From an optimization exercise on the open Yosys and OpenROAD flow, aimed at small area; shortcuts taken in it are not production practice. At most, simulation tests tie the RTL to the original design; equivalence was not proved. Some runs may be left out. An edit can pass the tests and still lose a function that they never use. Only the layout flow was run in run 1; the RTL was not checked for function there.

==> design.v <==
module reset_synch (
	input clk,     
	input RST_n,   
	output logic rst_n
);
	logic inter_val;
	always_ff @(posedge clk or negedge RST_n) begin : FF1
		if(~RST_n) begin
			inter_val <= 0;
		end else begin
			inter_val <= 1;
		end
	end
	always_ff @(posedge clk or negedge RST_n) begin : FF2
		if(~RST_n) begin
			rst_n <= 0;
		end else begin
			rst_n <= inter_val;
		end
	end
endmodule : reset_synch
module UART_tx (
	input clk, rst_n, trmt,
	output logic TX
);
	logic [11:0] baud_cnt;
	logic [3:0] bit_cnt;
	logic shift;
	logic init, transmit;
	logic frame_bit;
	typedef enum reg {IDLE, RUNNING} state_t;
	state_t state, nxt_state;
	always_ff @(posedge clk, negedge rst_n)
		if(!rst_n)
			state <= IDLE;
		else
			state <= nxt_state;
	always_comb begin
		init = 0;
		transmit = 0;
		nxt_state = state;
		case (state)
		RUNNING: begin
			if(bit_cnt == 4'hA) begin
				nxt_state = IDLE;
			end else
				transmit = 1;
		end
		default: begin
			if(trmt) begin
				init = 1;
				transmit = 1;
				nxt_state = RUNNING;
			end
		end
		endcase
	end 
	always_ff @(posedge clk)  
		if(init)
			bit_cnt <= 0;
		else if(shift)
			bit_cnt <= bit_cnt + 1;
	always_ff @(posedge clk)  
		if(init | shift)
			baud_cnt <= 0;
		else if(transmit)
			baud_cnt <= baud_cnt + 1;
	always_ff @(posedge clk) begin  
		if (baud_cnt == 12'hA2C)
			shift <= 1;
		else
			shift <= 0;
	end	
	always_comb
		case (bit_cnt)
			4'd0: frame_bit = 1'b0;
			4'd1: frame_bit = 1'b1;
			4'd2: frame_bit = 1'b0;
			4'd3: frame_bit = 1'b1;
			4'd4: frame_bit = 1'b0;
			4'd5: frame_bit = 1'b0;
			4'd6: frame_bit = 1'b1;
			4'd7: frame_bit = 1'b0;
			default: frame_bit = 1'b1;
		endcase
	always_ff @(posedge clk) begin
		TX <= (state == IDLE) | frame_bit;
	end	
endmodule
module UART_rx (
	input clk, rst_n, RX, clr_rdy,		 
	output [7:0] rx_data,
	output logic rdy
);
	logic [11:0] baud_cnt;
	logic [11:0] init_baud_cnt;
	logic [8:0] rx_shft_reg;
	logic [3:0] bit_cnt;
	logic shift;
	logic RX_meta, RX_stable;
	logic start, receiving, set_rdy;  
	typedef enum reg {IDLE, RUNNING} state_t;
	state_t state, nxt_state;
	assign rx_data = rx_shft_reg[7:0];
	assign init_baud_cnt = (start) ? 12'h516 : 12'hA2C;
	always_ff @(posedge clk, negedge rst_n) begin  
		if(!rst_n) begin
			RX_meta <= 1;
			RX_stable <= 1;
		end else begin
			RX_meta <= RX;
			RX_stable <= RX_meta;
		end
	end		
	always_ff @(posedge clk) begin  
		if(start)
			bit_cnt <= 0;
		else if(shift)
			bit_cnt <= bit_cnt + 1'b1;
	end
	always_ff @(posedge clk) begin
		if(start | shift)
			baud_cnt <= init_baud_cnt;
		else if(receiving)
			baud_cnt <= baud_cnt - 1'b1;	
	end
	assign shift = (baud_cnt == 0) ? 1 : 0;  
	always_ff @(posedge clk)  
		if(shift)
			rx_shft_reg <= {RX_stable, rx_shft_reg[8:1]};
	always_ff@(posedge clk, negedge rst_n)  
		if(!rst_n)
			state <= IDLE;
		else
			state <= nxt_state;
	always_ff @(posedge clk, negedge rst_n)
		if(!rst_n)
			rdy <= 0;
		else if(clr_rdy)
			rdy <= 0;
		else if(start)
			rdy <= 0;
		else if(set_rdy)
			rdy <= 1;
	always_comb begin
		start = 0;
		receiving = 0;
		set_rdy = 0;
		nxt_state = state;
		case (state) 
			RUNNING: begin
				if(bit_cnt == 4'hA) begin
					set_rdy = 1;
					nxt_state = IDLE;
				end	else
					receiving = 1;
			end
			default: begin
				if(!RX_stable) begin
					start = 1;
					receiving = 1;
					nxt_state = RUNNING;
				end
			end
		endcase
	end
endmodule
module UART(
  input clk, rst_n,		 
  input RX, trmt,		 
  input clr_rx_rdy,		 
  output TX, rx_rdy,		 
  output [7:0] rx_data		 
);
UART_tx iTX(.clk(clk), .rst_n(rst_n), .TX(TX), .trmt(trmt));
UART_rx iRX(.clk(clk), .rst_n(rst_n), .RX(RX), .rdy(rx_rdy),
            .clr_rdy(clr_rx_rdy), .rx_data(rx_data));
endmodule
module UART_wrapper(
	input clk, rst_n, RX, trmt,
	output logic cmd_rdy, clr_cmd_rdy, TX,
	output [15:0] cmd
);
	logic rx_rdy, clr_rx_rdy, store_data;
	logic [7:0] rx_data;
	logic [7:0] high_byte;
	typedef enum reg {IDLE, RUN} state_t;
	state_t state, nstate;
	UART iUART(.clk(clk), .rst_n(rst_n), .RX(RX), .TX(TX), .trmt(trmt),
						.rx_data(rx_data), .rx_rdy(rx_rdy), .clr_rx_rdy(clr_rx_rdy));
	always_ff @(posedge clk) begin
		if(store_data)
			high_byte <= rx_data;
	end
	assign cmd = {high_byte, rx_data};
	always_ff @(posedge clk, negedge rst_n)
		if (!rst_n)
			state <= IDLE;
		else
			state <= nstate;
  always_comb begin
	store_data = 0;
	clr_rx_rdy = 0;
	cmd_rdy = 0;
	nstate = state;
	case (state)
		RUN: begin
			if(rx_rdy) begin
				clr_rx_rdy = 1;
				cmd_rdy = 1;
				store_data = 0;
				nstate = IDLE;
			end
		end
		default: begin
			if(rx_rdy) begin
				cmd_rdy = 0;
				clr_rx_rdy = 1;
				store_data = 1;
				nstate = RUN;
			end
		end
	endcase
end
endmodule
module cmd_proc (
	input clk,     
	input rst_n,   
	input [15:0] cmd,
	input cmd_rdy,
	output logic clr_cmd_rdy,
	output logic send_resp,
	output logic strt_cal,
	input cal_done,
	output logic in_cal,
	input sol_cmplt,
	output logic strt_hdng,
	output logic strt_mv,
	output logic stp_lft,
	output logic stp_rght,
	output logic [11:0] dsrd_hdng,
	input mv_cmplt,
	output logic cmd_md
);
logic [11:0] dsrd_hdng_val;
logic stp_lft_ff, stp_rght_ff;
always_ff @(posedge clk, negedge rst_n) begin
	if (!rst_n) begin
		dsrd_hdng <= 12'h000;
	end else if (strt_hdng)
		dsrd_hdng <= dsrd_hdng_val;
end
always_ff @(posedge clk) begin
	if(strt_mv) begin
		stp_lft <= stp_lft_ff;
		stp_rght <= stp_rght_ff;
	end
end
typedef enum logic [2:0] {IDLE, HEADING, CAL, MAZE_SOLVE, MOVE} state_t;
state_t state, nxt_state;
always_ff @(posedge clk or negedge rst_n) begin
	if(~rst_n) 
		state <= IDLE;
	else 
		state <= nxt_state;
end
always_comb begin
	send_resp = 0;
	cmd_md = 1;
	strt_cal = 0;
	clr_cmd_rdy = 0;
	in_cal = 0;
	dsrd_hdng_val = 0;
	strt_hdng = 0;
	strt_mv = 0;
	stp_lft_ff = 0;
	stp_rght_ff = 0;
	nxt_state = state;
	case (state)
		HEADING: begin
			if(mv_cmplt) begin
				send_resp = 1;
				nxt_state = IDLE;
			end
		end
		CAL: begin
			if(cal_done) begin
				send_resp = 1;
				nxt_state = IDLE;
			end
		end
		MOVE: begin
			if(mv_cmplt) begin
				send_resp = 1;
				nxt_state = IDLE;
			end
		end
		MAZE_SOLVE: begin
			if(sol_cmplt) begin
				send_resp = 1;
				nxt_state = IDLE;
			end else
				cmd_md = 0;
		end
		default: begin
			if(cmd_rdy) begin
				clr_cmd_rdy = 1;
				casez (cmd)
					16'b000?????????????: begin
						strt_cal = 1;
						in_cal = 1;
						nxt_state = CAL;
					end 
					16'b001?????????????: begin
						dsrd_hdng_val = cmd[11:0];
						strt_hdng = 1;
						nxt_state = HEADING;
					end
					16'b010?????????????: begin
						strt_mv = 1;
						nxt_state = MOVE;
						if(cmd[1])
							stp_lft_ff = 1;
						if(cmd[0])
							stp_rght_ff = 1;
					end
					16'b011?????????????: begin
						cmd_md = 0;
						nxt_state = MAZE_SOLVE;
					end
				endcase
			end 
		end
	endcase
end
endmodule : cmd_proc
module maze_solve (
	input clk,     
	input rst_n,   
	input cmd_md,
	input cmd0,
	input lft_opn,
	input rght_opn,
	input mv_cmplt,
	input sol_cmplt,
	output logic strt_hdng,
	output logic [11:0] dsrd_hdng,
	output logic strt_mv,
	output logic stp_lft,
	output logic stp_rght
);
logic [1:0] hdng_code;
logic hdng_en;
logic [1:0] hdng_code_val;
always_ff @(posedge clk or negedge rst_n) begin : dsrd_hdng_register
	if(~rst_n) begin
		hdng_code <= 2'b00;
	end else if (hdng_en) begin
		hdng_code <= hdng_code_val;
	end
end
assign dsrd_hdng = {hdng_code[1] & hdng_code[0], hdng_code[1], {10{hdng_code[1] ^ hdng_code[0]}}};
typedef enum logic [2:0] {IDLE, FRWD, HDNG_WAIT, ROTATE_WAIT, FRWD_WAIT} state_t;
state_t state, nxt_state;
always_ff @(posedge clk or negedge rst_n) begin : state_ff
	if(~rst_n) begin
		state <= IDLE;
	end else begin
		state <= nxt_state;
	end
end
always_comb begin : state_machine
	hdng_code_val = hdng_code;
	strt_mv = 0;
	strt_hdng = 0;
	hdng_en = 0;
	nxt_state = state;
	case (state)
		default : begin
			if(!cmd_md) begin
				strt_mv = 1;
				nxt_state = FRWD;
			end
		end
		FRWD : begin
			if(mv_cmplt && sol_cmplt)
				nxt_state = IDLE;
			else if(mv_cmplt) begin
				if (cmd0 ? lft_opn : rght_opn)		 
					hdng_code_val = cmd0 ? hdng_code + 2'd1 : hdng_code - 2'd1;
				else if (cmd0 ? rght_opn : lft_opn)	 
					hdng_code_val = cmd0 ? hdng_code - 2'd1 : hdng_code + 2'd1;
				else								 
					hdng_code_val = hdng_code + 2'd2;
				hdng_en = 1;
				nxt_state = HDNG_WAIT;
			end
		end
		HDNG_WAIT : begin 
			strt_hdng = 1;
			nxt_state = ROTATE_WAIT;
		end
		ROTATE_WAIT : begin 
			if(mv_cmplt) begin
				nxt_state = FRWD_WAIT;
			end
		end
		FRWD_WAIT : begin
			strt_mv = 1;
			nxt_state = FRWD;
		end
	endcase
end
assign stp_lft = cmd0;
assign stp_rght = ~cmd0;
endmodule : maze_solve
module navigate(clk,rst_n,strt_hdng,strt_mv,stp_lft,stp_rght,mv_cmplt,hdng_rdy,moving,
                en_fusion,at_hdng,lft_opn,rght_opn,frwrd_opn,frwrd_spd);
  parameter FAST_SIM = 1;		 
  input clk,rst_n;					 
  input strt_hdng;					 
  input strt_mv;					 
  input stp_lft;					 
  input stp_rght;					 
  input hdng_rdy;					 
  output logic mv_cmplt;			 
  output logic moving;				 
  output en_fusion;					 
  input at_hdng;					 
  input lft_opn,rght_opn,frwrd_opn;	 
  output [10:0] frwrd_spd;		 
  logic lft_opn_rise, lft_ff, rght_opn_rise, rght_ff;
  logic init_frwrd;
  logic inc_frwrd;
  logic dec_frwrd;
  logic dec_frwrd_fast;
  typedef enum reg [2:0] {IDLE, HEADING, MOVING, DECELERATE_NORM, DECELERATE_FAST} state_t;
  state_t state, nxt_state;
  logic [6:0] fs;
  always_ff @(posedge clk, negedge rst_n)
    if (!rst_n)
	  fs <= 7'h00;
	else if (init_frwrd)
	  fs <= 7'h1A;									 
	else if (hdng_rdy && inc_frwrd && (fs<7'h54))	 
	  fs <= fs + 7'h03;								 
	else if (hdng_rdy && (fs!=7'h00) && (dec_frwrd | dec_frwrd_fast))
	  fs <= ((dec_frwrd_fast) && (fs>7'h18)) ? fs - 7'h18 :	 
                    (dec_frwrd_fast) ? 7'h00 :
	                (fs>7'h06) ? fs - 7'h06 :			 
					7'h00;
  assign frwrd_spd = {1'b0, fs, 3'b000};
  assign en_fusion = (fs > 7'h2A) ? 1'b1 : 1'b0;	 
  assign lft_opn_rise = (lft_opn && !lft_ff) ? 1'b1 : 1'b0;
  assign rght_opn_rise = (rght_opn && !rght_ff) ? 1'b1 : 1'b0; 
  always_ff @(posedge clk) begin
    lft_ff <= lft_opn;
  end
  always_ff @(posedge clk) begin
    rght_ff <= rght_opn;
  end	
  always_ff @(posedge clk, negedge rst_n) begin
    if (!rst_n)
      state <= IDLE;
    else
      state <= nxt_state;
  end
  always_comb begin
    moving = 0;
    init_frwrd = 0;
    inc_frwrd = 0;
    dec_frwrd = 0;
    dec_frwrd_fast = 0;
    mv_cmplt = 0;
    nxt_state = state;
    case(state)
      MOVING: begin
        moving = 1;
        inc_frwrd = 1;
        if (!frwrd_opn)
          nxt_state = DECELERATE_FAST;         
        else if ((lft_opn_rise & stp_lft) ||   
                  (rght_opn_rise & stp_rght))  
          nxt_state = DECELERATE_NORM;
      end
      HEADING: begin
        moving = 1;              
        if (at_hdng) begin       
          mv_cmplt = 1;          
          nxt_state = IDLE;
        end 
      end
      DECELERATE_FAST: begin
        moving = 1;              
        dec_frwrd_fast = 1;      
        if (fs == 7'h00) begin    
          mv_cmplt = 1;
          nxt_state = IDLE;
        end
      end
      DECELERATE_NORM: begin
        moving = 1;              
        dec_frwrd = 1;
        if (fs == 7'h00) begin
          mv_cmplt = 1;
          nxt_state = IDLE;
        end
      end
      default: begin            
        if (strt_hdng) begin     
          moving = 1; 
          nxt_state = HEADING;
        end else if (strt_mv) begin
          init_frwrd = 1;
          nxt_state = MOVING;
        end 
      end
    endcase    
  end
endmodule
module SPI_mnrch(
  input clk, rst_n, wrt, MISO,
  input [15:0] wt_data,
  output logic done, SS_n, SCLK, MOSI,
  output [7:0] rd_data
);
logic init, set_done, ld_SCLK, MISO_smpl, done15, shft_imm, shft, smpl;
logic [7:0] shft_reg;
logic lb6, lb5, lb1;
logic [4:0] SCLK_div;
logic [3:0] bit_cnt;
typedef enum reg [2:0] {IDLE, NOT_SHIFT, WORKHORSE, BACKPORCH} state_t;
state_t state, nxt_state;
assign MOSI = ~bit_cnt[3] ? shft_reg[7] :
              (bit_cnt == 4'd9) ? lb6 :
              (bit_cnt == 4'd10) ? lb5 :
              (bit_cnt == 4'd14) ? lb1 : 1'b0;
assign SCLK = SCLK_div[4];
assign shft_imm = (SCLK_div == 5'b11111) ? 1'b1 : 1'b0;
assign smpl = (SCLK_div == 5'b01111) ? 1'b1 : 1'b0;
assign done15 = &bit_cnt;
assign rd_data = shft_reg;
always_ff @(posedge clk) begin
  if (ld_SCLK)
    SCLK_div <= 5'b10111;
  else
    SCLK_div <= SCLK_div + 1;
end
always_ff @(posedge clk) begin
  if (init)
    bit_cnt <= 4'h0;
  else if (shft)
    bit_cnt <= bit_cnt + 1;
end
always_ff @(posedge clk, negedge rst_n) begin
  if (!rst_n)
    state <= IDLE;
  else
    state <= nxt_state;
end
always_ff @(posedge clk) begin
  if (smpl)
    MISO_smpl <= MISO;
end
always_ff @(posedge clk) begin
  if (init) begin
    lb6 <= wt_data[6];
    lb5 <= wt_data[5];
    lb1 <= wt_data[1];
  end
end
always_ff @(posedge clk) begin
  if (init)
    shft_reg <= wt_data[15:8];
  else if (shft)
    shft_reg <= {shft_reg[6:0], MISO_smpl};
end
always_ff @(posedge clk, negedge rst_n) begin
  if (!rst_n) begin
    done <= 0;
    SS_n <= 1;
  end else if (init) begin
    done <= 0;
    SS_n <= 0;
  end else if (set_done) begin
    done <= 1;
    SS_n <= 1;
  end
end
always_comb begin
  set_done = 0;
  init = 0;
  ld_SCLK = 0;
  shft = 0;
  nxt_state = state;
  case(state)
    NOT_SHIFT: if (shft_imm)
      nxt_state = WORKHORSE;
    WORKHORSE: if (done15)
      nxt_state = BACKPORCH;
      else if (shft_imm)
      shft = 1;
    BACKPORCH: if (shft_imm) begin
      shft = 1;
      ld_SCLK = 1;
      set_done = 1;
      nxt_state = IDLE;
    end
    default: if (wrt) begin
      init = 1;
      nxt_state = NOT_SHIFT;
      ld_SCLK = 1;
    end
  endcase
end
endmodule
module inertial_integrator(clk,rst_n,strt_cal,cal_done,vld,rdy,yaw_rt,
                           IR_Dtrm,heading,moving,en_fusion);
  parameter FAST_SIM = 1;		 
  input clk, rst_n;
  input strt_cal;						 
  input vld;							 
  input signed [15:0] yaw_rt;			 
  input [8:0] IR_Dtrm;					 
  input moving;							 
  input en_fusion;						 
  output logic cal_done;				 
  output reg rdy;
  output signed [11:0] heading;
  reg vld_ff1,vld_ff2;				 
  reg comp_d1, comp_d2;				 
  logic clr_integrator;
  logic clr_smpl_cntr;
  logic en_smpl_cntr;
  logic compensate_offset;
  typedef enum reg[1:0] {IDLE,CALIBRATING,RUNNING} state_t;
  state_t state,nstate;
  reg [24:0] yi;						 
  reg [16:0] yo;						 
  reg [3:0] smpl_cntr;					 
  wire enough_smpls;
  wire signed [18:0] yaw_fusion;
  wire signed [26:0] yaw_int;
  wire signed [18:0] yaw_off;
  wire signed [18:0] yaw_scaled;
  assign yaw_int = {yi, 2'b00};
  assign yaw_off = {yo, 2'b00};
  always_ff @(posedge clk, negedge rst_n)
    if (!rst_n)
	   state <= IDLE;
	 else
	   state <= nstate;
  always_comb begin
	 cal_done = 0;
	 clr_integrator = 0;
	 clr_smpl_cntr = 0;
	 en_smpl_cntr = 0;
	 compensate_offset = 0;
	 nstate = IDLE;
	 case (state)
	   IDLE : begin
		  if (strt_cal) begin
		    clr_integrator = 1;
			clr_smpl_cntr = 1;
		    nstate = CALIBRATING;
		  end else
		    nstate = IDLE;
		end
		CALIBRATING : begin
		  en_smpl_cntr = vld_ff1;
		  if (enough_smpls) begin
		    cal_done = 1;
			clr_integrator = 1;
			nstate = RUNNING;
		  end else
			nstate = CALIBRATING;
		end
		default : begin		 
		  compensate_offset = 1;
		  if (strt_cal) begin
			 clr_smpl_cntr = 1;
			 clr_integrator = 1;
			 nstate = CALIBRATING;
		  end else
		    nstate = RUNNING;
		end
	 endcase
  end
  always_ff @(posedge clk) begin
    comp_d1 <= compensate_offset;
    comp_d2 <= comp_d1;
  end
  assign yaw_scaled = (comp_d2) ? {yaw_rt,3'b000}-yaw_off : {{3{yaw_rt[15]}},yaw_rt};
  always @(posedge clk)
    if (clr_smpl_cntr)
	  smpl_cntr <= 0;
	else if (en_smpl_cntr)
	  smpl_cntr <= smpl_cntr + 1;
  assign enough_smpls = (smpl_cntr==4'h8) ? 1'b1 : 1'b0;
  always_ff @(posedge clk, negedge rst_n) begin
    if (!rst_n) begin
      vld_ff1 <= 1'b0;
      vld_ff2 <= 1'b0;
      rdy <= 1'b0;
	  end else begin
      vld_ff1 <= vld;
      vld_ff2 <= vld_ff1;
	    rdy <= vld_ff2;
	  end end
  assign yaw_fusion = (en_fusion) ? -{{3{IR_Dtrm[8]}},IR_Dtrm,7'h00} + {{7{IR_Dtrm[8]}},IR_Dtrm,3'h0} :
                                      19'h00000;
  wire [26:0] yaw_int_nxt = yaw_int + {{6{yaw_scaled[18]}},yaw_scaled,2'b00} +
	                          {{7{yaw_fusion[18]}},yaw_fusion,1'b0};
  always @(posedge clk, negedge rst_n)
    if (!rst_n) begin
	  yi <= 0;
	end else if (clr_integrator) begin
	  yi <= 0;
	end else if ((vld_ff2) && ((!compensate_offset) || (moving))) begin
	  yi <= yaw_int_nxt[26:2];
	end
  always @(posedge clk)
    if (cal_done) begin
	  yo <= yi[16:0];			 
	end
	assign heading = yaw_int[26:15];
endmodule
module inert_intf(clk,rst_n,strt_cal,cal_done,heading,rdy,IR_Dtrm,
                  SS_n,SCLK,MOSI,MISO,INT,moving,en_fusion,timer);
  parameter FAST_SIM = 1;	 
  input clk, rst_n;
  input MISO;							 
  input INT;							 
  input strt_cal;						 
  input moving;							 
  input en_fusion;						 
  input [8:0] IR_Dtrm;					 
  input [15:0] timer;					 
  output cal_done;				 
  output signed [11:0] heading;	 
  output rdy;					 
  output SS_n,SCLK,MOSI;		 
   logic int_ff1, int_ff2;
   logic [15:0] cmd;
  logic vld_pre, wrt, C_Y_L, C_Y_H, vld;
  wire done;
  wire [7:0] inert_data;		 
  wire signed [15:0] yaw_rt;
  logic [7:0] yaw_H, yaw_L;
  assign yaw_rt = {yaw_H, yaw_L};
  always_ff @(posedge clk) begin
    if (C_Y_H)
      yaw_H <= inert_data[7:0];
    else if (C_Y_L)
      yaw_L <= inert_data[7:0];
   end
  typedef enum reg [3:0] {INIT1, INIT2, INIT3, READING, YAWL, YAWH} state_t;
  state_t state, nxt_state;
  SPI_mnrch iSPI(.clk(clk),.rst_n(rst_n),.SS_n(SS_n),.SCLK(SCLK),
                 .MISO(MISO),.MOSI(MOSI),.wrt(wrt),.done(done),
				 .rd_data(inert_data),.wt_data(cmd));
  inertial_integrator #(FAST_SIM) iINT(.clk(clk), .rst_n(rst_n), .strt_cal(strt_cal),
                        .vld(vld),.rdy(rdy),.cal_done(cal_done), .yaw_rt(yaw_rt),.moving(moving),
						.en_fusion(en_fusion),.IR_Dtrm(IR_Dtrm),.heading(heading));
  always_ff @(posedge clk, negedge rst_n) begin
    if (!rst_n)
      state <= INIT1;
    else
      state <= nxt_state;
  end
  always_comb begin
    wrt = 0;
    C_Y_L = 0;
    C_Y_H = 0;
    vld_pre = 0;
    nxt_state = state;
    cmd = '0;
    case(state)
      default: if (&timer) begin
        wrt = 1;                       
        cmd = 16'h0D02;                
        nxt_state = INIT2;
      end
      INIT2: if (done) begin
        wrt = 1;                       
        cmd = 16'h1160;
        nxt_state = INIT3;
      end
      INIT3: if (done) begin
        wrt = 1;                       
        cmd = 16'h1440;
        nxt_state = READING;
      end
      READING: if (int_ff2) begin
        wrt = 1;                       
        cmd = 16'hA600;
        nxt_state = YAWL;
      end
      YAWL: if (done) begin
        wrt = 1;                       
        C_Y_L = 1;                     
        cmd = 16'hA700;
        nxt_state = YAWH;
      end
      YAWH: if (done) begin
        vld_pre = 1;                   
        C_Y_H = 1;                     
        nxt_state = READING;
      end
    endcase   
  end
  always_ff @(posedge clk) begin 
    if (!rst_n) begin
      int_ff1 <= 0;
      int_ff2 <= 0;
    end else
      int_ff1 <= INT;
      int_ff2 <= int_ff1;
  end
  always_ff @(posedge clk, negedge rst_n) begin
    if (!rst_n)
      vld <= '0;
    else
      vld <= vld_pre;
  end
endmodule
module A2D_intf(clk,rst_n,strt_cnv,cnv_cmplt,chnnl,res,SS_n,SCLK,MOSI,MISO);
  input clk,rst_n;			 
  input strt_cnv;			 
  input [2:0] chnnl;		 
  input MISO;				 
  output [11:0] res;		 
  output logic cnv_cmplt;	 
  output SS_n;				 
  output SCLK,MOSI;			 
  typedef enum reg[1:0] {IDLE,CMD,WAIT,RSP} state_t;
  state_t state, nxt_state;
  wire done;
  logic wrt;
  always_ff @(posedge clk, negedge rst_n)
    if (!rst_n)
	  state <= IDLE;
	else
	  state <= nxt_state;
  always_comb begin
	wrt = 0;
	cnv_cmplt = 1'b0;
	nxt_state = IDLE;
	case (state)
	  IDLE:
	    if (strt_cnv) begin
		  nxt_state = CMD;
		  wrt = 1;
		end
	  CMD: begin
	    if (done) begin
		  nxt_state = WAIT;
		end else
		  nxt_state = CMD;
	  end
	  WAIT: begin			 
		wrt = 1;
		nxt_state = RSP;
	  end
	  RSP: begin
	    if (done) begin
		  cnv_cmplt = 1;
		  nxt_state = IDLE;
		end else
		  nxt_state = RSP;
	  end
	endcase
  end
  SPI_a2d iSPI(.clk(clk),.rst_n(rst_n),.SS_n(SS_n),.SCLK(SCLK),.MISO(MISO),.MOSI(MOSI),.wrt(wrt),
                  .done(done),.chnnl(chnnl),.rd_data(res));
endmodule
module SPI_a2d(
  input clk, rst_n, wrt, MISO,
  input [2:0] chnnl,
  output logic done, SS_n, SCLK, MOSI,
  output [11:0] rd_data
);
logic init, set_done, ld_SCLK, MISO_smpl, done15, shft_imm, shft, smpl;
logic [11:0] shft_reg;
logic [4:0] SCLK_div;
logic [3:0] bit_cnt;
typedef enum reg [2:0] {IDLE, NOT_SHIFT, WORKHORSE, BACKPORCH} state_t;
state_t state, nxt_state;
assign MOSI = shft_reg[11] & ~(bit_cnt[3] & bit_cnt[2]);
assign SCLK = SCLK_div[4];
assign shft_imm = (SCLK_div == 5'b11111) ? 1'b1 : 1'b0;
assign smpl = (SCLK_div == 5'b01111) ? 1'b1 : 1'b0;
assign done15 = &bit_cnt;
assign rd_data = shft_reg;
always_ff @(posedge clk) begin
  if (ld_SCLK)
    SCLK_div <= 5'b10111;
  else
    SCLK_div <= SCLK_div + 1;
end
always_ff @(posedge clk) begin
  if (init)
    bit_cnt <= 4'h0;
  else if (shft)
    bit_cnt <= bit_cnt + 1;
end
always_ff @(posedge clk, negedge rst_n) begin
  if (!rst_n)
    state <= IDLE;
  else
    state <= nxt_state;
end
always_ff @(posedge clk) begin
  if (smpl)
    MISO_smpl <= MISO;
end
always_ff @(posedge clk) begin
  if (init)
    shft_reg <= {2'b00, chnnl, 7'h00};
  else if (shft)
    shft_reg <= {shft_reg[10:0], MISO_smpl};
end
always_ff @(posedge clk, negedge rst_n) begin
  if (!rst_n) begin
    done <= 0;
    SS_n <= 1;
  end else if (init) begin
    done <= 0;
    SS_n <= 0;
  end else if (set_done) begin
    done <= 1;
    SS_n <= 1;
  end
end
always_comb begin
  set_done = 0;
  init = 0;
  ld_SCLK = 0;
  shft = 0;
  nxt_state = state;
  case(state)
    NOT_SHIFT: if (shft_imm)
      nxt_state = WORKHORSE;
    WORKHORSE: if (done15)
      nxt_state = BACKPORCH;
      else if (shft_imm)
      shft = 1;
    BACKPORCH: if (shft_imm) begin
      shft = 1;
      ld_SCLK = 1;
      set_done = 1;
      nxt_state = IDLE;
    end
    default: if (wrt) begin
      init = 1;
      nxt_state = NOT_SHIFT;
      ld_SCLK = 1;
    end
  endcase
end
endmodule
module PWM8(cnt,PWM_sig);
  input [7:0] cnt;
  output PWM_sig;
  assign PWM_sig = (cnt != 8'h00) && (cnt <= 8'hC0);
endmodule
module sensor_intf(clk,rst_n,IR_lft_en,IR_cntr_en,IR_rght_en,lft_IR,
                   rght_IR,IR_Dtrm,vbatt,lft_opn,rght_opn,strt_cal,
				   frwrd_opn,batt_low,A2D_SS_n,
				   A2D_SCLK,A2D_MOSI,A2D_MISO,tmr,cnt8,
                   lft_IR_prev1,rght_IR_prev1,capture_lft,capture_rght);
  parameter FAST_SIM = 1'b1;		 
  parameter NOM_IR = 12'h900;		 
  input clk,rst_n;					 
  input A2D_MISO;
  input strt_cal;					 
  input [10:0] tmr;					 
  input [7:0] cnt8;					 
  output IR_lft_en;					 
  output IR_cntr_en;
  output IR_rght_en;
  output reg [11:0] lft_IR;				 
  output reg [11:0] rght_IR;			 
  output reg [8:0] IR_Dtrm;					 
  output [11:0] vbatt;					 
  output lft_opn,frwrd_opn,rght_opn;	 
  output batt_low;						 
  output A2D_SS_n;						 
  output A2D_MOSI, A2D_SCLK;			 
  typedef enum reg [2:0] {LFT_STTL,LFT_CPTR,CNTR_STTL,CNTR_CPTR,RGHT_STTL,
                          RGHT_CPTR,BATT_STTL,BATT_CPTR} state_t;
  typedef enum reg {IDLE,CAL} cal_state_t;
  state_t state,nxt_state;
  cal_state_t cal_state, nxt_cal_state;
  wire [11:0] res;
  wire cnv_cmplt;
  wire IR_duty;
  wire signed [9:0] IR_Dtrm_sum;
  wire sttl_ovr;
  wire [11:0] IR_err;
  logic strt_cnv;
  output logic capture_rght,capture_lft;			 
  logic capture_batt,capture_cntr;
  logic [2:0] chnnl;
  logic [1:0] IR_sel;
  logic clr_avg_accums;
  logic accum_lft,accum_rght;
  logic ld_offs;
  reg cntr_opn;
  output reg [11:0] lft_IR_prev1,rght_IR_prev1;	 
  reg [11:0] lft_IR_prev2,rght_IR_prev2;
  reg [8:0] lft_D,rght_D;
  reg [11:0] vbatt1,vbatt2,vbatt3;
  wire [11:0] lft_off_reg,rght_off_reg;
  reg [14:0] lft_acc_off,rght_acc_off;
  reg [3:0] smpl_cnt;
  localparam OPEN_THRES = 12'hD30;
  localparam OPEN_THRES_FRNT = 12'hDC0;
  localparam HUG = 12'h0E0;
  assign sttl_ovr = &tmr[10:0];
  wire [13:0] vbatt_nxt = res + vbatt1 + vbatt2 + vbatt3;
  reg [7:0] vbatt_hi;
  always_ff @(posedge clk, negedge rst_n)
    if (!rst_n) begin
      vbatt1 <= 12'hC00;
	  vbatt2 <= 12'hC00;
	  vbatt3 <= 12'hC00;
	  vbatt_hi <= 8'hC0;
    end else if (capture_batt) begin
      vbatt1 <= res;
	  vbatt2 <= vbatt1;
	  vbatt3 <= vbatt2;
	  vbatt_hi <= vbatt_nxt[13:6];
	end
  assign vbatt = {vbatt_hi, 4'h0};		 
  assign batt_low = (vbatt[11:4]<8'hD9)? 1'b1 : 1'b0;
  always_ff @(posedge clk)
    if (capture_cntr)
      cntr_opn <= (res>OPEN_THRES_FRNT);
  wire [11:0] off_sel = capture_lft ? lft_off_reg : rght_off_reg;
  wire [11:0] prev2_sel = capture_lft ? lft_IR_prev2 : rght_IR_prev2;
  wire [11:0] IR_new = res - off_sel;
  wire [12:0] IR_diff = {1'b0,IR_new} - {1'b0,prev2_sel};
  wire [8:0] D_new = (IR_diff[12] & ~&IR_diff[11:8]) ? 9'h100 :
                     (~IR_diff[12] & |IR_diff[11:8]) ? 9'h0FF :
					 IR_diff[8:0];
  always_ff @(posedge clk)
    if (capture_rght) begin
      rght_IR <= IR_new;
	  rght_IR_prev1 <= rght_IR;
	  rght_IR_prev2 <= rght_IR_prev1;
	  rght_D <= D_new;
    end
  always_ff @(posedge clk)
    if (capture_lft) begin
      lft_IR <= IR_new;
	  lft_IR_prev1 <= lft_IR;
	  lft_IR_prev2 <= lft_IR_prev1;
	  lft_D <= D_new;
	end
  assign IR_Dtrm_sum = {lft_D[8],lft_D} - {rght_D[8],rght_D};
  always_ff @(posedge clk)
    IR_Dtrm <= ((lft_opn) && (rght_opn)) ? 9'h000 :
              (lft_opn) ? ~{rght_D[8],rght_D[8:1]} :
	      (rght_opn) ? {lft_D[8],lft_D[8:1]} :
	      IR_Dtrm_sum[9:1];
  always_ff @(posedge clk, negedge rst_n)
    if (!rst_n)
      state <= LFT_STTL;
    else
      state <= nxt_state;
  always_comb begin
    strt_cnv = 0;
    capture_batt = 0;
    capture_rght = 0;
    capture_lft = 0;
    capture_cntr = 0;
    chnnl = 3'b000;
    IR_sel = 2'b00;
    nxt_state = state;
    case (state)
      LFT_STTL : begin
	    IR_sel = 2'b01;
	    if (sttl_ovr) begin
	      chnnl = 3'b101;
	      strt_cnv = 1;
	      nxt_state = LFT_CPTR;
		end
	  end
	  LFT_CPTR : begin
	    IR_sel = 2'b01;
		if (cnv_cmplt) begin
		  capture_lft = 1;
		  nxt_state = CNTR_STTL;
		end
	  end
      CNTR_STTL : begin
	    IR_sel = 2'b10;
	    if (sttl_ovr) begin
	      chnnl = 3'b111;
	      strt_cnv = 1;
	      nxt_state = CNTR_CPTR;
		end
	  end	    
	  CNTR_CPTR : begin
	    IR_sel = 2'b10;
		if (cnv_cmplt) begin
		  capture_cntr = 1;
		  nxt_state = RGHT_STTL;
		end
	  end
      RGHT_STTL : begin
	    IR_sel = 2'b11;
	    if (sttl_ovr) begin
	      chnnl = 3'b010;
	      strt_cnv = 1;
	      nxt_state = RGHT_CPTR;
		end
	  end
	  RGHT_CPTR : begin
	    IR_sel = 2'b11;
		if (cnv_cmplt) begin
		  capture_rght = 1;
		  nxt_state = BATT_STTL;
		end
	  end
	  BATT_STTL : begin
	    if (sttl_ovr) begin
	      chnnl = 3'b000;
	      strt_cnv = 1;
	      nxt_state = BATT_CPTR;
		end
	  end
	  BATT_CPTR : begin
	    if (cnv_cmplt) begin
	      capture_batt = 1;
		  nxt_state = LFT_STTL;
	    end
	  end
    endcase
  end
  assign IR_err = res - NOM_IR - HUG;
  wire [14:0] accum_sum = (accum_lft ? lft_acc_off : rght_acc_off) + {{3{IR_err[11]}},IR_err};
  always_ff @(posedge clk, negedge rst_n)
    if (!rst_n)
	  lft_acc_off[11:0] <= 12'h000;
	else if (clr_avg_accums)
	  lft_acc_off[11:0] <= 12'h000;
	else if (ld_offs)
	  lft_acc_off[11:0] <= lft_acc_off[14:3];
	else if (accum_lft)
	  lft_acc_off[11:0] <= accum_sum[11:0];
  always_ff @(posedge clk)
    if (clr_avg_accums)
	  lft_acc_off[14:12] <= 3'h0;
	else if (accum_lft & ~ld_offs)
	  lft_acc_off[14:12] <= accum_sum[14:12];
  always_ff @(posedge clk, negedge rst_n)
    if (!rst_n)
	  rght_acc_off[11:0] <= 12'h000;
	else if (clr_avg_accums)
	  rght_acc_off[11:0] <= 12'h000;
	else if (ld_offs)
	  rght_acc_off[11:0] <= rght_acc_off[14:3];
	else if (accum_rght)
	  rght_acc_off[11:0] <= accum_sum[11:0];
  always_ff @(posedge clk)
    if (clr_avg_accums)
	  rght_acc_off[14:12] <= 3'h0;
	else if (accum_rght & ~ld_offs)
	  rght_acc_off[14:12] <= accum_sum[14:12];
  assign lft_off_reg = (cal_state == CAL) ? 12'h000 : lft_acc_off[11:0];
  assign rght_off_reg = (cal_state == CAL) ? 12'h000 : rght_acc_off[11:0];
  always_ff @(posedge clk)
    if (clr_avg_accums)
	  smpl_cnt <= 4'h0;
	else if (accum_rght)
	  smpl_cnt <= smpl_cnt + 1;
  always_ff @(posedge clk, negedge rst_n)
    if (!rst_n)
      cal_state <= IDLE;
    else
      cal_state <= nxt_cal_state;
  always_comb begin
    clr_avg_accums = 0;
    accum_lft = 0;
	accum_rght = 0;
	ld_offs = 0;
    nxt_cal_state = cal_state;
	case (cal_state)
	  IDLE : begin
	    if (strt_cal) begin
		  clr_avg_accums = 1;
		  nxt_cal_state = CAL;
		end
	  end
	  CAL : begin
	    accum_lft = capture_lft;
		accum_rght = capture_rght;
		if (smpl_cnt == 4'h8) begin
		  ld_offs = 1;
		  nxt_cal_state = IDLE;
		end
	  end
	endcase
  end
  assign lft_opn = (lft_IR>OPEN_THRES) ? 1'b1 : 1'b0;
  assign frwrd_opn = cntr_opn;
  assign rght_opn = (rght_IR>OPEN_THRES) ? 1'b1 : 1'b0;
  A2D_intf iA2D(.clk(clk),.rst_n(rst_n),.strt_cnv(strt_cnv),.cnv_cmplt(cnv_cmplt),
                .chnnl(chnnl),.res(res),.SS_n(A2D_SS_n),.SCLK(A2D_SCLK),.MOSI(A2D_MOSI),
  			    .MISO(A2D_MISO));
  PWM8 iDRV(.cnt(cnt8),.PWM_sig(IR_duty));
  assign IR_lft_en = (IR_sel==2'b01) ? IR_duty : 1'b0;
  assign IR_cntr_en = (IR_sel==2'b10) ? IR_duty : 1'b0;
  assign IR_rght_en = (IR_sel==2'b11) ? IR_duty : 1'b0;
endmodule
module IR_math (clk, rst_n, lft_opn, rght_opn, lft_IR, rght_IR, IR_Dtrm, en_fusion, dsrd_hdng, dsrd_hdng_adj,
               lft_IR_prev1, rght_IR_prev1, capture_lft, capture_rght);
parameter NOM_IR = 12'h900;
input lft_opn, rght_opn, clk, rst_n;
input [11:0] lft_IR, rght_IR;
input [11:0] lft_IR_prev1, rght_IR_prev1;	 
input capture_lft, capture_rght;			 
input signed [8:0] IR_Dtrm;
input en_fusion;
input signed [11:0] dsrd_hdng;
output signed [11:0] dsrd_hdng_adj;
logic signed [12:0] IR_diff;
logic signed [11:0] IR_diff_adj;
logic signed [11:0] IR_adj;
logic signed [11:0] lft_IR_only;
logic signed [11:0] rght_IR_only;
logic signed [12:0] calculated_heading;
assign IR_diff = {1'b0, lft_IR} - {1'b0, rght_IR};
assign IR_diff_adj = IR_diff[12:1];
logic cap_lft_d, cap_rght_d;
always_ff @(posedge clk) begin
	cap_lft_d <= capture_lft;
	cap_rght_d <= capture_rght;
end
assign lft_IR_only = (cap_lft_d ? lft_IR_prev1 : lft_IR) - NOM_IR;
assign rght_IR_only = NOM_IR - (cap_rght_d ? rght_IR_prev1 : rght_IR);
assign IR_adj = (lft_opn && rght_opn) ? 12'h000 :
				(lft_opn) ? rght_IR_only :
				(rght_opn) ? lft_IR_only :
				IR_diff_adj;
assign calculated_heading = { {2{IR_Dtrm[8]}}, IR_Dtrm[8:0], 2'b00 } + { {8{IR_adj[11]}}, IR_adj[10:5] };
assign dsrd_hdng_adj = (en_fusion) ? (calculated_heading[12:1] + dsrd_hdng) : dsrd_hdng;
endmodule
module P_term ( 
	input signed [11:0] error,
	output [9:0] err_sat
);
assign err_sat = (!error[11] && |error[10:9]) ? 10'h1FF :
				 (error[11] && !(&error[10:9])) ? 10'h200 :
				 error[9:0];
endmodule
module I_term (
input clk,
input rst_n,
input hdng_vld, 
input moving,
input [9:0] err_sat,
output [11:0] I_term
);
logic [15:0] sign_extended_err, sum, nxt_integrator, integrator, hdng_vld_value;
logic ov;
assign sign_extended_err = { {6{err_sat[9]}}, err_sat[9:0] };  
assign sum = sign_extended_err + integrator; 
assign ov = ((sign_extended_err[15] == integrator[15]) && (sum[15] != integrator[15])) ? 1 : 0; 
assign I_term = integrator[15:4];
assign nxt_integrator = (!moving) ? 16'h0000 :
						(hdng_vld & (!ov)) ? sum :
						integrator;
always_ff @(posedge clk)
	integrator <= nxt_integrator;
endmodule
module Dterm(clk, rst_n, hdng_vld, err_sat, D_sat);
input clk, hdng_vld, rst_n; 
input signed [9:0] err_sat;
output logic signed [7:0] D_sat;		 
logic signed [9:0] q1, prev_err;
logic signed [10:0] D_diff_value;
assign D_diff_value = err_sat - prev_err;
always_ff @(posedge clk) begin : proc_D_sat
	D_sat <= (!D_diff_value[10] && |D_diff_value[9:7]) ? 8'h7F :
			 (D_diff_value[10] && !(&D_diff_value[9:7])) ? 8'h80 :
			 D_diff_value[7:0];
end
always_ff@(posedge clk, negedge rst_n) begin
	if(!rst_n) begin
		q1 <= 0;
		prev_err <= 0;
	end
	else if(hdng_vld) begin
		q1 <= err_sat;
		prev_err <= q1;
	end
end
endmodule
module PID (clk, rst_n, moving, dsrd_hdng, actl_hdng, hdng_vld, frwrd_spd, at_hdng, lft_spd, rght_spd);
input clk, rst_n, moving;
input signed [11:0] dsrd_hdng;
input signed [11:0] actl_hdng;
input hdng_vld;
input [10:0] frwrd_spd;
output at_hdng;
output logic [11:0] lft_spd;
output logic [11:0] rght_spd;
logic [11:0] error;
logic [11:0] iterm_out;
logic signed [7:0] D_sat;
logic signed [9:0] err_sat;
logic [9:0] abs_err_sat;
logic [14:0] pid_sum;
logic [10:0] pid_sum_div8;		 
logic [10:0] pid_term_div8;
logic moving_ff;
localparam COMPARE_VAL = 10'd30;
assign error = actl_hdng - dsrd_hdng;
P_term pterm1 (.error(error), .err_sat(err_sat));
I_term iterm1 (.clk(clk), .rst_n(rst_n), .hdng_vld(hdng_vld), .moving(moving), .err_sat(err_sat), .I_term(iterm_out));
Dterm dterm1 (.clk(clk), .rst_n(rst_n), .hdng_vld(hdng_vld), .err_sat(err_sat), .D_sat(D_sat));
assign pid_sum = {{3{err_sat[9]}}, err_sat, 2'b00} - {{5{err_sat[9]}}, err_sat}	 
               + {{3{iterm_out[11]}}, iterm_out}
               + {{3{D_sat[7]}}, D_sat, 4'b0000} - {{6{D_sat[7]}}, D_sat, 1'b0};	 
always_ff @(posedge clk) begin : proc_pid_sum
	pid_sum_div8 <= pid_sum[13:3];
end
always_ff @(posedge clk) begin : proc_pid_term_div8
	pid_term_div8 <= pid_sum_div8;
end
assign abs_err_sat = !err_sat[9] ? err_sat : -err_sat;
assign at_hdng = ((abs_err_sat) < COMPARE_VAL) ? 1 : 0;
always_ff @(posedge clk) begin : proc_moving_ff
	moving_ff <= moving;
end
assign rght_spd = (moving_ff) ? {1'b0, frwrd_spd[10:0]} - {pid_term_div8[10], pid_term_div8} : 12'h000;
assign lft_spd = (moving_ff) ? {1'b0, frwrd_spd[10:0]} + {pid_term_div8[10], pid_term_div8} : 12'h000;  
endmodule
module DutyScaleROM(clk,batt_level,delta);
  input clk;
  input [5:0] batt_level;
  output logic signed [9:0] delta;
  reg [5:0] level_ff;
  always_ff @(posedge clk)
    level_ff <= batt_level;
 always_comb begin
   case(level_ff)
     6'h00 : delta = 10'sd283;
     6'h01 : delta = 10'sd271;
     6'h02 : delta = 10'sd259;
     6'h03 : delta = 10'sd248;
     6'h04 : delta = 10'sd236;
     6'h05 : delta = 10'sd224;
     6'h06 : delta = 10'sd213;
     6'h07 : delta = 10'sd201;
     6'h08 : delta = 10'sd190;
     6'h09 : delta = 10'sd179;
     6'h0A : delta = 10'sd168;
     6'h0B : delta = 10'sd157;
     6'h0C : delta = 10'sd146;
     6'h0D : delta = 10'sd136;
     6'h0E : delta = 10'sd125;
     6'h0F : delta = 10'sd114;
     6'h10 : delta = 10'sd104;
     6'h11 : delta = 10'sd94;
     6'h12 : delta = 10'sd84;
     6'h13 : delta = 10'sd73;
     6'h14 : delta = 10'sd63;
     6'h15 : delta = 10'sd54;
     6'h16 : delta = 10'sd44;
     6'h17 : delta = 10'sd34;
     6'h18 : delta = 10'sd24;
     6'h19 : delta = 10'sd15;
     6'h1A : delta = 10'sd5;
     6'h1B : delta = -10'sd4;
     6'h1C : delta = -10'sd13;
     6'h1D : delta = -10'sd23;
     6'h1E : delta = -10'sd32;
     6'h1F : delta = -10'sd41;
     6'h20 : delta = -10'sd50;
     6'h21 : delta = -10'sd59;
     6'h22 : delta = -10'sd67;
     6'h23 : delta = -10'sd76;
     6'h24 : delta = -10'sd85;
     6'h25 : delta = -10'sd93;
     6'h26 : delta = -10'sd102;
     6'h27 : delta = -10'sd110;
     6'h28 : delta = -10'sd119;
     6'h29 : delta = -10'sd127;
     6'h2A : delta = -10'sd135;
     6'h2B : delta = -10'sd143;
     6'h2C : delta = -10'sd151;
     6'h2D : delta = -10'sd159;
     6'h2E : delta = -10'sd167;
     6'h2F : delta = -10'sd175;
     6'h30 : delta = -10'sd183;
     6'h31 : delta = -10'sd191;
     6'h32 : delta = -10'sd198;
     6'h33 : delta = -10'sd206;
     6'h34 : delta = -10'sd213;
     6'h35 : delta = -10'sd221;
     6'h36 : delta = -10'sd228;
     6'h37 : delta = -10'sd236;
     6'h38 : delta = -10'sd243;
     6'h39 : delta = -10'sd250;
     6'h3A : delta = -10'sd257;
     6'h3B : delta = -10'sd265;
     6'h3C : delta = -10'sd272;
     6'h3D : delta = -10'sd279;
     6'h3E : delta = -10'sd286;
     6'h3F : delta = -10'sd293;
     default : delta = 10'sd0;
   endcase
 end
endmodule
module PWM12(
  input clk, rst_n,  
  input [11:0] cnt,	 
  input unsigned [11:0] duty, 
  output logic PWM1, PWM2
);
  localparam NONOVERLAP = 12'h02C;
  always_ff @(posedge clk, negedge rst_n) begin
    if (!rst_n)
      PWM1 <= 1'b0;
    else if (cnt>=duty)
      PWM1 <= 1'b0;
    else if (cnt>=NONOVERLAP)
      PWM1 <= 1'b1;
  end
  always_ff @(posedge clk, negedge rst_n) begin
    if (!rst_n)
      PWM2 <= 1'b0;
    else if (&cnt)
      PWM2 <= 1'b0;
    else if (cnt>=(duty+NONOVERLAP))
      PWM2 <= 1'b1;
  end
endmodule
module MtrDrv(
  input clk, rst_n,
  input [11:0] cnt,				 
  input signed [11:0] lft_spd, rght_spd, vbatt,
  output lftPWM1, lftPWM2, rghtPWM1, rghtPWM2
);
logic signed [9:0] delta;				 
logic signed [11:0] lft_scaled, rght_scaled;
logic signed [11:0] lft_duty, rght_duty;
DutyScaleROM iDUT(.clk(clk), .batt_level(vbatt[9:4]), .delta(delta));
PWM12 iDUTlft(.clk(clk), .rst_n(rst_n), .cnt(cnt), .duty(lft_duty), .PWM1(lftPWM1), .PWM2(lftPWM2));
PWM12 iDUTrght(.clk(clk), .rst_n(rst_n), .cnt(cnt), .duty(rght_duty), .PWM1(rghtPWM1), .PWM2(rghtPWM2));
logic [11:0] lft_hi_w, rght_hi_w;
bmul_hi iLMUL(.spd(lft_spd), .delta(delta), .out(lft_hi_w));
bmul_hi iRMUL(.spd(rght_spd), .delta(delta), .out(rght_hi_w));
always_ff @(posedge clk) begin : proc_lft_prod
  lft_scaled <= lft_hi_w;
end
always_ff @(posedge clk) begin : proc_rght_prod
  rght_scaled <= rght_hi_w;
end
always_ff @(posedge clk) begin : proc_lft_duty
  lft_duty <= lft_scaled + $signed(12'h800);
end
always_ff @(posedge clk) begin : proc_rght_duty
  rght_duty <= $signed(12'h800) - rght_scaled;
end
endmodule
module bmul_hi(input signed [11:0] spd, input signed [9:0] delta, output [11:0] out);
  wire b_one1 = delta[0] ^ 1'b0;
  wire b_two2 = (delta[1] & ~delta[0] & ~1'b0) | (~delta[1] & delta[0] & 1'b0);
  wire b_neg3 = delta[1];
  wire pp4 = b_neg3 ^ ((b_one1 & spd[0]) | (b_two2 & 1'b0));
  wire pp5 = b_neg3 ^ ((b_one1 & spd[1]) | (b_two2 & spd[0]));
  wire pp6 = b_neg3 ^ ((b_one1 & spd[2]) | (b_two2 & spd[1]));
  wire pp7 = b_neg3 ^ ((b_one1 & spd[3]) | (b_two2 & spd[2]));
  wire pp8 = b_neg3 ^ ((b_one1 & spd[4]) | (b_two2 & spd[3]));
  wire pp9 = b_neg3 ^ ((b_one1 & spd[5]) | (b_two2 & spd[4]));
  wire pp10 = b_neg3 ^ ((b_one1 & spd[6]) | (b_two2 & spd[5]));
  wire pp11 = b_neg3 ^ ((b_one1 & spd[7]) | (b_two2 & spd[6]));
  wire pp12 = b_neg3 ^ ((b_one1 & spd[8]) | (b_two2 & spd[7]));
  wire pp13 = b_neg3 ^ ((b_one1 & spd[9]) | (b_two2 & spd[8]));
  wire pp14 = b_neg3 ^ ((b_one1 & spd[10]) | (b_two2 & spd[9]));
  wire pp15 = b_neg3 ^ ((b_one1 & spd[11]) | (b_two2 & spd[10]));
  wire pp16 = b_neg3 ^ ((b_one1 & spd[11]) | (b_two2 & spd[11]));
  wire b_one17 = delta[2] ^ delta[1];
  wire b_two18 = (delta[3] & ~delta[2] & ~delta[1]) | (~delta[3] & delta[2] & delta[1]);
  wire b_neg19 = delta[3];
  wire pp20 = b_neg19 ^ ((b_one17 & spd[0]) | (b_two18 & 1'b0));
  wire pp21 = b_neg19 ^ ((b_one17 & spd[1]) | (b_two18 & spd[0]));
  wire pp22 = b_neg19 ^ ((b_one17 & spd[2]) | (b_two18 & spd[1]));
  wire pp23 = b_neg19 ^ ((b_one17 & spd[3]) | (b_two18 & spd[2]));
  wire pp24 = b_neg19 ^ ((b_one17 & spd[4]) | (b_two18 & spd[3]));
  wire pp25 = b_neg19 ^ ((b_one17 & spd[5]) | (b_two18 & spd[4]));
  wire pp26 = b_neg19 ^ ((b_one17 & spd[6]) | (b_two18 & spd[5]));
  wire pp27 = b_neg19 ^ ((b_one17 & spd[7]) | (b_two18 & spd[6]));
  wire pp28 = b_neg19 ^ ((b_one17 & spd[8]) | (b_two18 & spd[7]));
  wire pp29 = b_neg19 ^ ((b_one17 & spd[9]) | (b_two18 & spd[8]));
  wire pp30 = b_neg19 ^ ((b_one17 & spd[10]) | (b_two18 & spd[9]));
  wire pp31 = b_neg19 ^ ((b_one17 & spd[11]) | (b_two18 & spd[10]));
  wire pp32 = b_neg19 ^ ((b_one17 & spd[11]) | (b_two18 & spd[11]));
  wire b_one33 = delta[4] ^ delta[3];
  wire b_two34 = (delta[5] & ~delta[4] & ~delta[3]) | (~delta[5] & delta[4] & delta[3]);
  wire b_neg35 = delta[5];
  wire pp36 = b_neg35 ^ ((b_one33 & spd[0]) | (b_two34 & 1'b0));
  wire pp37 = b_neg35 ^ ((b_one33 & spd[1]) | (b_two34 & spd[0]));
  wire pp38 = b_neg35 ^ ((b_one33 & spd[2]) | (b_two34 & spd[1]));
  wire pp39 = b_neg35 ^ ((b_one33 & spd[3]) | (b_two34 & spd[2]));
  wire pp40 = b_neg35 ^ ((b_one33 & spd[4]) | (b_two34 & spd[3]));
  wire pp41 = b_neg35 ^ ((b_one33 & spd[5]) | (b_two34 & spd[4]));
  wire pp42 = b_neg35 ^ ((b_one33 & spd[6]) | (b_two34 & spd[5]));
  wire pp43 = b_neg35 ^ ((b_one33 & spd[7]) | (b_two34 & spd[6]));
  wire pp44 = b_neg35 ^ ((b_one33 & spd[8]) | (b_two34 & spd[7]));
  wire pp45 = b_neg35 ^ ((b_one33 & spd[9]) | (b_two34 & spd[8]));
  wire pp46 = b_neg35 ^ ((b_one33 & spd[10]) | (b_two34 & spd[9]));
  wire pp47 = b_neg35 ^ ((b_one33 & spd[11]) | (b_two34 & spd[10]));
  wire pp48 = b_neg35 ^ ((b_one33 & spd[11]) | (b_two34 & spd[11]));
  wire b_one49 = delta[6] ^ delta[5];
  wire b_two50 = (delta[7] & ~delta[6] & ~delta[5]) | (~delta[7] & delta[6] & delta[5]);
  wire b_neg51 = delta[7];
  wire pp52 = b_neg51 ^ ((b_one49 & spd[0]) | (b_two50 & 1'b0));
  wire pp53 = b_neg51 ^ ((b_one49 & spd[1]) | (b_two50 & spd[0]));
  wire pp54 = b_neg51 ^ ((b_one49 & spd[2]) | (b_two50 & spd[1]));
  wire pp55 = b_neg51 ^ ((b_one49 & spd[3]) | (b_two50 & spd[2]));
  wire pp56 = b_neg51 ^ ((b_one49 & spd[4]) | (b_two50 & spd[3]));
  wire pp57 = b_neg51 ^ ((b_one49 & spd[5]) | (b_two50 & spd[4]));
  wire pp58 = b_neg51 ^ ((b_one49 & spd[6]) | (b_two50 & spd[5]));
  wire pp59 = b_neg51 ^ ((b_one49 & spd[7]) | (b_two50 & spd[6]));
  wire pp60 = b_neg51 ^ ((b_one49 & spd[8]) | (b_two50 & spd[7]));
  wire pp61 = b_neg51 ^ ((b_one49 & spd[9]) | (b_two50 & spd[8]));
  wire pp62 = b_neg51 ^ ((b_one49 & spd[10]) | (b_two50 & spd[9]));
  wire pp63 = b_neg51 ^ ((b_one49 & spd[11]) | (b_two50 & spd[10]));
  wire pp64 = b_neg51 ^ ((b_one49 & spd[11]) | (b_two50 & spd[11]));
  wire b_one65 = delta[8] ^ delta[7];
  wire b_two66 = (delta[9] & ~delta[8] & ~delta[7]) | (~delta[9] & delta[8] & delta[7]);
  wire b_neg67 = delta[9];
  wire pp68 = b_neg67 ^ ((b_one65 & spd[0]) | (b_two66 & 1'b0));
  wire pp69 = b_neg67 ^ ((b_one65 & spd[1]) | (b_two66 & spd[0]));
  wire pp70 = b_neg67 ^ ((b_one65 & spd[2]) | (b_two66 & spd[1]));
  wire pp71 = b_neg67 ^ ((b_one65 & spd[3]) | (b_two66 & spd[2]));
  wire pp72 = b_neg67 ^ ((b_one65 & spd[4]) | (b_two66 & spd[3]));
  wire pp73 = b_neg67 ^ ((b_one65 & spd[5]) | (b_two66 & spd[4]));
  wire pp74 = b_neg67 ^ ((b_one65 & spd[6]) | (b_two66 & spd[5]));
  wire pp75 = b_neg67 ^ ((b_one65 & spd[7]) | (b_two66 & spd[6]));
  wire pp76 = b_neg67 ^ ((b_one65 & spd[8]) | (b_two66 & spd[7]));
  wire pp77 = b_neg67 ^ ((b_one65 & spd[9]) | (b_two66 & spd[8]));
  wire pp78 = b_neg67 ^ ((b_one65 & spd[10]) | (b_two66 & spd[9]));
  wire pp79 = b_neg67 ^ ((b_one65 & spd[11]) | (b_two66 & spd[10]));
  wire pp80 = b_neg67 ^ ((b_one65 & spd[11]) | (b_two66 & spd[11]));
  wire s81 = pp6 ^ pp20 ^ b_neg19;
  wire c82 = (pp6 & pp20) | (pp6 & b_neg19) | (pp20 & b_neg19);
  wire s83 = pp8 ^ pp22 ^ pp36;
  wire c84 = (pp8 & pp22) | (pp8 & pp36) | (pp22 & pp36);
  wire s85 = pp9 ^ pp23 ^ pp37;
  wire c86 = (pp9 & pp23) | (pp9 & pp37) | (pp23 & pp37);
  wire s87 = pp10 ^ pp24 ^ pp38;
  wire c88 = (pp10 & pp24) | (pp10 & pp38) | (pp24 & pp38);
  wire s89 = pp52 ^ b_neg51;
  wire c90 = pp52 & b_neg51;
  wire s91 = pp11 ^ pp25 ^ pp39;
  wire c92 = (pp11 & pp25) | (pp11 & pp39) | (pp25 & pp39);
  wire s93 = pp12 ^ pp26 ^ pp40;
  wire c94 = (pp12 & pp26) | (pp12 & pp40) | (pp26 & pp40);
  wire s95 = pp54 ^ pp68 ^ b_neg67;
  wire c96 = (pp54 & pp68) | (pp54 & b_neg67) | (pp68 & b_neg67);
  wire s97 = pp13 ^ pp27 ^ pp41;
  wire c98 = (pp13 & pp27) | (pp13 & pp41) | (pp27 & pp41);
  wire s99 = pp55 ^ pp69;
  wire c100 = pp55 & pp69;
  wire s101 = pp14 ^ pp28 ^ pp42;
  wire c102 = (pp14 & pp28) | (pp14 & pp42) | (pp28 & pp42);
  wire s103 = pp56 ^ pp70;
  wire c104 = pp56 & pp70;
  wire s105 = spd[0] ^ pp15 ^ pp29;
  wire c106 = (spd[0] & pp15) | (spd[0] & pp29) | (pp15 & pp29);
  wire s107 = pp43 ^ pp57 ^ pp71;
  wire c108 = (pp43 & pp57) | (pp43 & pp71) | (pp57 & pp71);
  wire s109 = spd[1] ^ ~pp16 ^ pp30;
  wire c110 = (spd[1] & ~pp16) | (spd[1] & pp30) | (~pp16 & pp30);
  wire s111 = pp44 ^ pp58 ^ pp72;
  wire c112 = (pp44 & pp58) | (pp44 & pp72) | (pp58 & pp72);
  wire s113 = spd[2] ^ pp31 ^ pp45;
  wire c114 = (spd[2] & pp31) | (spd[2] & pp45) | (pp31 & pp45);
  wire s115 = pp59 ^ pp73 ^ 1'b1;
  wire c116 = (pp59 & pp73) | (pp59 & 1'b1) | (pp73 & 1'b1);
  wire s117 = spd[3] ^ ~pp32 ^ pp46;
  wire c118 = (spd[3] & ~pp32) | (spd[3] & pp46) | (~pp32 & pp46);
  wire s119 = pp60 ^ pp74;
  wire c120 = pp60 & pp74;
  wire s121 = spd[4] ^ pp47 ^ pp61;
  wire c122 = (spd[4] & pp47) | (spd[4] & pp61) | (pp47 & pp61);
  wire s123 = pp75 ^ 1'b1;
  wire c124 = pp75 & 1'b1;
  wire s125 = spd[5] ^ ~pp48 ^ pp62;
  wire c126 = (spd[5] & ~pp48) | (spd[5] & pp62) | (~pp48 & pp62);
  wire s127 = spd[6] ^ pp63 ^ pp77;
  wire c128 = (spd[6] & pp63) | (spd[6] & pp77) | (pp63 & pp77);
  wire s129 = spd[7] ^ ~pp64 ^ pp78;
  wire c130 = (spd[7] & ~pp64) | (spd[7] & pp78) | (~pp64 & pp78);
  wire s131 = spd[8] ^ pp79 ^ 1'b1;
  wire c132 = (spd[8] & pp79) | (spd[8] & 1'b1) | (pp79 & 1'b1);
  wire s133 = c82 ^ pp7 ^ pp21;
  wire c134 = (c82 & pp7) | (c82 & pp21) | (pp7 & pp21);
  wire s135 = c86 ^ s87 ^ s89;
  wire c136 = (c86 & s87) | (c86 & s89) | (s87 & s89);
  wire s137 = c88 ^ c90 ^ s91;
  wire c138 = (c88 & c90) | (c88 & s91) | (c90 & s91);
  wire s139 = c92 ^ s93 ^ s95;
  wire c140 = (c92 & s93) | (c92 & s95) | (s93 & s95);
  wire s141 = c94 ^ c96 ^ s97;
  wire c142 = (c94 & c96) | (c94 & s97) | (c96 & s97);
  wire s143 = c98 ^ c100 ^ s101;
  wire c144 = (c98 & c100) | (c98 & s101) | (c100 & s101);
  wire s145 = c102 ^ c104 ^ s105;
  wire c146 = (c102 & c104) | (c102 & s105) | (c104 & s105);
  wire s147 = c106 ^ c108 ^ s109;
  wire c148 = (c106 & c108) | (c106 & s109) | (c108 & s109);
  wire s149 = s111 ^ 1'b1;
  wire c150 = s111 & 1'b1;
  wire s151 = c110 ^ c112 ^ s113;
  wire c152 = (c110 & c112) | (c110 & s113) | (c112 & s113);
  wire s153 = c114 ^ c116 ^ s117;
  wire c154 = (c114 & c116) | (c114 & s117) | (c116 & s117);
  wire s155 = c118 ^ c120 ^ s121;
  wire c156 = (c118 & c120) | (c118 & s121) | (c120 & s121);
  wire s157 = c122 ^ c124 ^ s125;
  wire c158 = (c122 & c124) | (c122 & s125) | (c124 & s125);
  wire s159 = c126 ^ s127 ^ 1'b1;
  wire c160 = (c126 & s127) | (c126 & 1'b1) | (s127 & 1'b1);
  wire s161 = c132 ^ spd[9] ^ ~pp80;
  wire c162 = (c132 & spd[9]) | (c132 & ~pp80) | (spd[9] & ~pp80);
  wire s163 = c134 ^ s83 ^ b_neg35;
  wire c164 = (c134 & s83) | (c134 & b_neg35) | (s83 & b_neg35);
  wire s165 = c136 ^ s137 ^ pp53;
  wire c166 = (c136 & s137) | (c136 & pp53) | (s137 & pp53);
  wire s167 = c140 ^ s141 ^ s99;
  wire c168 = (c140 & s141) | (c140 & s99) | (s141 & s99);
  wire s169 = c142 ^ s143 ^ s103;
  wire c170 = (c142 & s143) | (c142 & s103) | (s143 & s103);
  wire s171 = c144 ^ s145 ^ s107;
  wire c172 = (c144 & s145) | (c144 & s107) | (s145 & s107);
  wire s173 = c146 ^ s147 ^ s149;
  wire c174 = (c146 & s147) | (c146 & s149) | (s147 & s149);
  wire s175 = c148 ^ c150 ^ s151;
  wire c176 = (c148 & c150) | (c148 & s151) | (c150 & s151);
  wire s177 = c152 ^ s153 ^ s119;
  wire c178 = (c152 & s153) | (c152 & s119) | (s153 & s119);
  wire s179 = c154 ^ s155 ^ s123;
  wire c180 = (c154 & s155) | (c154 & s123) | (s155 & s123);
  wire s181 = c156 ^ s157 ^ pp76;
  wire c182 = (c156 & s157) | (c156 & pp76) | (s157 & pp76);
  wire s183 = c160 ^ c128 ^ s129;
  wire c184 = (c160 & c128) | (c160 & s129) | (c128 & s129);
  wire s185 = c162 ^ spd[10] ^ 1'b1;
  wire c186 = (c162 & spd[10]) | (c162 & 1'b1) | (spd[10] & 1'b1);
  wire s187 = c164 ^ c84 ^ s85;
  wire c188 = (c164 & c84) | (c164 & s85) | (c84 & s85);
  wire s189 = c166 ^ c138 ^ s139;
  wire c190 = (c166 & c138) | (c166 & s139) | (c138 & s139);
  wire s191 = c174 ^ s175 ^ s115;
  wire c192 = (c174 & s175) | (c174 & s115) | (s175 & s115);
  wire s193 = c182 ^ c158 ^ s159;
  wire c194 = (c182 & c158) | (c182 & s159) | (c158 & s159);
  wire s195 = c184 ^ c130 ^ s131;
  wire c196 = (c184 & c130) | (c184 & s131) | (c130 & s131);
  wire s197 = c192 ^ c176 ^ s177;
  wire c198 = (c192 & c176) | (c192 & s177) | (c176 & s177);
  wire s199 = c198 ^ c178 ^ s179;
  wire c200 = (c198 & c178) | (c198 & s179) | (c178 & s179);
  wire s201 = c200 ^ c180 ^ s181;
  wire c202 = (c200 & c180) | (c200 & s181) | (c180 & s181);
  wire [22:0] ra = {c186, s185, c196, s195, c194, c202, s201, s199, s197, s191, c172, c170, c168, c190, s189, s165, c188, s187, s163, s133, s81, pp5, pp4};
  wire [22:0] rb = {~spd[11], 1'b0, s161, 1'b0, s183, s193, 1'b0, 1'b0, 1'b0, 1'b0, s173, s171, s169, s167, 1'b0, 1'b0, s135, 1'b0, 1'b0, 1'b0, 1'b0, 1'b0, b_neg3};
  wire [22:0] sum = ra + rb;
  assign out = sum[22:11];
endmodule
module piezo_drv (
	input clk,     
	input rst_n,   
	input batt_low, 
	input fanfare, 
	output logic piezo, 
	output logic piezo_n
);
	parameter FAST_SIM = 1;  
	localparam [2:0] F_0 = 3'd0, F_G6 = 3'd1, F_C7 = 3'd2, F_E7 = 3'd3, F_G7 = 3'd4;
	localparam [2:0] D_0 = 3'd0, D_THIRD = 3'd1, D_QUARTER = 3'd2, D_SIXTEENTH = 3'd3, D_HALF = 3'd4;
	typedef enum reg [3:0] {IDLE, FF_G6, FF_C7, FF_E7, FF_G7, FF_E7Q, FF_G7H, LOW_G6, LOW_C7, LOW_E7} state_t;
	state_t state, nstate;
	logic strt_frq, strt_dur;
	logic [2:0] SM_dur_code;
	logic [2:0] SM_frq_code;
	logic [20:0] duration_tmr;			 
	logic [13:0] frequency_tmr;
	logic [2:0] Check_dur_code, Check_frq_code;
	logic [20:0] Check_duration_tmr;
	logic [13:0] Check_frequency_tmr;
	logic frq_done, dur_done, dur_done_ff;
	always_ff @(posedge clk) begin : proc_frequency_tmr
		if(strt_frq || frq_done) begin
			frequency_tmr <= 0;
		end else begin
			frequency_tmr <= frequency_tmr + 1;
		end
	end
	always_ff @(posedge clk) begin : proc_duration_tmr
		if(strt_dur || dur_done_ff) begin
			duration_tmr <= 0;
		end else begin
			duration_tmr <= duration_tmr + 1;
		end
	end
	always_ff @(posedge clk) begin : proc_check_frequency
		if (strt_frq || frq_done)
			Check_frq_code <= SM_frq_code;
	end
	always_ff @(posedge clk) begin : proc_check_duration
		if (strt_dur || dur_done_ff)
			Check_dur_code <= SM_dur_code;
	end
	always_comb
		case (Check_frq_code)
			F_G6: Check_frequency_tmr = 14'h3E48;
			F_C7: Check_frequency_tmr = 14'h2EA9;
			F_E7: Check_frequency_tmr = 14'h2508;
			F_G7: Check_frequency_tmr = 14'h1F24;
			default: Check_frequency_tmr = 14'h0000;
		endcase
	always_comb
		case (Check_dur_code)
			D_THIRD: Check_duration_tmr = 21'h080000;
			D_QUARTER: Check_duration_tmr = 21'h0C0000;
			D_SIXTEENTH: Check_duration_tmr = 21'h040000;
			D_HALF: Check_duration_tmr = 21'h100000;
			default: Check_duration_tmr = 21'h000000;
		endcase
	assign frq_done = (frequency_tmr == Check_frequency_tmr) ? 1'b1 : 1'b0;
	assign dur_done = (duration_tmr == Check_duration_tmr) ? 1'b1 : 1'b0;
	always_ff @(posedge clk) begin
		dur_done_ff <= dur_done;
	end
	always_ff @(posedge clk or negedge rst_n) begin : proc_piezo
		if(~rst_n) begin
			piezo <= 0;
		end else if (frq_done) begin
			piezo <= ~piezo;
		end
	end
	assign piezo_n = ~piezo;
	always_ff @(posedge clk, negedge rst_n) begin : SM_flop
		if (!rst_n)
			state <= IDLE;
		else
			state <= nstate;
	end : SM_flop
  always_comb begin
		strt_dur = 0;
		strt_frq = 0;
		SM_dur_code = D_0;
		SM_frq_code = F_0;
		nstate = state;
		case (state)
			default : begin
				if(batt_low) begin
					nstate = LOW_G6;
					SM_frq_code = F_G6;
					SM_dur_code = D_THIRD;
					strt_dur = 1;
					strt_frq = 1;
				end else if (fanfare) begin
					nstate = FF_G6;
					SM_frq_code = F_G6;
					SM_dur_code = D_THIRD;
					strt_dur = 1;
					strt_frq = 1;
				end
			end
			FF_G6 : begin
				SM_frq_code = F_G6;
				SM_dur_code = D_THIRD;
				if(dur_done) nstate = FF_C7;
			end
			FF_C7 : begin
				SM_frq_code = F_C7;
				SM_dur_code = D_THIRD;
				if(dur_done) nstate = FF_E7;
			end
			FF_E7 : begin
				SM_frq_code = F_E7;
				SM_dur_code = D_THIRD;
				if(dur_done) nstate = FF_G7;
			end
			FF_G7 : begin
				SM_frq_code = F_G7;
				SM_dur_code = D_QUARTER;
				if(dur_done) nstate = FF_E7Q;
			end
			FF_E7Q : begin
				SM_frq_code = F_E7;
				SM_dur_code = D_SIXTEENTH;
				if(dur_done) nstate = FF_G7H;
			end
			FF_G7H : begin
				SM_frq_code = F_G7;
				SM_dur_code = D_HALF;
				if(dur_done) nstate = IDLE;
			end
			LOW_G6 : begin
				SM_frq_code = F_G6;
				SM_dur_code = D_THIRD;
				if(dur_done) nstate = LOW_C7;
			end
			LOW_C7 : begin
				SM_frq_code = F_C7;
				SM_dur_code = D_THIRD;
				if(dur_done) nstate = LOW_E7;
			end
			LOW_E7 : begin
				SM_frq_code = F_E7;
				SM_dur_code = D_THIRD;
				if(dur_done) nstate = IDLE;
			end
		endcase
	end
endmodule : piezo_drv
module MazeRunner(
  input clk, RST_n,						 
  output INRT_SS_n,INRT_SCLK,INRT_MOSI,	 
  input INRT_MISO,						 
  input INRT_INT,						 
  output A2D_SS_n,A2D_SCLK,A2D_MOSI,	 
  input A2D_MISO,						 
  output lftPWM1,lftPWM2,				 
  output rghtPWM1,rghtPWM2,				 
  input RX,								 
  input hall_n,							 
  output TX,							 
  output piezo,piezo_n,					 
  output IR_lft_en,						 
  output IR_cntr_en,					 
  output IR_rght_en,					 
  output [7:0] LED
);
  localparam FAST_SIM = 1;
  localparam NOM_IR = 12'h900;			 
  wire rst_n;							 
  wire strt_cal;						 
  wire cal_done;						 
  wire signed [11:0] lft_spd, rght_spd;	 
  wire signed [11:0] actl_hdng;			 
  wire signed [11:0] dsrd_hdng_cmd;		 
  wire signed [11:0] dsrd_hdng_slv;		 
  wire signed [11:0] dsrd_hdng;			 
  wire signed [11:0] dsrd_hdng_adj;		 
  wire strt_hdng_cmd,strt_hdng_slv;		 
  wire strt_mv_cmd,strt_mv_slv;			 
  wire strt_mv,strt_hdng;				 
  wire stp_lft_cmd,stp_rght_cmd;		 
  wire stp_lft_slv,stp_rght_slv;		 
  wire stp_lft,stp_rght;				 
  wire [11:0] lft_IR,rght_IR;
  wire [11:0] lft_IR_prev1,rght_IR_prev1;	 
  wire capture_lft,capture_rght;			 
  wire [8:0] IR_Dtrm; 					 
  wire [11:0] vbatt;					 
  wire lft_opn,rght_opn,frwrd_opn;		 
  wire hdng_rdy;						 
  wire moving;							 
  wire en_fusion;						 
  wire at_hdng;							 
  wire send_resp;						 
  wire mv_cmplt;						 
  wire sol_cmplt;						 
  wire [10:0] frwrd_spd;				 
  wire [15:0] cmd;						 
  wire cmd_rdy;							 
  wire clr_cmd_rdy;						 
  wire batt_low;
  wire cmd_md;							 
  wire [15:0] tmr;						 
  assign sol_cmplt = ~hall_n;			 
  reset_synch iRST(.*);
  logic [15:0] tmr_q;
  always_ff @(posedge clk, negedge rst_n)
    if (!rst_n)
      tmr_q <= 16'h0000;
    else
      tmr_q <= tmr_q + 1'b1;
  assign tmr = tmr_q;
  UART_wrapper iWRAP(.clk(clk), .rst_n(rst_n), .RX(RX), .TX(TX),
               .trmt(send_resp),
			   .cmd_rdy(cmd_rdy), .cmd(cmd), .clr_cmd_rdy(clr_cmd_rdy));
  cmd_proc iCMD(.clk(clk),.rst_n(rst_n),.cmd(cmd),.cmd_rdy(cmd_rdy),
           .clr_cmd_rdy(clr_cmd_rdy),.send_resp(send_resp),.strt_cal(strt_cal),
		   .cal_done(cal_done),.cmd_md(cmd_md),.dsrd_hdng(dsrd_hdng_cmd),
		   .strt_hdng(strt_hdng_cmd),.strt_mv(strt_mv_cmd),.stp_lft(stp_lft_cmd),
		   .stp_rght(stp_rght_cmd),.mv_cmplt(mv_cmplt),.sol_cmplt(sol_cmplt),
		   .in_cal(LED[0]));
  maze_solve iSLV(.clk(clk),.rst_n(rst_n),.cmd0(cmd[0]),.cmd_md(cmd_md),
             .lft_opn(lft_opn),.rght_opn(rght_opn),.dsrd_hdng(dsrd_hdng_slv),
			 .strt_hdng(strt_hdng_slv),.strt_mv(strt_mv_slv),
			 .stp_lft(stp_lft_slv),.stp_rght(stp_rght_slv),.mv_cmplt(mv_cmplt)
			 ,.sol_cmplt(sol_cmplt));
  assign dsrd_hdng = (cmd_md) ? dsrd_hdng_cmd : dsrd_hdng_slv;
  assign strt_hdng = (cmd_md) ? strt_hdng_cmd : strt_hdng_slv;
  assign strt_mv = (cmd_md) ? strt_mv_cmd : strt_mv_slv;
  assign stp_lft = (cmd_md) ? stp_lft_cmd : stp_lft_slv;
  assign stp_rght = (cmd_md) ? stp_rght_cmd : stp_rght_slv;
  navigate #(FAST_SIM) iNAV(.clk(clk),.rst_n(rst_n),.strt_hdng(strt_hdng),.strt_mv(strt_mv),
                .stp_lft(stp_lft),.stp_rght(stp_rght),.mv_cmplt(mv_cmplt),.hdng_rdy(hdng_rdy),
				.moving(moving),.en_fusion(en_fusion),.at_hdng(at_hdng),.lft_opn(lft_opn),
				.rght_opn(rght_opn),.frwrd_opn(frwrd_opn),.frwrd_spd(frwrd_spd));
  assign LED[7:1] = 7'h00;	 
  inert_intf #(FAST_SIM) iNEMO(.clk(clk),.rst_n(rst_n),.strt_cal(strt_cal),
             .cal_done(cal_done),.heading(actl_hdng),.rdy(hdng_rdy),.IR_Dtrm(IR_Dtrm),   
			 .SS_n(INRT_SS_n),.SCLK(INRT_SCLK),.MOSI(INRT_MOSI),.MISO(INRT_MISO),
			 .INT(INRT_INT),.moving(moving),.en_fusion(en_fusion),.timer(tmr));
  IR_math #(NOM_IR) iIR_adj(.clk(clk), .rst_n(rst_n), .lft_opn(lft_opn),.rght_opn(rght_opn),.lft_IR(lft_IR),.rght_IR(rght_IR),
                            .IR_Dtrm(IR_Dtrm),.en_fusion(en_fusion),.dsrd_hdng(dsrd_hdng),
                            .lft_IR_prev1(lft_IR_prev1),.rght_IR_prev1(rght_IR_prev1),.capture_lft(capture_lft),.capture_rght(capture_rght),
				            .dsrd_hdng_adj(dsrd_hdng_adj));
  PID iCNTRL(.clk(clk),.rst_n(rst_n),.moving(moving),.dsrd_hdng(dsrd_hdng_adj),.actl_hdng(actl_hdng),
             .hdng_vld(hdng_rdy),.at_hdng(at_hdng),.frwrd_spd(frwrd_spd),.lft_spd(lft_spd),
			 .rght_spd(rght_spd));
  MtrDrv iMTR(.clk(clk),.rst_n(rst_n),.cnt(tmr[11:0]),.lft_spd(lft_spd),.rght_spd(rght_spd),
              .vbatt(vbatt),.lftPWM1(lftPWM1),.lftPWM2(lftPWM2),
				  .rghtPWM1(rghtPWM1),.rghtPWM2(rghtPWM2));
  sensor_intf #(FAST_SIM,NOM_IR) iIR(.clk(clk),.rst_n(rst_n),
                          .IR_lft_en(IR_lft_en),.strt_cal(strt_cal),
                          .IR_cntr_en(IR_cntr_en),.IR_rght_en(IR_rght_en),
						  .lft_IR(lft_IR),.rght_IR(rght_IR),.IR_Dtrm(IR_Dtrm),
						  .vbatt(vbatt),.lft_opn(lft_opn),.rght_opn(rght_opn),
						  .frwrd_opn(frwrd_opn),.batt_low(batt_low),
						  .A2D_SS_n(A2D_SS_n),.A2D_SCLK(A2D_SCLK),
						  .A2D_MOSI(A2D_MOSI),.A2D_MISO(A2D_MISO),.tmr(tmr[10:0]),.cnt8(tmr[7:0]),
                          .lft_IR_prev1(lft_IR_prev1),.rght_IR_prev1(rght_IR_prev1),.capture_lft(capture_lft),.capture_rght(capture_rght));
  piezo_drv #(FAST_SIM) iCHRG(.clk(clk),.rst_n(rst_n),.batt_low(batt_low),.fanfare(sol_cmplt),
                           .piezo(piezo),.piezo_n(piezo_n));
endmodule
==> flow/run.sh <==
#!/bin/bash
# The standard layout (standard.sh: standard synthesis, ORFS floorplan to finish),
# with clock tree synthesis told not to add dummy loads for balancing.
set -euo pipefail
export CTS_ARGS="-sink_clustering_enable -repair_clock_nets -sink_clustering_size 16 -sink_clustering_max_diameter 80 -buf_list sky130_fd_sc_hd__clkbuf_8 -dont_use_dummy_load"
bash standard.sh > standard.log 2>&1
==> standard.sh <==
#!/bin/bash
# synth_recipe.tcl (not shown) runs the flow's synth.tcl, then flattens the netlist and writes it again
# the make line also repeats each setting of config.mk as NAME=value (left out here)
make -C /OpenROAD-flow-scripts/flow DESIGN_CONFIG=/design/flow/config.mk WORK_HOME=/design/flow/orfs CLKGATE_MAP_FILE= SYNTH_SCRIPT=/design/flow/synth_recipe.tcl "${@:-finish}"
==> config.mk <==
export PLATFORM = sky130hd
export DESIGN_NAME = MazeRunner
export DESIGN_NICKNAME = MazeRunner
export VERILOG_FILES = /design/flow/design.v
export SDC_FILE = /design/flow/constraint.sdc
export NUM_CORES = 4
export LEC_CHECK = 0
export ABC_AREA = 1
export CAP_MARGIN = 20
export CORE_MARGIN = 2
export CORE_UTILIZATION = 60
export CTS_BUF_LIST = sky130_fd_sc_hd__clkbuf_8
export CTS_CLUSTER_DIAMETER = 80
export CTS_CLUSTER_SIZE = 16
export SLEW_MARGIN = 20
==> constraint.sdc <==
create_clock -name core_clock -period 20.0 [get_ports {clk}]
set_input_delay 4.0000 -clock core_clock [delete_from_list [all_inputs] [get_ports {clk}]]
set_output_delay 4.0000 -clock core_clock [all_outputs]
set_load 0.01 [all_outputs]
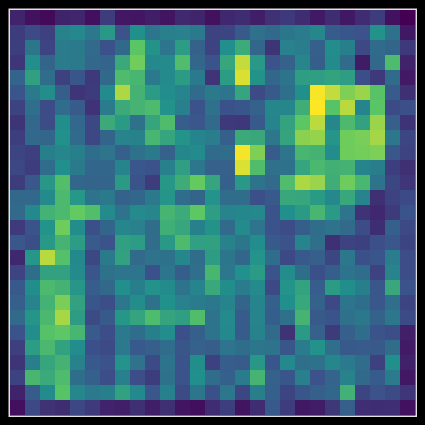
*Signal metal coverage by tile, run 1*
Scale: 1.5 px per µm. The die is cut into 27 by 27 equal tiles; dark purple is low, yellow is high, scaled to the fullest tile. Values are wire area over tile area, all layers added.
nearly empty tiles = 0.10%
fullest tile = 0.53
mean over tiles = 0.21
tiles over half the peak = 25%
final wirelength: 96,100 µm
WL per Instance: 15.9 µm
Overall Global Routing Usage: 0.267
via count: 32,893

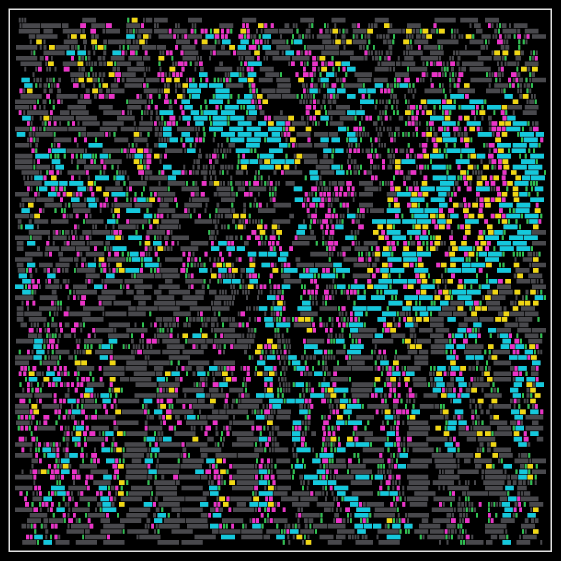
*Selected gate families, run 1*
Scale: 2 px per µm.
inverters -> green  # cells 916, where spread over the die
XOR/XNOR gates -> yellow  # cells 339, where spread over the die
adder and majority cells -> cyan  # cells 530, where spread over the die
inverting AOI/OAI gates -> magenta  # cells 974, where spread over the die

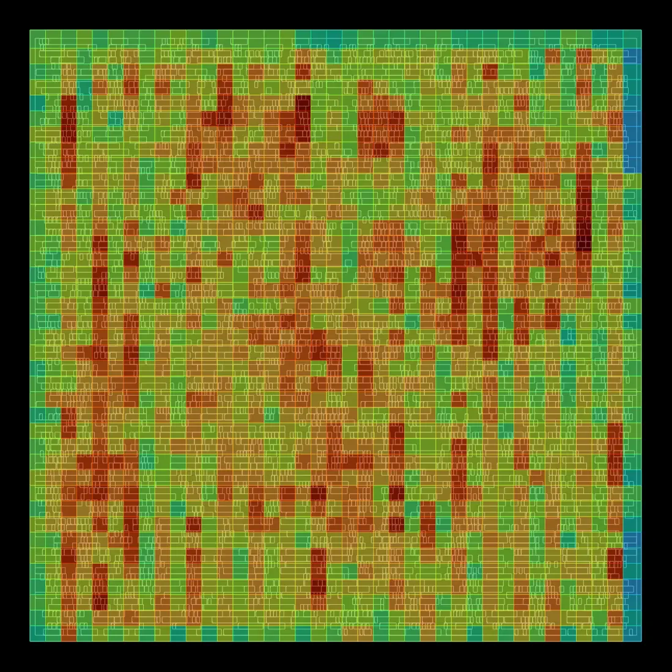
*Track usage over the die, run 1*
met3 usage: 0.0268
GR Util met2: 0.462

==> results by group, run 1 <==
Outcome
  – Status: complete, no violations

Synthesis
  – Cell Area, Synth: 0.0425 mm²
  – Post-Synthesis Cells: 5,123
  – Synth cell count leaders: 887 x inv_1, 764 x nand2_1, 409 x nor2_1
  – Distinct cells, synth: 74
  – Mean area per synthesized cell: 8.31 µm²
  – Flop and latch count out of synthesis: 597
  – Yosys warns: 22
  – Seq/Total Area, Yosys: 0.346
  – Yosys top cell area share: 0.124
  – Number of synthesized flops with an enable pin: 176
  – Most common cell in the synthesized netlist: inv_1
  – Yosys top cell by area: edfxtp_1
  – Prevailing post-synth register cell: dfxtp_1
  – Asr flop ratio synth: 0.333

Min path
  – Hold Crit Class: flop to asynchronous set/reset pin

STA
  – Fmax: 0.0835 GHz
  – Final Hold Vio Count: 0
  – Final max-slew violation count: 0
  – Final period utilization: 0.599
  – Count of final setup violators: 0
  – Setup TNS: 0 ps
  – Worst slew pin tran: 1080 ps
  – Worst slew margin: 0.278
  – Minimum clock period: 11,980 ps
  – Setup Skew: 78.5 ps

Setup path
  – Critical Path Max Stage Delay: 610 ps
  – Req. time, crit path: 20,590 ps
  – Slowest cell on crit path: fa_1
  – CP Capture Point: iCNTRL.pid_sum_div8[10]$_DFF_P_
  – Arrival time worst endpoint: 12,570 ps
  – WS Path Type: input pin to flop
  – CP startpoint kind: input pin
  – Flop2flop setup slack: 9650 ps
  – Worst reg2reg path endpoint: iCNTRL.pid_sum_div8[10]$_DFF_P_
  – CP max FO: 11
  – Crit path launch: hall_n
  – Worst R2R Path Depth: 58

Detailed routing
  – DR pass1 iterations: 5
  – # DRC: 0

Clocking
  – Reg clk slew, reported paths: 100 ps
  – Total CTS buffers: 46
  – Clock Latency Late Sink: 700 ps
  – H-tree Lvls: 2
  – Hold-fix buffers, CTS: 0
  – Max clock buf depth: 3
  – Root Buffer: clkbuf_8
  – Setup bufs post-CTS: 0

GRT
  – First-pass GRT wire length: 162,000 µm
  – Global route overflow: 0
  – Initial antenna violation count: 2

Die
  – Chip Width: 270 µm
  – Core region area: 0.0701 mm²
  – Tapcells: 940
  – I/O pin count: 31
  – Std-Cell Rows: 97
  – Initial Util: 0.607

Layout
  – N_diodes: 2
  – Number of non-clock buffers in the layout: 57
  – Layout overhead on the synthesized area: 4.18%
  – Post-route cell area: 0.0443 mm²
  – Clock buffers and inverters, area share: 0.0143
  – Final #Nets: 5,642
  – Fillers: 6,210
  – Logic inverters: 916
  – Finished Layout Cells: 6,045
  – Multi-input gate area: 0.0239 mm²
  – Fraction of layout cells with a size suffix above 1: 0.0435
  – Largest regs: iNEMO.iINT.yi: 25 flops, iCHRG.duration_tmr: 21 flops, iNEMO.iINT.yo: 17 flops
  – Seq Cell Count: 597
  – Final core utilization: 0.632
  – Commonest non-fill, non-tap cell in the layout: inv_1
  – Most frequent cells in the layout: 887 x inv_1, 764 x nand2_1, 406 x nor2_1, 355 x ha_1, 348 x o21ai_0
  – Final-layout non-clock buffer area share: 0.0110
  – Comb_multi_in: 3,487

Place
  – Dpl cells: 5,997
  – Detailed placement HPWL: 73,100 µm
  – Post-DP Area: 0.0437 mm²
run 1: metal layers:
metal / share of wire / vias up / global-route usage
met3: 0.045 / 139 / 0.0268
li1: - / 16673 / -
met2: 0.47 / 723 / 0.462
met4: 0.026 / 2 / 0.0699
met5: 0.00015 / - / 0
met1: 0.46 / 15356 / 0.360
run 1: logic make-up after synthesis:
group / after synthesis / share of synthesized area
AO/OA/AOI/OAI: 1005 / 0.136
XOR/XNOR: 339 / 0.0698
adder cells (fa/ha/maj): 530 / 0.187
buffers and inverters: 1045 / 0.0944
flip-flops: 597 / 0.346
multiplexers: 28 / 0.00694
other: 2 / 0.000177
AND/OR/NAND/NOR: 1577 / 0.160
run 1: critical path, delay by kind of cell:
| family | cells | cell delay (ps) |
|---|---|---|
| AOI/OAI and AO/OA | 14 | 2160 |
| xor gates and xnor gates | 2 | 290 |
| adders and majority gates | 7 | 3050 |
| buffers and inverters | 7 | 970 |
| and+or+nand+nor | 14 | 2060 |
### Met3 routing, run 1

Scale: 1.5 px per µm.
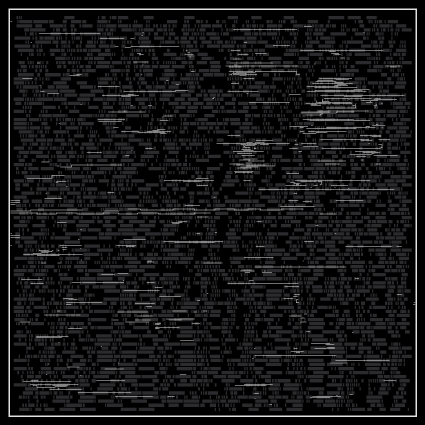

--- run 2 (diff from run 1) ---
--- a/design.v
+++ b/design.v
@@ -1248,3 +1248,3 @@
 assign calculated_heading = { {2{IR_Dtrm[8]}}, IR_Dtrm[8:0], 2'b00 } + { {8{IR_adj[11]}}, IR_adj[10:5] };
-assign dsrd_hdng_adj = (en_fusion) ? (calculated_heading[12:1] + dsrd_hdng) : dsrd_hdng;
+assign dsrd_hdng_adj = dsrd_hdng + (en_fusion ? calculated_heading[12:1] : 12'h000);
 endmodule
==> flow/run.sh (replaced) <==
#!/bin/bash
# The standard layout (standard.sh: standard synthesis, ORFS floorplan to finish),
# with clock tree synthesis told not to add dummy loads for balancing.
set -euo pipefail
export CTS_ARGS="-sink_clustering_enable -repair_clock_nets -sink_clustering_size 20 -sink_clustering_max_diameter 70 -buf_list sky130_fd_sc_hd__clkbuf_8 -dont_use_dummy_load"
bash standard.sh > standard.log 2>&1
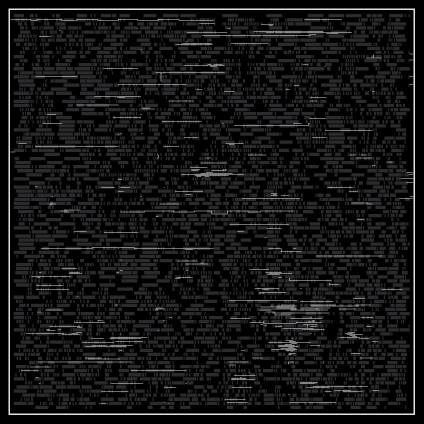
*Met3 routing, run 2*
Scale: 1.5 px per µm.
wire length on this layer = 3,550 µm
main direction = horizontal
nets with wire on the layer = 213
longest straight run = 72.2 µm
met3 usage: 0.0260
via count: 32,097
final wirelength: 93,500 µm

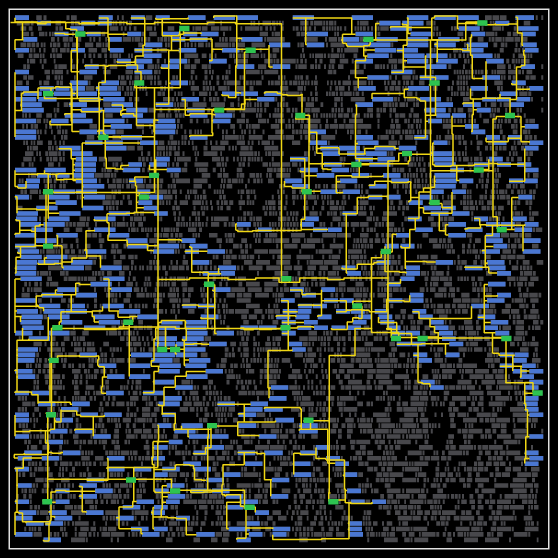
*Clock distribution, run 2*
Scale: 2 px per µm.
clock wires -> yellow  # length 7,420 µm
flip-flops -> blue  # count 597
clock drivers -> green  # count 44
routed clock nets = 45
flops lie = spread over the die

==> results by group, run 2 <==
Layout
  – Most frequent cells in the layout: 880 x inv_1, 719 x nand2_1, 381 x nor2_1, 347 x ha_1, 341 x o21ai_0
  – Largest regs: iNEMO.iINT.yi: 25 flops, iCHRG.duration_tmr: 21 flops, iNEMO.iINT.yo: 17 flops
  – Layout overhead on the synthesized area: 4.21% (about the same)
  – Fillers: 6,206 (-0.064%)
  – Final #Nets: 5,555 (-1.5%)

Detailed routing
  – # DRC: 0 (unchanged)
  – WL per Instance: 15.7 µm (-1.2%)
  – DR pass1 iterations: 8 (+3)

Synthesis
  – Compound-Gate Fraction of Synth Area: 0.136 (+0.000305)
  – Seq/Total Area, Yosys: 0.349 (+0.00335)
  – Number of synthesized flops with an enable pin: 176 (unchanged)
  – Post-Synthesis Cells: 5,037 (-1.7%)
  – XOR/XNOR share of the synthesized area: 0.0707 (+0.000883)
  – Prevailing post-synth register cell: dfxtp_1
  – Yosys warns: 22 (unchanged)
  – Yosys top cell by area: edfxtp_1
  – Yosys top cell area share: 0.125 (+0.00120)
  – Most common cell in the synthesized netlist: inv_1
  – Largest family of logic cells by synthesized area: adder cells
  – Mean area per synthesized cell: 8.37 µm² (+0.73%)
  – Distinct cells, synth: 71 (-4.1%)
  – Cell Area, Synth: 0.0421 mm² (-0.96%)
  – Synth Area in Adders: 0.190 (+0.00371)
  – Proportion of synthesized area in mux cells: 0.00674 (-0.000200)
  – Flop and latch count out of synthesis: 597 (unchanged)

Setup path
  – Worst path depth: 40 (-9.1%)
  – WS Path Type: input pin to flop
  – Req. time, crit path: 20,620 ps (+30 ps)
  – CP max FO: 12 (+1)
  – Arrival time worst endpoint: 11,520 ps (-1050 ps)
  – Crit path launch: hall_n
  – Flop2flop setup slack: 9570 ps (-80 ps)
  – Worst reg2reg path endpoint: iCNTRL.pid_sum_div8[9]$_DFF_P_
  – Worst setup EP type: flop
  – Worst R2R Path Depth: 53 (-8.6%)
  – CP Capture Point: iCNTRL.pid_sum_div8[9]$_DFF_P_
  – Worst path bufs/invs: 10 (+3)

STA
  – Worst slew pin tran: 1120 ps (+35.0 ps)
  – Count of final setup violators: 0 (unchanged)
  – Fmax: 0.0918 GHz (+9.9%)
  – Worst slew margin: 0.252 (-0.0258)
  – Final period utilization: 0.545 (-0.0541)
  – Setup Skew: 132 ps (+53.1 ps)
  – Setup TNS: 0 ps (unchanged)
  – Final max-slew violation count: 0 (unchanged)
  – Final Hold Vio Count: 0 (unchanged)

GRT
  – First-pass GRT wire length: 154,000 µm (-4.6%)
  – Global route overflow: 0 (unchanged)
  – Initial antenna violation count: 1 (-1)

Min path
  – Hold Crit Class: flop to asynchronous set/reset pin

Die
  – I/O pin count: 31 (unchanged)
  – Initial Util: 0.604 (-0.00268)
  – Chip Width: 269 µm (-0.47%)
  – Core region area: 0.0698 mm² (-0.52%)

Clocking
  – Clock Latency Late Sink: 700 ps (about the same)
  – Total CTS buffers: 44 (-4.3%)
  – Max clock buf depth: 3 (unchanged)
  – Hold-fix buffers, CTS: 0 (unchanged)
  – H-tree Lvls: 2 (unchanged)
  – Reg clk slew, reported paths: 110 ps (about the same)
  – Setup bufs post-CTS: 0 (unchanged)

Place
  – Detailed placement HPWL: 70,800 µm (-3.2%)

Outcome
  – Status: complete, no violations
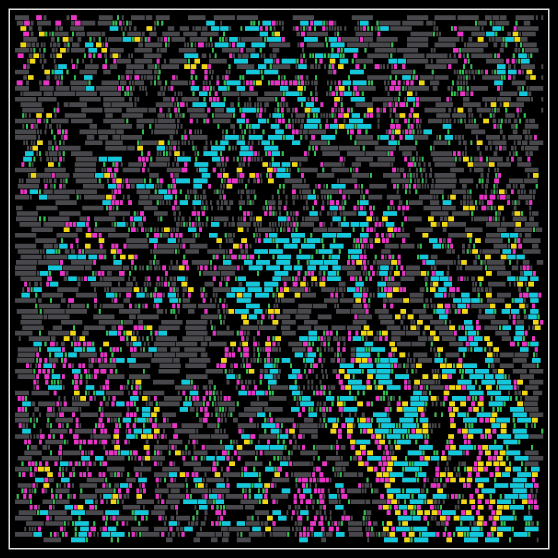
*Selected gate families, run 2*
Scale: 2 px per µm.
inverters -> green  # cells 898, where spread over the die
inverting AOI/OAI gates -> magenta  # cells 974, where spread over the die
XOR/XNOR gates -> yellow  # cells 340, where spread over the die
adder and majority cells -> cyan  # cells 531, where spread over the die
Finished Layout Cells: 5,956
fraction of area in multi-input gates: 0.536
commonest non-fill, non-tap cell in the layout: inv_1

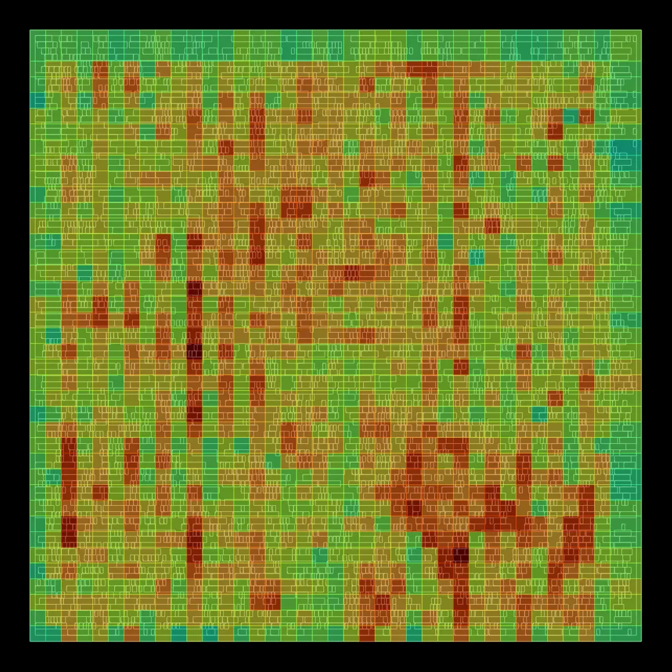
*Track usage over the die, run 2*
final core utilization: 0.629
met1 usage: 0.377
busiest grt layer: met2

## run 2: cell types whose count changed in the layout (fill, tap and decap cells not counted), moves of 8 or more
cell / previous run / this run
nand2_1: 764 / 719
nor2_1: 406 / 381
nand3_1: 145 / 161
a21oi_1: 315 / 327
nor4_1: 26 / 16
fa_1: 175 / 184
ha_1: 355 / 347
o22ai_1: 112 / 120
## run 2: per-layer routing
metal,vias up,track usage,routed length (µm),share of wire
met4,0,0.0572,1760,0.019
met3,120,0.0260,3550,0.038
met5,-,0,0,0
met1,15036,0.377,45700,0.49
met2,559,0.430,42500,0.45
li1,16382,-,-,-
## run 2: stage by stage
stage / cell area [µm²] / hold WS (ps) / instances / util
final: 43900 / 236 / 5956 / 0.629
after global routing: 43900 / 271 / 5956 / 0.629
after CTS: 43900 / 249 / 5955 / 0.629
after detailed placement: 43300 / 238 / 5911 / 0.620
after global placement: 43300 / 240 / 5911 / 0.620
after floorplan: 42200 / 310 / 5043 / -
## run 2: final cells by class
class	instances	share of cell area
multi-input combinational	3416	0.536
sequential	597	0.335
inverter	898	0.0768
tap	940	0.0268
clock buffer	44	0.0138
timing repair buffer	60	0.0116
antenna	1	0.0000570
### Signal metal coverage by tile, run 2

Scale: 1.5 px per µm. The die is cut into 27 by 27 equal tiles; dark purple is low, yellow is high, scaled to the fullest tile. Values are wire area over tile area, all layers added.
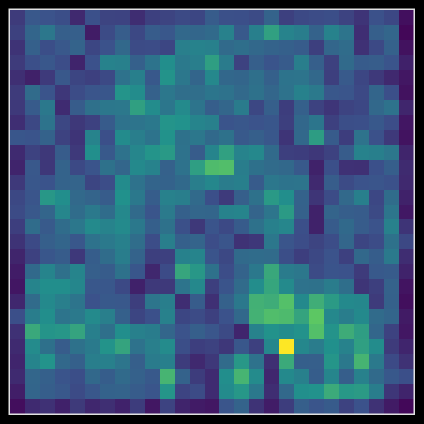

--- run 3 (diff from run 2) ---
==> flow/run.sh (replaced) <==
#!/bin/bash
# The standard layout (standard.sh: standard synthesis, ORFS floorplan to finish),
# with clock tree synthesis told not to add dummy loads for balancing.
set -euo pipefail
export CTS_ARGS="-sink_clustering_enable -repair_clock_nets -sink_clustering_size 28 -sink_clustering_max_diameter 90 -buf_list sky130_fd_sc_hd__clkbuf_16 -dont_use_dummy_load"
bash standard.sh > standard.log 2>&1
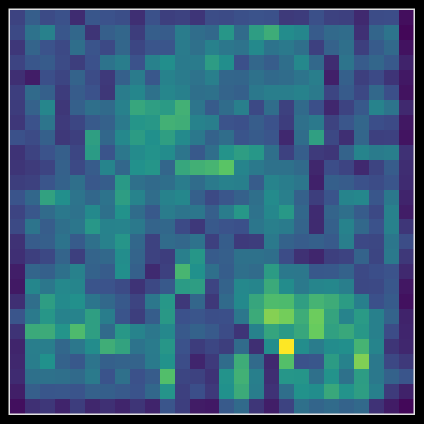
*Signal metal coverage by tile, run 3*
Scale: 1.5 px per µm. The die is cut into 27 by 27 equal tiles; dark purple is low, yellow is high, scaled to the fullest tile. Values are wire area over tile area, all layers added.
tiles over half the peak = 13%
mean over tiles = 0.20
nearly empty tiles = 0.10%

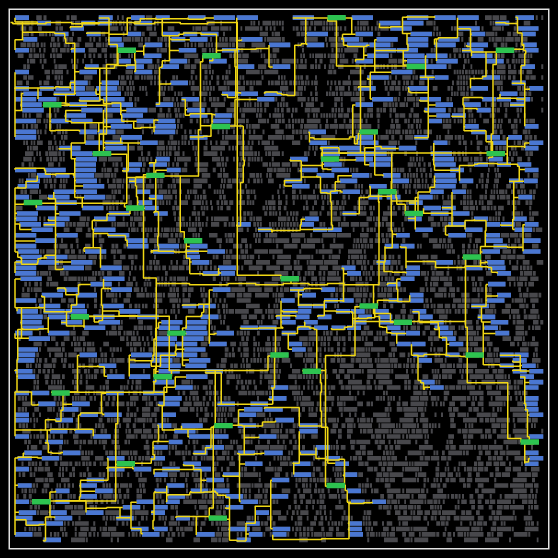
*Clock distribution, run 3*
Scale: 2 px per µm.
flip-flops -> blue  # count 597
clock drivers -> green  # count 34
clock wires -> yellow  # length 7,250 µm
flops lie = spread over the die
Clock Latency Late Sink: 600 ps
Setup Skew: 73.2 ps

==> results by group, run 3 <==
Clocking
  – Hold-fix buffers, CTS: 0 (unchanged)
  – Max clock buf depth: 3 (unchanged)
  – Setup bufs post-CTS: 0 (unchanged)
  – H-tree Lvls: 2 (unchanged)
  – Clock Sinks: 597
  – Total CTS buffers: 34 (-23%)
  – Reg clk slew, reported paths: 110 ps (about the same)

Detailed routing
  – DR WL met2: 42,500 µm (about the same)
  – Met3 Wirelength: 3780 µm (+6.5%)
  – # DRC: 0 (unchanged)
  – Via count: 32,061 (-0.11%)
  – Final wirelength: 93,400 µm (-0.14%)
  – DR pass1 iterations: 6 (-2)
  – Highest routed metal layer: met4
  – Met1 Wirelength: 45,300 µm (-0.86%)

GRT
  – Initial antenna violation count: 0 (-1)
  – Overall Global Routing Usage: 0.262
  – Global route overflow: 0 (unchanged)
  – First-pass GRT wire length: 154,000 µm (about the same)
  – Busiest grt layer: met2
  – Met3 usage: 0.0250 (-0.00100)
  – Met1 usage: 0.376 (-0.00122)

Synthesis
  – Yosys top cell by area: edfxtp_1
  – Yosys warns: 22 (unchanged)
  – Prevailing post-synth register cell: dfxtp_1
  – Flop and latch count out of synthesis: 597 (unchanged)
  – Asr flop ratio synth: 0.333
  – Cell Area, Synth: 0.0421 mm² (unchanged)
  – Seq/Total Area, Yosys: 0.349 (unchanged)
  – Yosys top cell area share: 0.125 (unchanged)
  – Number of synthesized flops with an enable pin: 176 (unchanged)
  – Distinct cells, synth: 71 (unchanged)
  – Post-Synthesis Cells: 5,037 (unchanged)
  – Mean area per synthesized cell: 8.37 µm² (unchanged)
  – Synth cell count leaders: 881 x inv_1, 719 x nand2_1, 382 x nor2_1
  – Most common cell in the synthesized netlist: inv_1

Setup path
  – Worst setup EP type: flop
  – CP max FO: 12 (unchanged)
  – Arrival time worst endpoint: 11,480 ps (-40 ps)
  – CP Capture Point: iCNTRL.pid_sum_div8[9]$_DFF_P_
  – Req. time, crit path: 20,490 ps (-130 ps)
  – WS Path Type: input pin to flop
  – Worst reg2reg path endpoint: iCNTRL.pid_sum_div8[9]$_DFF_P_
  – Worst R2R Path Depth: 53 (unchanged)
  – Flop2flop setup slack: 9560 ps (about the same)
  – Crit path launch: hall_n

Layout
  – Max FFs per register: 25
  – Final #Nets: 5,545 (-0.18%)
  – Seq Cell Count: 597 (unchanged)
  – Comb_multi_in: 3,416 (unchanged)
  – Commonest non-fill, non-tap cell in the layout: inv_1
  – Fraction of area in multi-input gates: 0.533 (-0.00294)
  – Fillers: 6,163 (-0.69%)
  – N_diodes: 0 (-1)
  – Top class by area: multi-input combinational cells
  – Post-route cell area: 0.0442 mm² (+0.55%)
  – Layout overhead on the synthesized area: 4.78%
  – Logic inverters: 898 (unchanged)
  – Finished Layout Cells: 5,945 (-0.18%)
  – Clock buffer cells: 34 (-23%)
  – Most frequent cells in the layout: 880 x inv_1, 719 x nand2_1, 381 x nor2_1, 347 x ha_1, 341 x o21ai_0
  – Largest regs: iNEMO.iINT.yi: 25 flops, iCHRG.duration_tmr: 21 flops, iNEMO.iINT.yo: 17 flops
  – Seq area share: 0.334 (-0.00184)
  – Clock buffers and inverters, area share: 0.0193 (+0.00548)
  – Number of non-clock buffers in the layout: 60 (unchanged)
  – Reg with most FFs: iNEMO.iINT.yi
  – Final-layout non-clock buffer area share: 0.0115 (-0.0000636)

Place
  – Detailed placement HPWL: 70,800 µm (unchanged)
  – Post-DP Area: 0.0433 mm² (unchanged)
  – Dpl cells: 5,911 (unchanged)

STA
  – Final Hold Vio Count: 0 (unchanged)
  – Final max-slew violation count: 0 (unchanged)
  – Fmax: 0.0910 GHz (-0.82%)
  – Setup TNS: 0 ps (unchanged)
  – Worst slew pin tran: 1110 ps (-9.89 ps)
  – Count of final setup violators: 0 (unchanged)
  – Final period utilization: 0.549 (+0.00453)
  – Worst slew margin: 0.258 (+0.00662)

Die
  – Core region area: 0.0698 mm² (unchanged)
  – I/O pin count: 31 (unchanged)
  – Std-Cell Rows: 97
  – Chip Width: 269 µm (unchanged)
  – Initial Util: 0.604 (unchanged)

Min path
  – Hold Crit Class: flop to asynchronous set/reset pin

Outcome
  – Status: complete, no violations
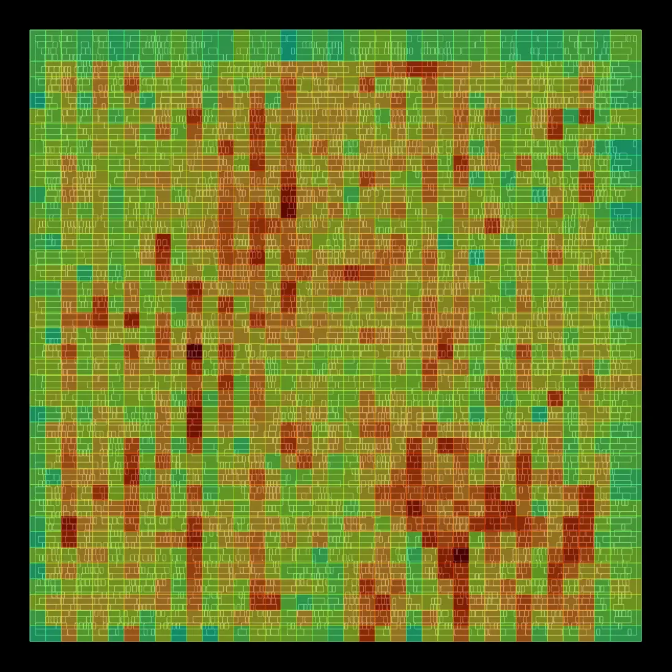
*Track usage over the die, run 3*
WL per Instance: 15.7 µm
GR Util met2: 0.432

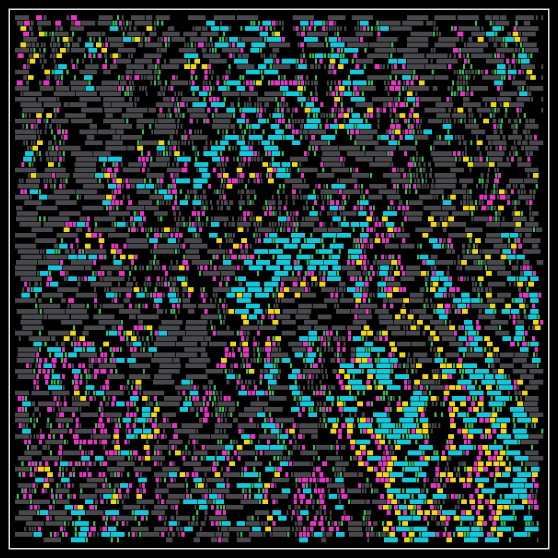
*Selected gate families, run 3*
Scale: 2 px per µm.
XOR/XNOR gates -> yellow  # cells 340, where spread over the die
inverting AOI/OAI gates -> magenta  # cells 974, where spread over the die
inverters -> green  # cells 898, where spread over the die
adder and majority cells -> cyan  # cells 531, where spread over the die

[run 3: cell types whose count changed in the layout (fill, tap and decap cells not counted)]
cell,change
clkbuf_8,-44
diode_2,-1
clkbuf_16,+34
[run 3: cells by family after synthesis]
| logic type | share of synthesized area |
|---|---|
| other | 0.000178 |
| XOR/XNOR | 0.0707 |
| multiplexers | 0.00674 |
| buffers and inverters | 0.0935 |
| AND/OR/NAND/NOR | 0.153 |
| flip-flops | 0.349 |
| AO/OA/AOI/OAI | 0.136 |
| adder cells (fa/ha/maj) | 0.190 |
[run 3: critical path: cells and delay by family]
kind | cells | cell delay (ps)
adder cells (fa/ha/maj) | 7 | 3080
AND/OR/NAND/NOR | 16 | 1940
buffers and inverters | 10 | 1220
AO/OA/AOI/OAI | 6 | 1110
XOR/XNOR | 1 | 120
[run 3: metrics by stage]
stage               utilization  hold slack (ps)
finish                    0.633              235
global route              0.633              271
CTS                       0.633              249
detailed placement        0.620              238
global placement          0.620              240
floorplan                     -              310
### Met3 routing, run 3

Scale: 1.5 px per µm.
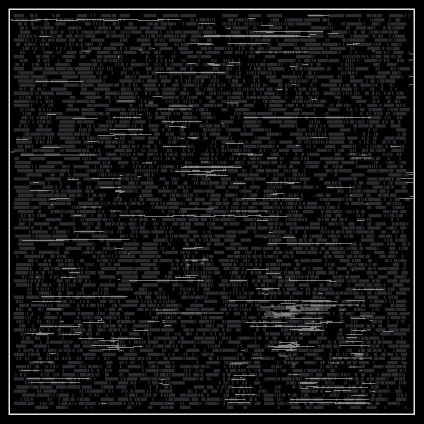

--- run 4 (diff from run 3) ---
==> flow/run.sh (replaced) <==
#!/bin/bash
# The standard layout (standard.sh: standard synthesis, ORFS floorplan to finish),
# with clock tree synthesis told not to add dummy loads for balancing, and a power/area
# recovery pass (downsizing on paths with slack) after the placement resizer.
set -euo pipefail
export CTS_ARGS="-sink_clustering_enable -repair_clock_nets -sink_clustering_size 16 -sink_clustering_max_diameter 80 -buf_list sky130_fd_sc_hd__clkbuf_8 -dont_use_dummy_load"
export POST_RESIZE_TCL="$(pwd)/flow/recover.tcl"
bash standard.sh > standard.log 2>&1
==> flow/recover.tcl (new file) <==
# After the placement resizer: downsize cells on paths with slack (area/power recovery).
estimate_parasitics -placement
repair_timing -recover_power 100 -verbose
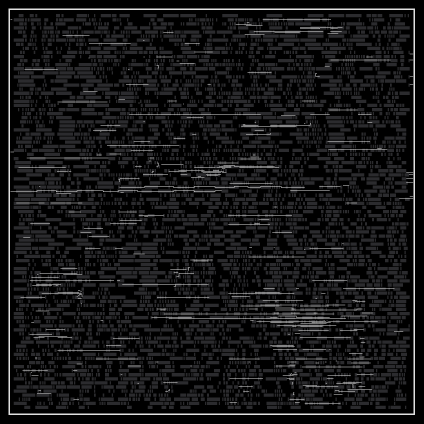
*Met3 routing, run 4*
Scale: 1.5 px per µm.
nets with wire on the layer = 195
main direction = horizontal
longest straight run = 118 µm
share of all routed wire = 4.3%
wire length on this layer = 4,000 µm

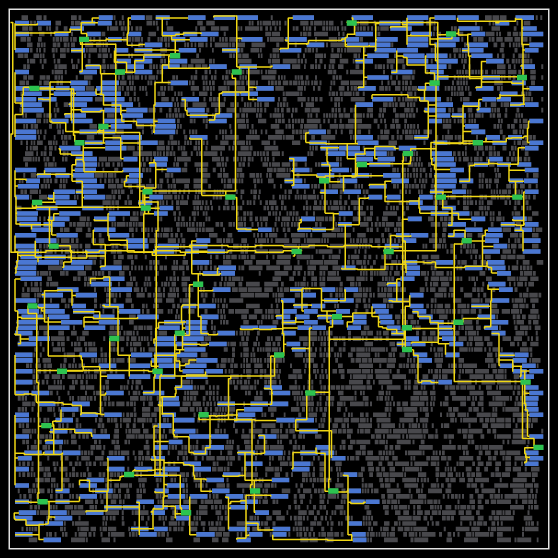
*Clock distribution, run 4*
Scale: 2 px per µm.
clock drivers -> green  # count 46
flip-flops -> blue  # count 597
clock wires -> yellow  # length 7,580 µm
routed clock nets = 47
flops lie = spread over the die

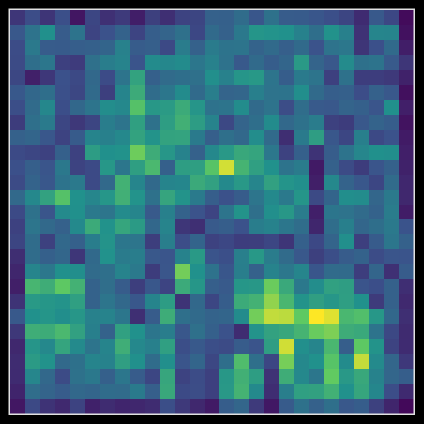
*Signal metal coverage by tile, run 4*
Scale: 1.5 px per µm. The die is cut into 27 by 27 equal tiles; dark purple is low, yellow is high, scaled to the fullest tile. Values are wire area over tile area, all layers added.
densest ninth of the die = bottom right
mean over tiles = 0.20
tiles over half the peak = 21%
fullest tile = 0.55

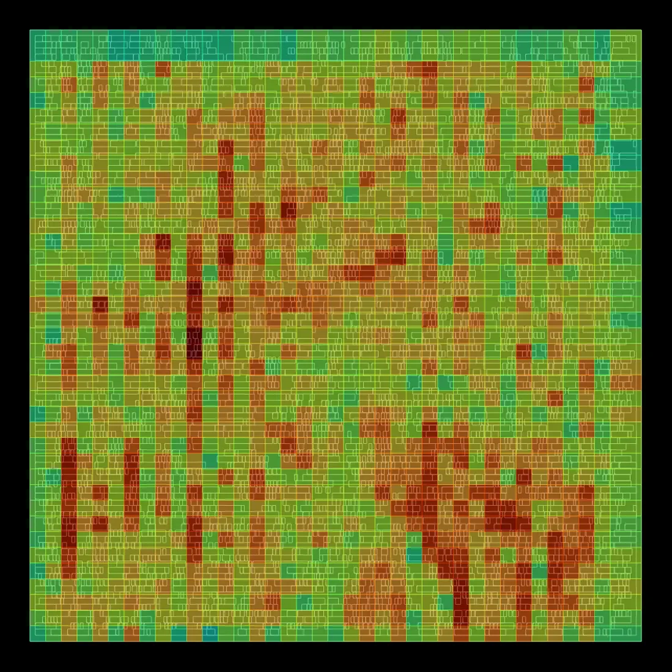
*Track usage over the die, run 4*
GR Util met2: 0.429
final core utilization: 0.630
met1 usage: 0.376

==> results by group, run 4 <==
Setup path
  – Critical path's most frequent cell: inv_1
  – Crit path launch: hall_n
  – Worst path depth: 41 (+2.5%)
  – CP startpoint kind: input pin
  – Worst reg2reg path endpoint: iCNTRL.pid_sum_div8[9]$_DFF_P_
  – Worst R2R Path Depth: 53 (unchanged)
  – CP max FO: 14 (+2)
  – Largest delay share family, worst path: adder cells
  – Worst setup EP type: flop
  – WS Path Type: input pin to flop
  – Slowest cell on crit path: dlygate4sd3_1
  – CP Capture Point: iCNTRL.pid_sum_div8[9]$_DFF_P_
  – Critical Path Max Stage Delay: 590 ps
  – Arrival time worst endpoint: 12,090 ps (+610 ps)
  – Worst path bufs/invs: 11 (+1)
  – Flop2flop setup slack: 9260 ps (-300 ps)
  – RR Startpoint: iIR_adj.cap_rght_d$_DFF_P_
  – Req. time, crit path: 20,650 ps (+160 ps)

Synthesis
  – Post-Synth Simple-Gate Area: 0.153 (unchanged)
  – Synth Area in Adders: 0.190 (unchanged)
  – Most common cell in the synthesized netlist: inv_1
  – Cell Area, Synth: 0.0421 mm² (unchanged)
  – Prevailing post-synth register cell: dfxtp_1
  – XOR/XNOR share of the synthesized area: 0.0707 (unchanged)
  – Yosys warns: 22 (unchanged)
  – Synth cell count leaders: 881 x inv_1, 719 x nand2_1, 382 x nor2_1
  – Flop and latch count out of synthesis: 597 (unchanged)
  – Distinct cells, synth: 71 (unchanged)
  – Yosys top cell by area: edfxtp_1
  – Mean area per synthesized cell: 8.37 µm² (unchanged)
  – Proportion of synthesized area in mux cells: 0.00674 (unchanged)
  – Asr flop ratio synth: 0.333 (unchanged)
  – Synth area leaders: edfxtp_1 13%, dfrtp_1 11%, dfxtp_1 11%
  – Seq/Total Area, Yosys: 0.349 (unchanged)
  – Compound-Gate Fraction of Synth Area: 0.136 (unchanged)
  – Post-Synthesis Cells: 5,037 (unchanged)
  – Yosys top cell area share: 0.125 (unchanged)
  – Largest family of logic cells by synthesized area: adder cells
  – Number of synthesized flops with an enable pin: 176 (unchanged)

Clocking
  – Setup bufs post-CTS: 0 (unchanged)
  – Total CTS buffers: 46 (+35%)
  – CTS resizes: 0
  – CTS tree: done
  – Clock Latency Late Sink: 710 ps (+110 ps)
  – Clock Sinks: 597 (unchanged)
  – H-tree Lvls: 2 (unchanged)
  – Hold-fix buffers, CTS: 0 (unchanged)
  – Reg clk slew, reported paths: 110 ps (about the same)
  – Root Buffer: clkbuf_8
  – Max clock buf depth: 3 (unchanged)

GRT
  – Largest net degree at the start of global routing: 71
  – Overall Global Routing Usage: 0.263 (+0.00124)
  – Initial antenna violation count: 3 (+3)
  – Global route overflow: 0 (unchanged)
  – Number of global-route vias before repair: 30,642
  – First-pass GRT wire length: 154,000 µm (about the same)

STA
  – Count of final setup violators: 0 (unchanged)
  – Final period utilization: 0.572 (+0.0229)
  – Minimum clock period: 11,450 ps
  – Final max-slew violation count: 0 (unchanged)
  – Setup TNS: 0 ps (unchanged)
  – Fin worst setup slack: 8550 ps
  – RSZ-0062 raised after global routing: false
  – Worst slew margin: 0.278 (+0.0199)
  – Final Hold Vio Count: 0 (unchanged)
  – Hold_ws: 239 ps (+4.79 ps)
  – Setup Skew: 143 ps (+70.1 ps)
  – Fmax: 0.0874 GHz (-4.0%)
  – Worst slew pin tran: 1080 ps (-29.7 ps)

Detailed routing
  – Highest routed metal layer: met5
  – Vias per cell: 5.40
  – Via count: 32,198 (+0.43%)
  – # DRC: 0 (unchanged)
  – DR WL met2: 42,700 µm (+0.47%)
  – DR pass1 iterations: 6 (unchanged)
  – Met3 Wirelength: 4000 µm (+5.9%)
  – Met1 Wirelength: 45,300 µm (about the same)
  – WL per Instance: 15.8 µm (+0.39%)
  – Final wirelength: 94,000 µm (+0.71%)
  – Starting DRT DRC Count: 2,108
  – Post-route ant nets: 0

Layout
  – Final #Nets: 5,562 (+0.31%)
  – Max FFs per register: 25 (unchanged)
  – Most frequent cells in the layout: 882 x inv_1, 726 x nand2_1, 381 x nor2_1, 347 x o21ai_0, 347 x ha_1
  – Reg with most FFs: iNEMO.iINT.yi
  – Post-route cell area: 0.0440 mm² (-0.45%)
  – Commonest non-fill, non-tap cell in the layout: inv_1
  – Fraction of layout cells with a size suffix above 1: 0.0380
  – Fillers: 6,256 (+1.5%)
  – Layout overhead on the synthesized area: 4.31%
  – Finished Layout Cells: 5,964 (+0.32%)
  – Largest regs: iNEMO.iINT.yi: 25 flops, iCHRG.duration_tmr: 21 flops, iNEMO.iINT.yo: 17 flops

Flow run
  – Max cap viols: 0

Place
  – Dpl cells: 5,911 (unchanged)
  – Detailed placement HPWL: 70,900 µm (+0.22%)
  – Post-DP Area: 0.0432 mm² (-0.31%)
  – DP Worst Slack: 7930 ps
  – GP Congestion: 0.898
  – Port bufs: 23

Die
  – Core region area: 0.0698 mm² (unchanged)
  – I/O pin count: 31 (unchanged)
  – Die height: 269 µm
  – Chip Width: 269 µm (unchanged)
  – Initial Util: 0.604 (unchanged)
  – Area of the die: 0.0724 mm²
  – Std-Cell Rows: 97 (unchanged)

Min path
  – Hold Crit Class: flop to asynchronous set/reset pin

Outcome
  – Status: complete, no violations
[run 4: cell count changes in the layout (fill, tap and decap cells not counted), moves of 5 or more]
cell / delta
buf_4: -15
clkbuf_1: +5
clkbuf_16: -34
clkbuf_2: +6
clkbuf_8: +46
clkdlybuf4s50_1: -23
dlygate4sd3_1: +23
nand2_1: +7
o21ai_0: +6
o21ai_1: -6
[run 4: metal layers]
metal | vias up | GRT usage
met5 | - | 0
met3 | 113 | 0.0309
met2 | 549 | 0.429
met1 | 15119 | 0.376
met4 | 2 | 0.0629
li1 | 16415 | -
[run 4: cell type report]
cell class,instances,area [µm²],area share
inverters,898,3370,0.0767
repair buffers,65,597,0.0136
well taps,940,1180,0.0268
diodes,2,5.00,0.000114
clock buffers,46,633,0.0144
multi-input cells,3416,23400,0.533
flip-flops and latches,597,14700,0.335

==> what the ideal ports hide <==
The results above use ideal ports. As a check the final layouts listed here were re-extracted and re-timed, cells and wires unchanged.
Step 1 sets driving cells, clkbuf_16 on the clock port and buf_2 on the other inputs (assumed; they add their load-dependent delay and slew).
Step 2, shift: input delay + t, output delay - t, t = (earliest + latest rising clock arrival at the registers) / 2. This alone moves slack from input paths to output paths.
a / b / c = ideal ports / drivers / drivers and shift; a / b = the first two.
run | shift t [ns] | setup slack, ns | worst hold slack (ns) | worst register clock-pin slew, ns | worst slew at a driven data input, ns
run 1 | 0.717 | 8.020 / 7.995 / 7.279 | 0.279 / 0.279 / 0.279 | 0.11 / 0.11 | 0.08
run 2 | 0.701 | 9.103 / 9.135 / 8.434 | 0.236 / 0.236 / 0.236 | 0.12 / 0.12 | 0.04
run 3 | 0.628 | 9.012 / 9.049 / 8.421 | 0.235 / 0.235 / 0.235 | 0.11 / 0.11 | 0.04
run 4 | 0.705 | 8.554 / 8.589 / 7.884 | 0.239 / 0.239 / 0.239 | 0.11 / 0.11 | 0.03
After both steps setup and hold are still met in every run listed. For run 1, which loses most, drivers alone change the setup slack by -0.025 ns; drivers and shift together by -0.741 ns.
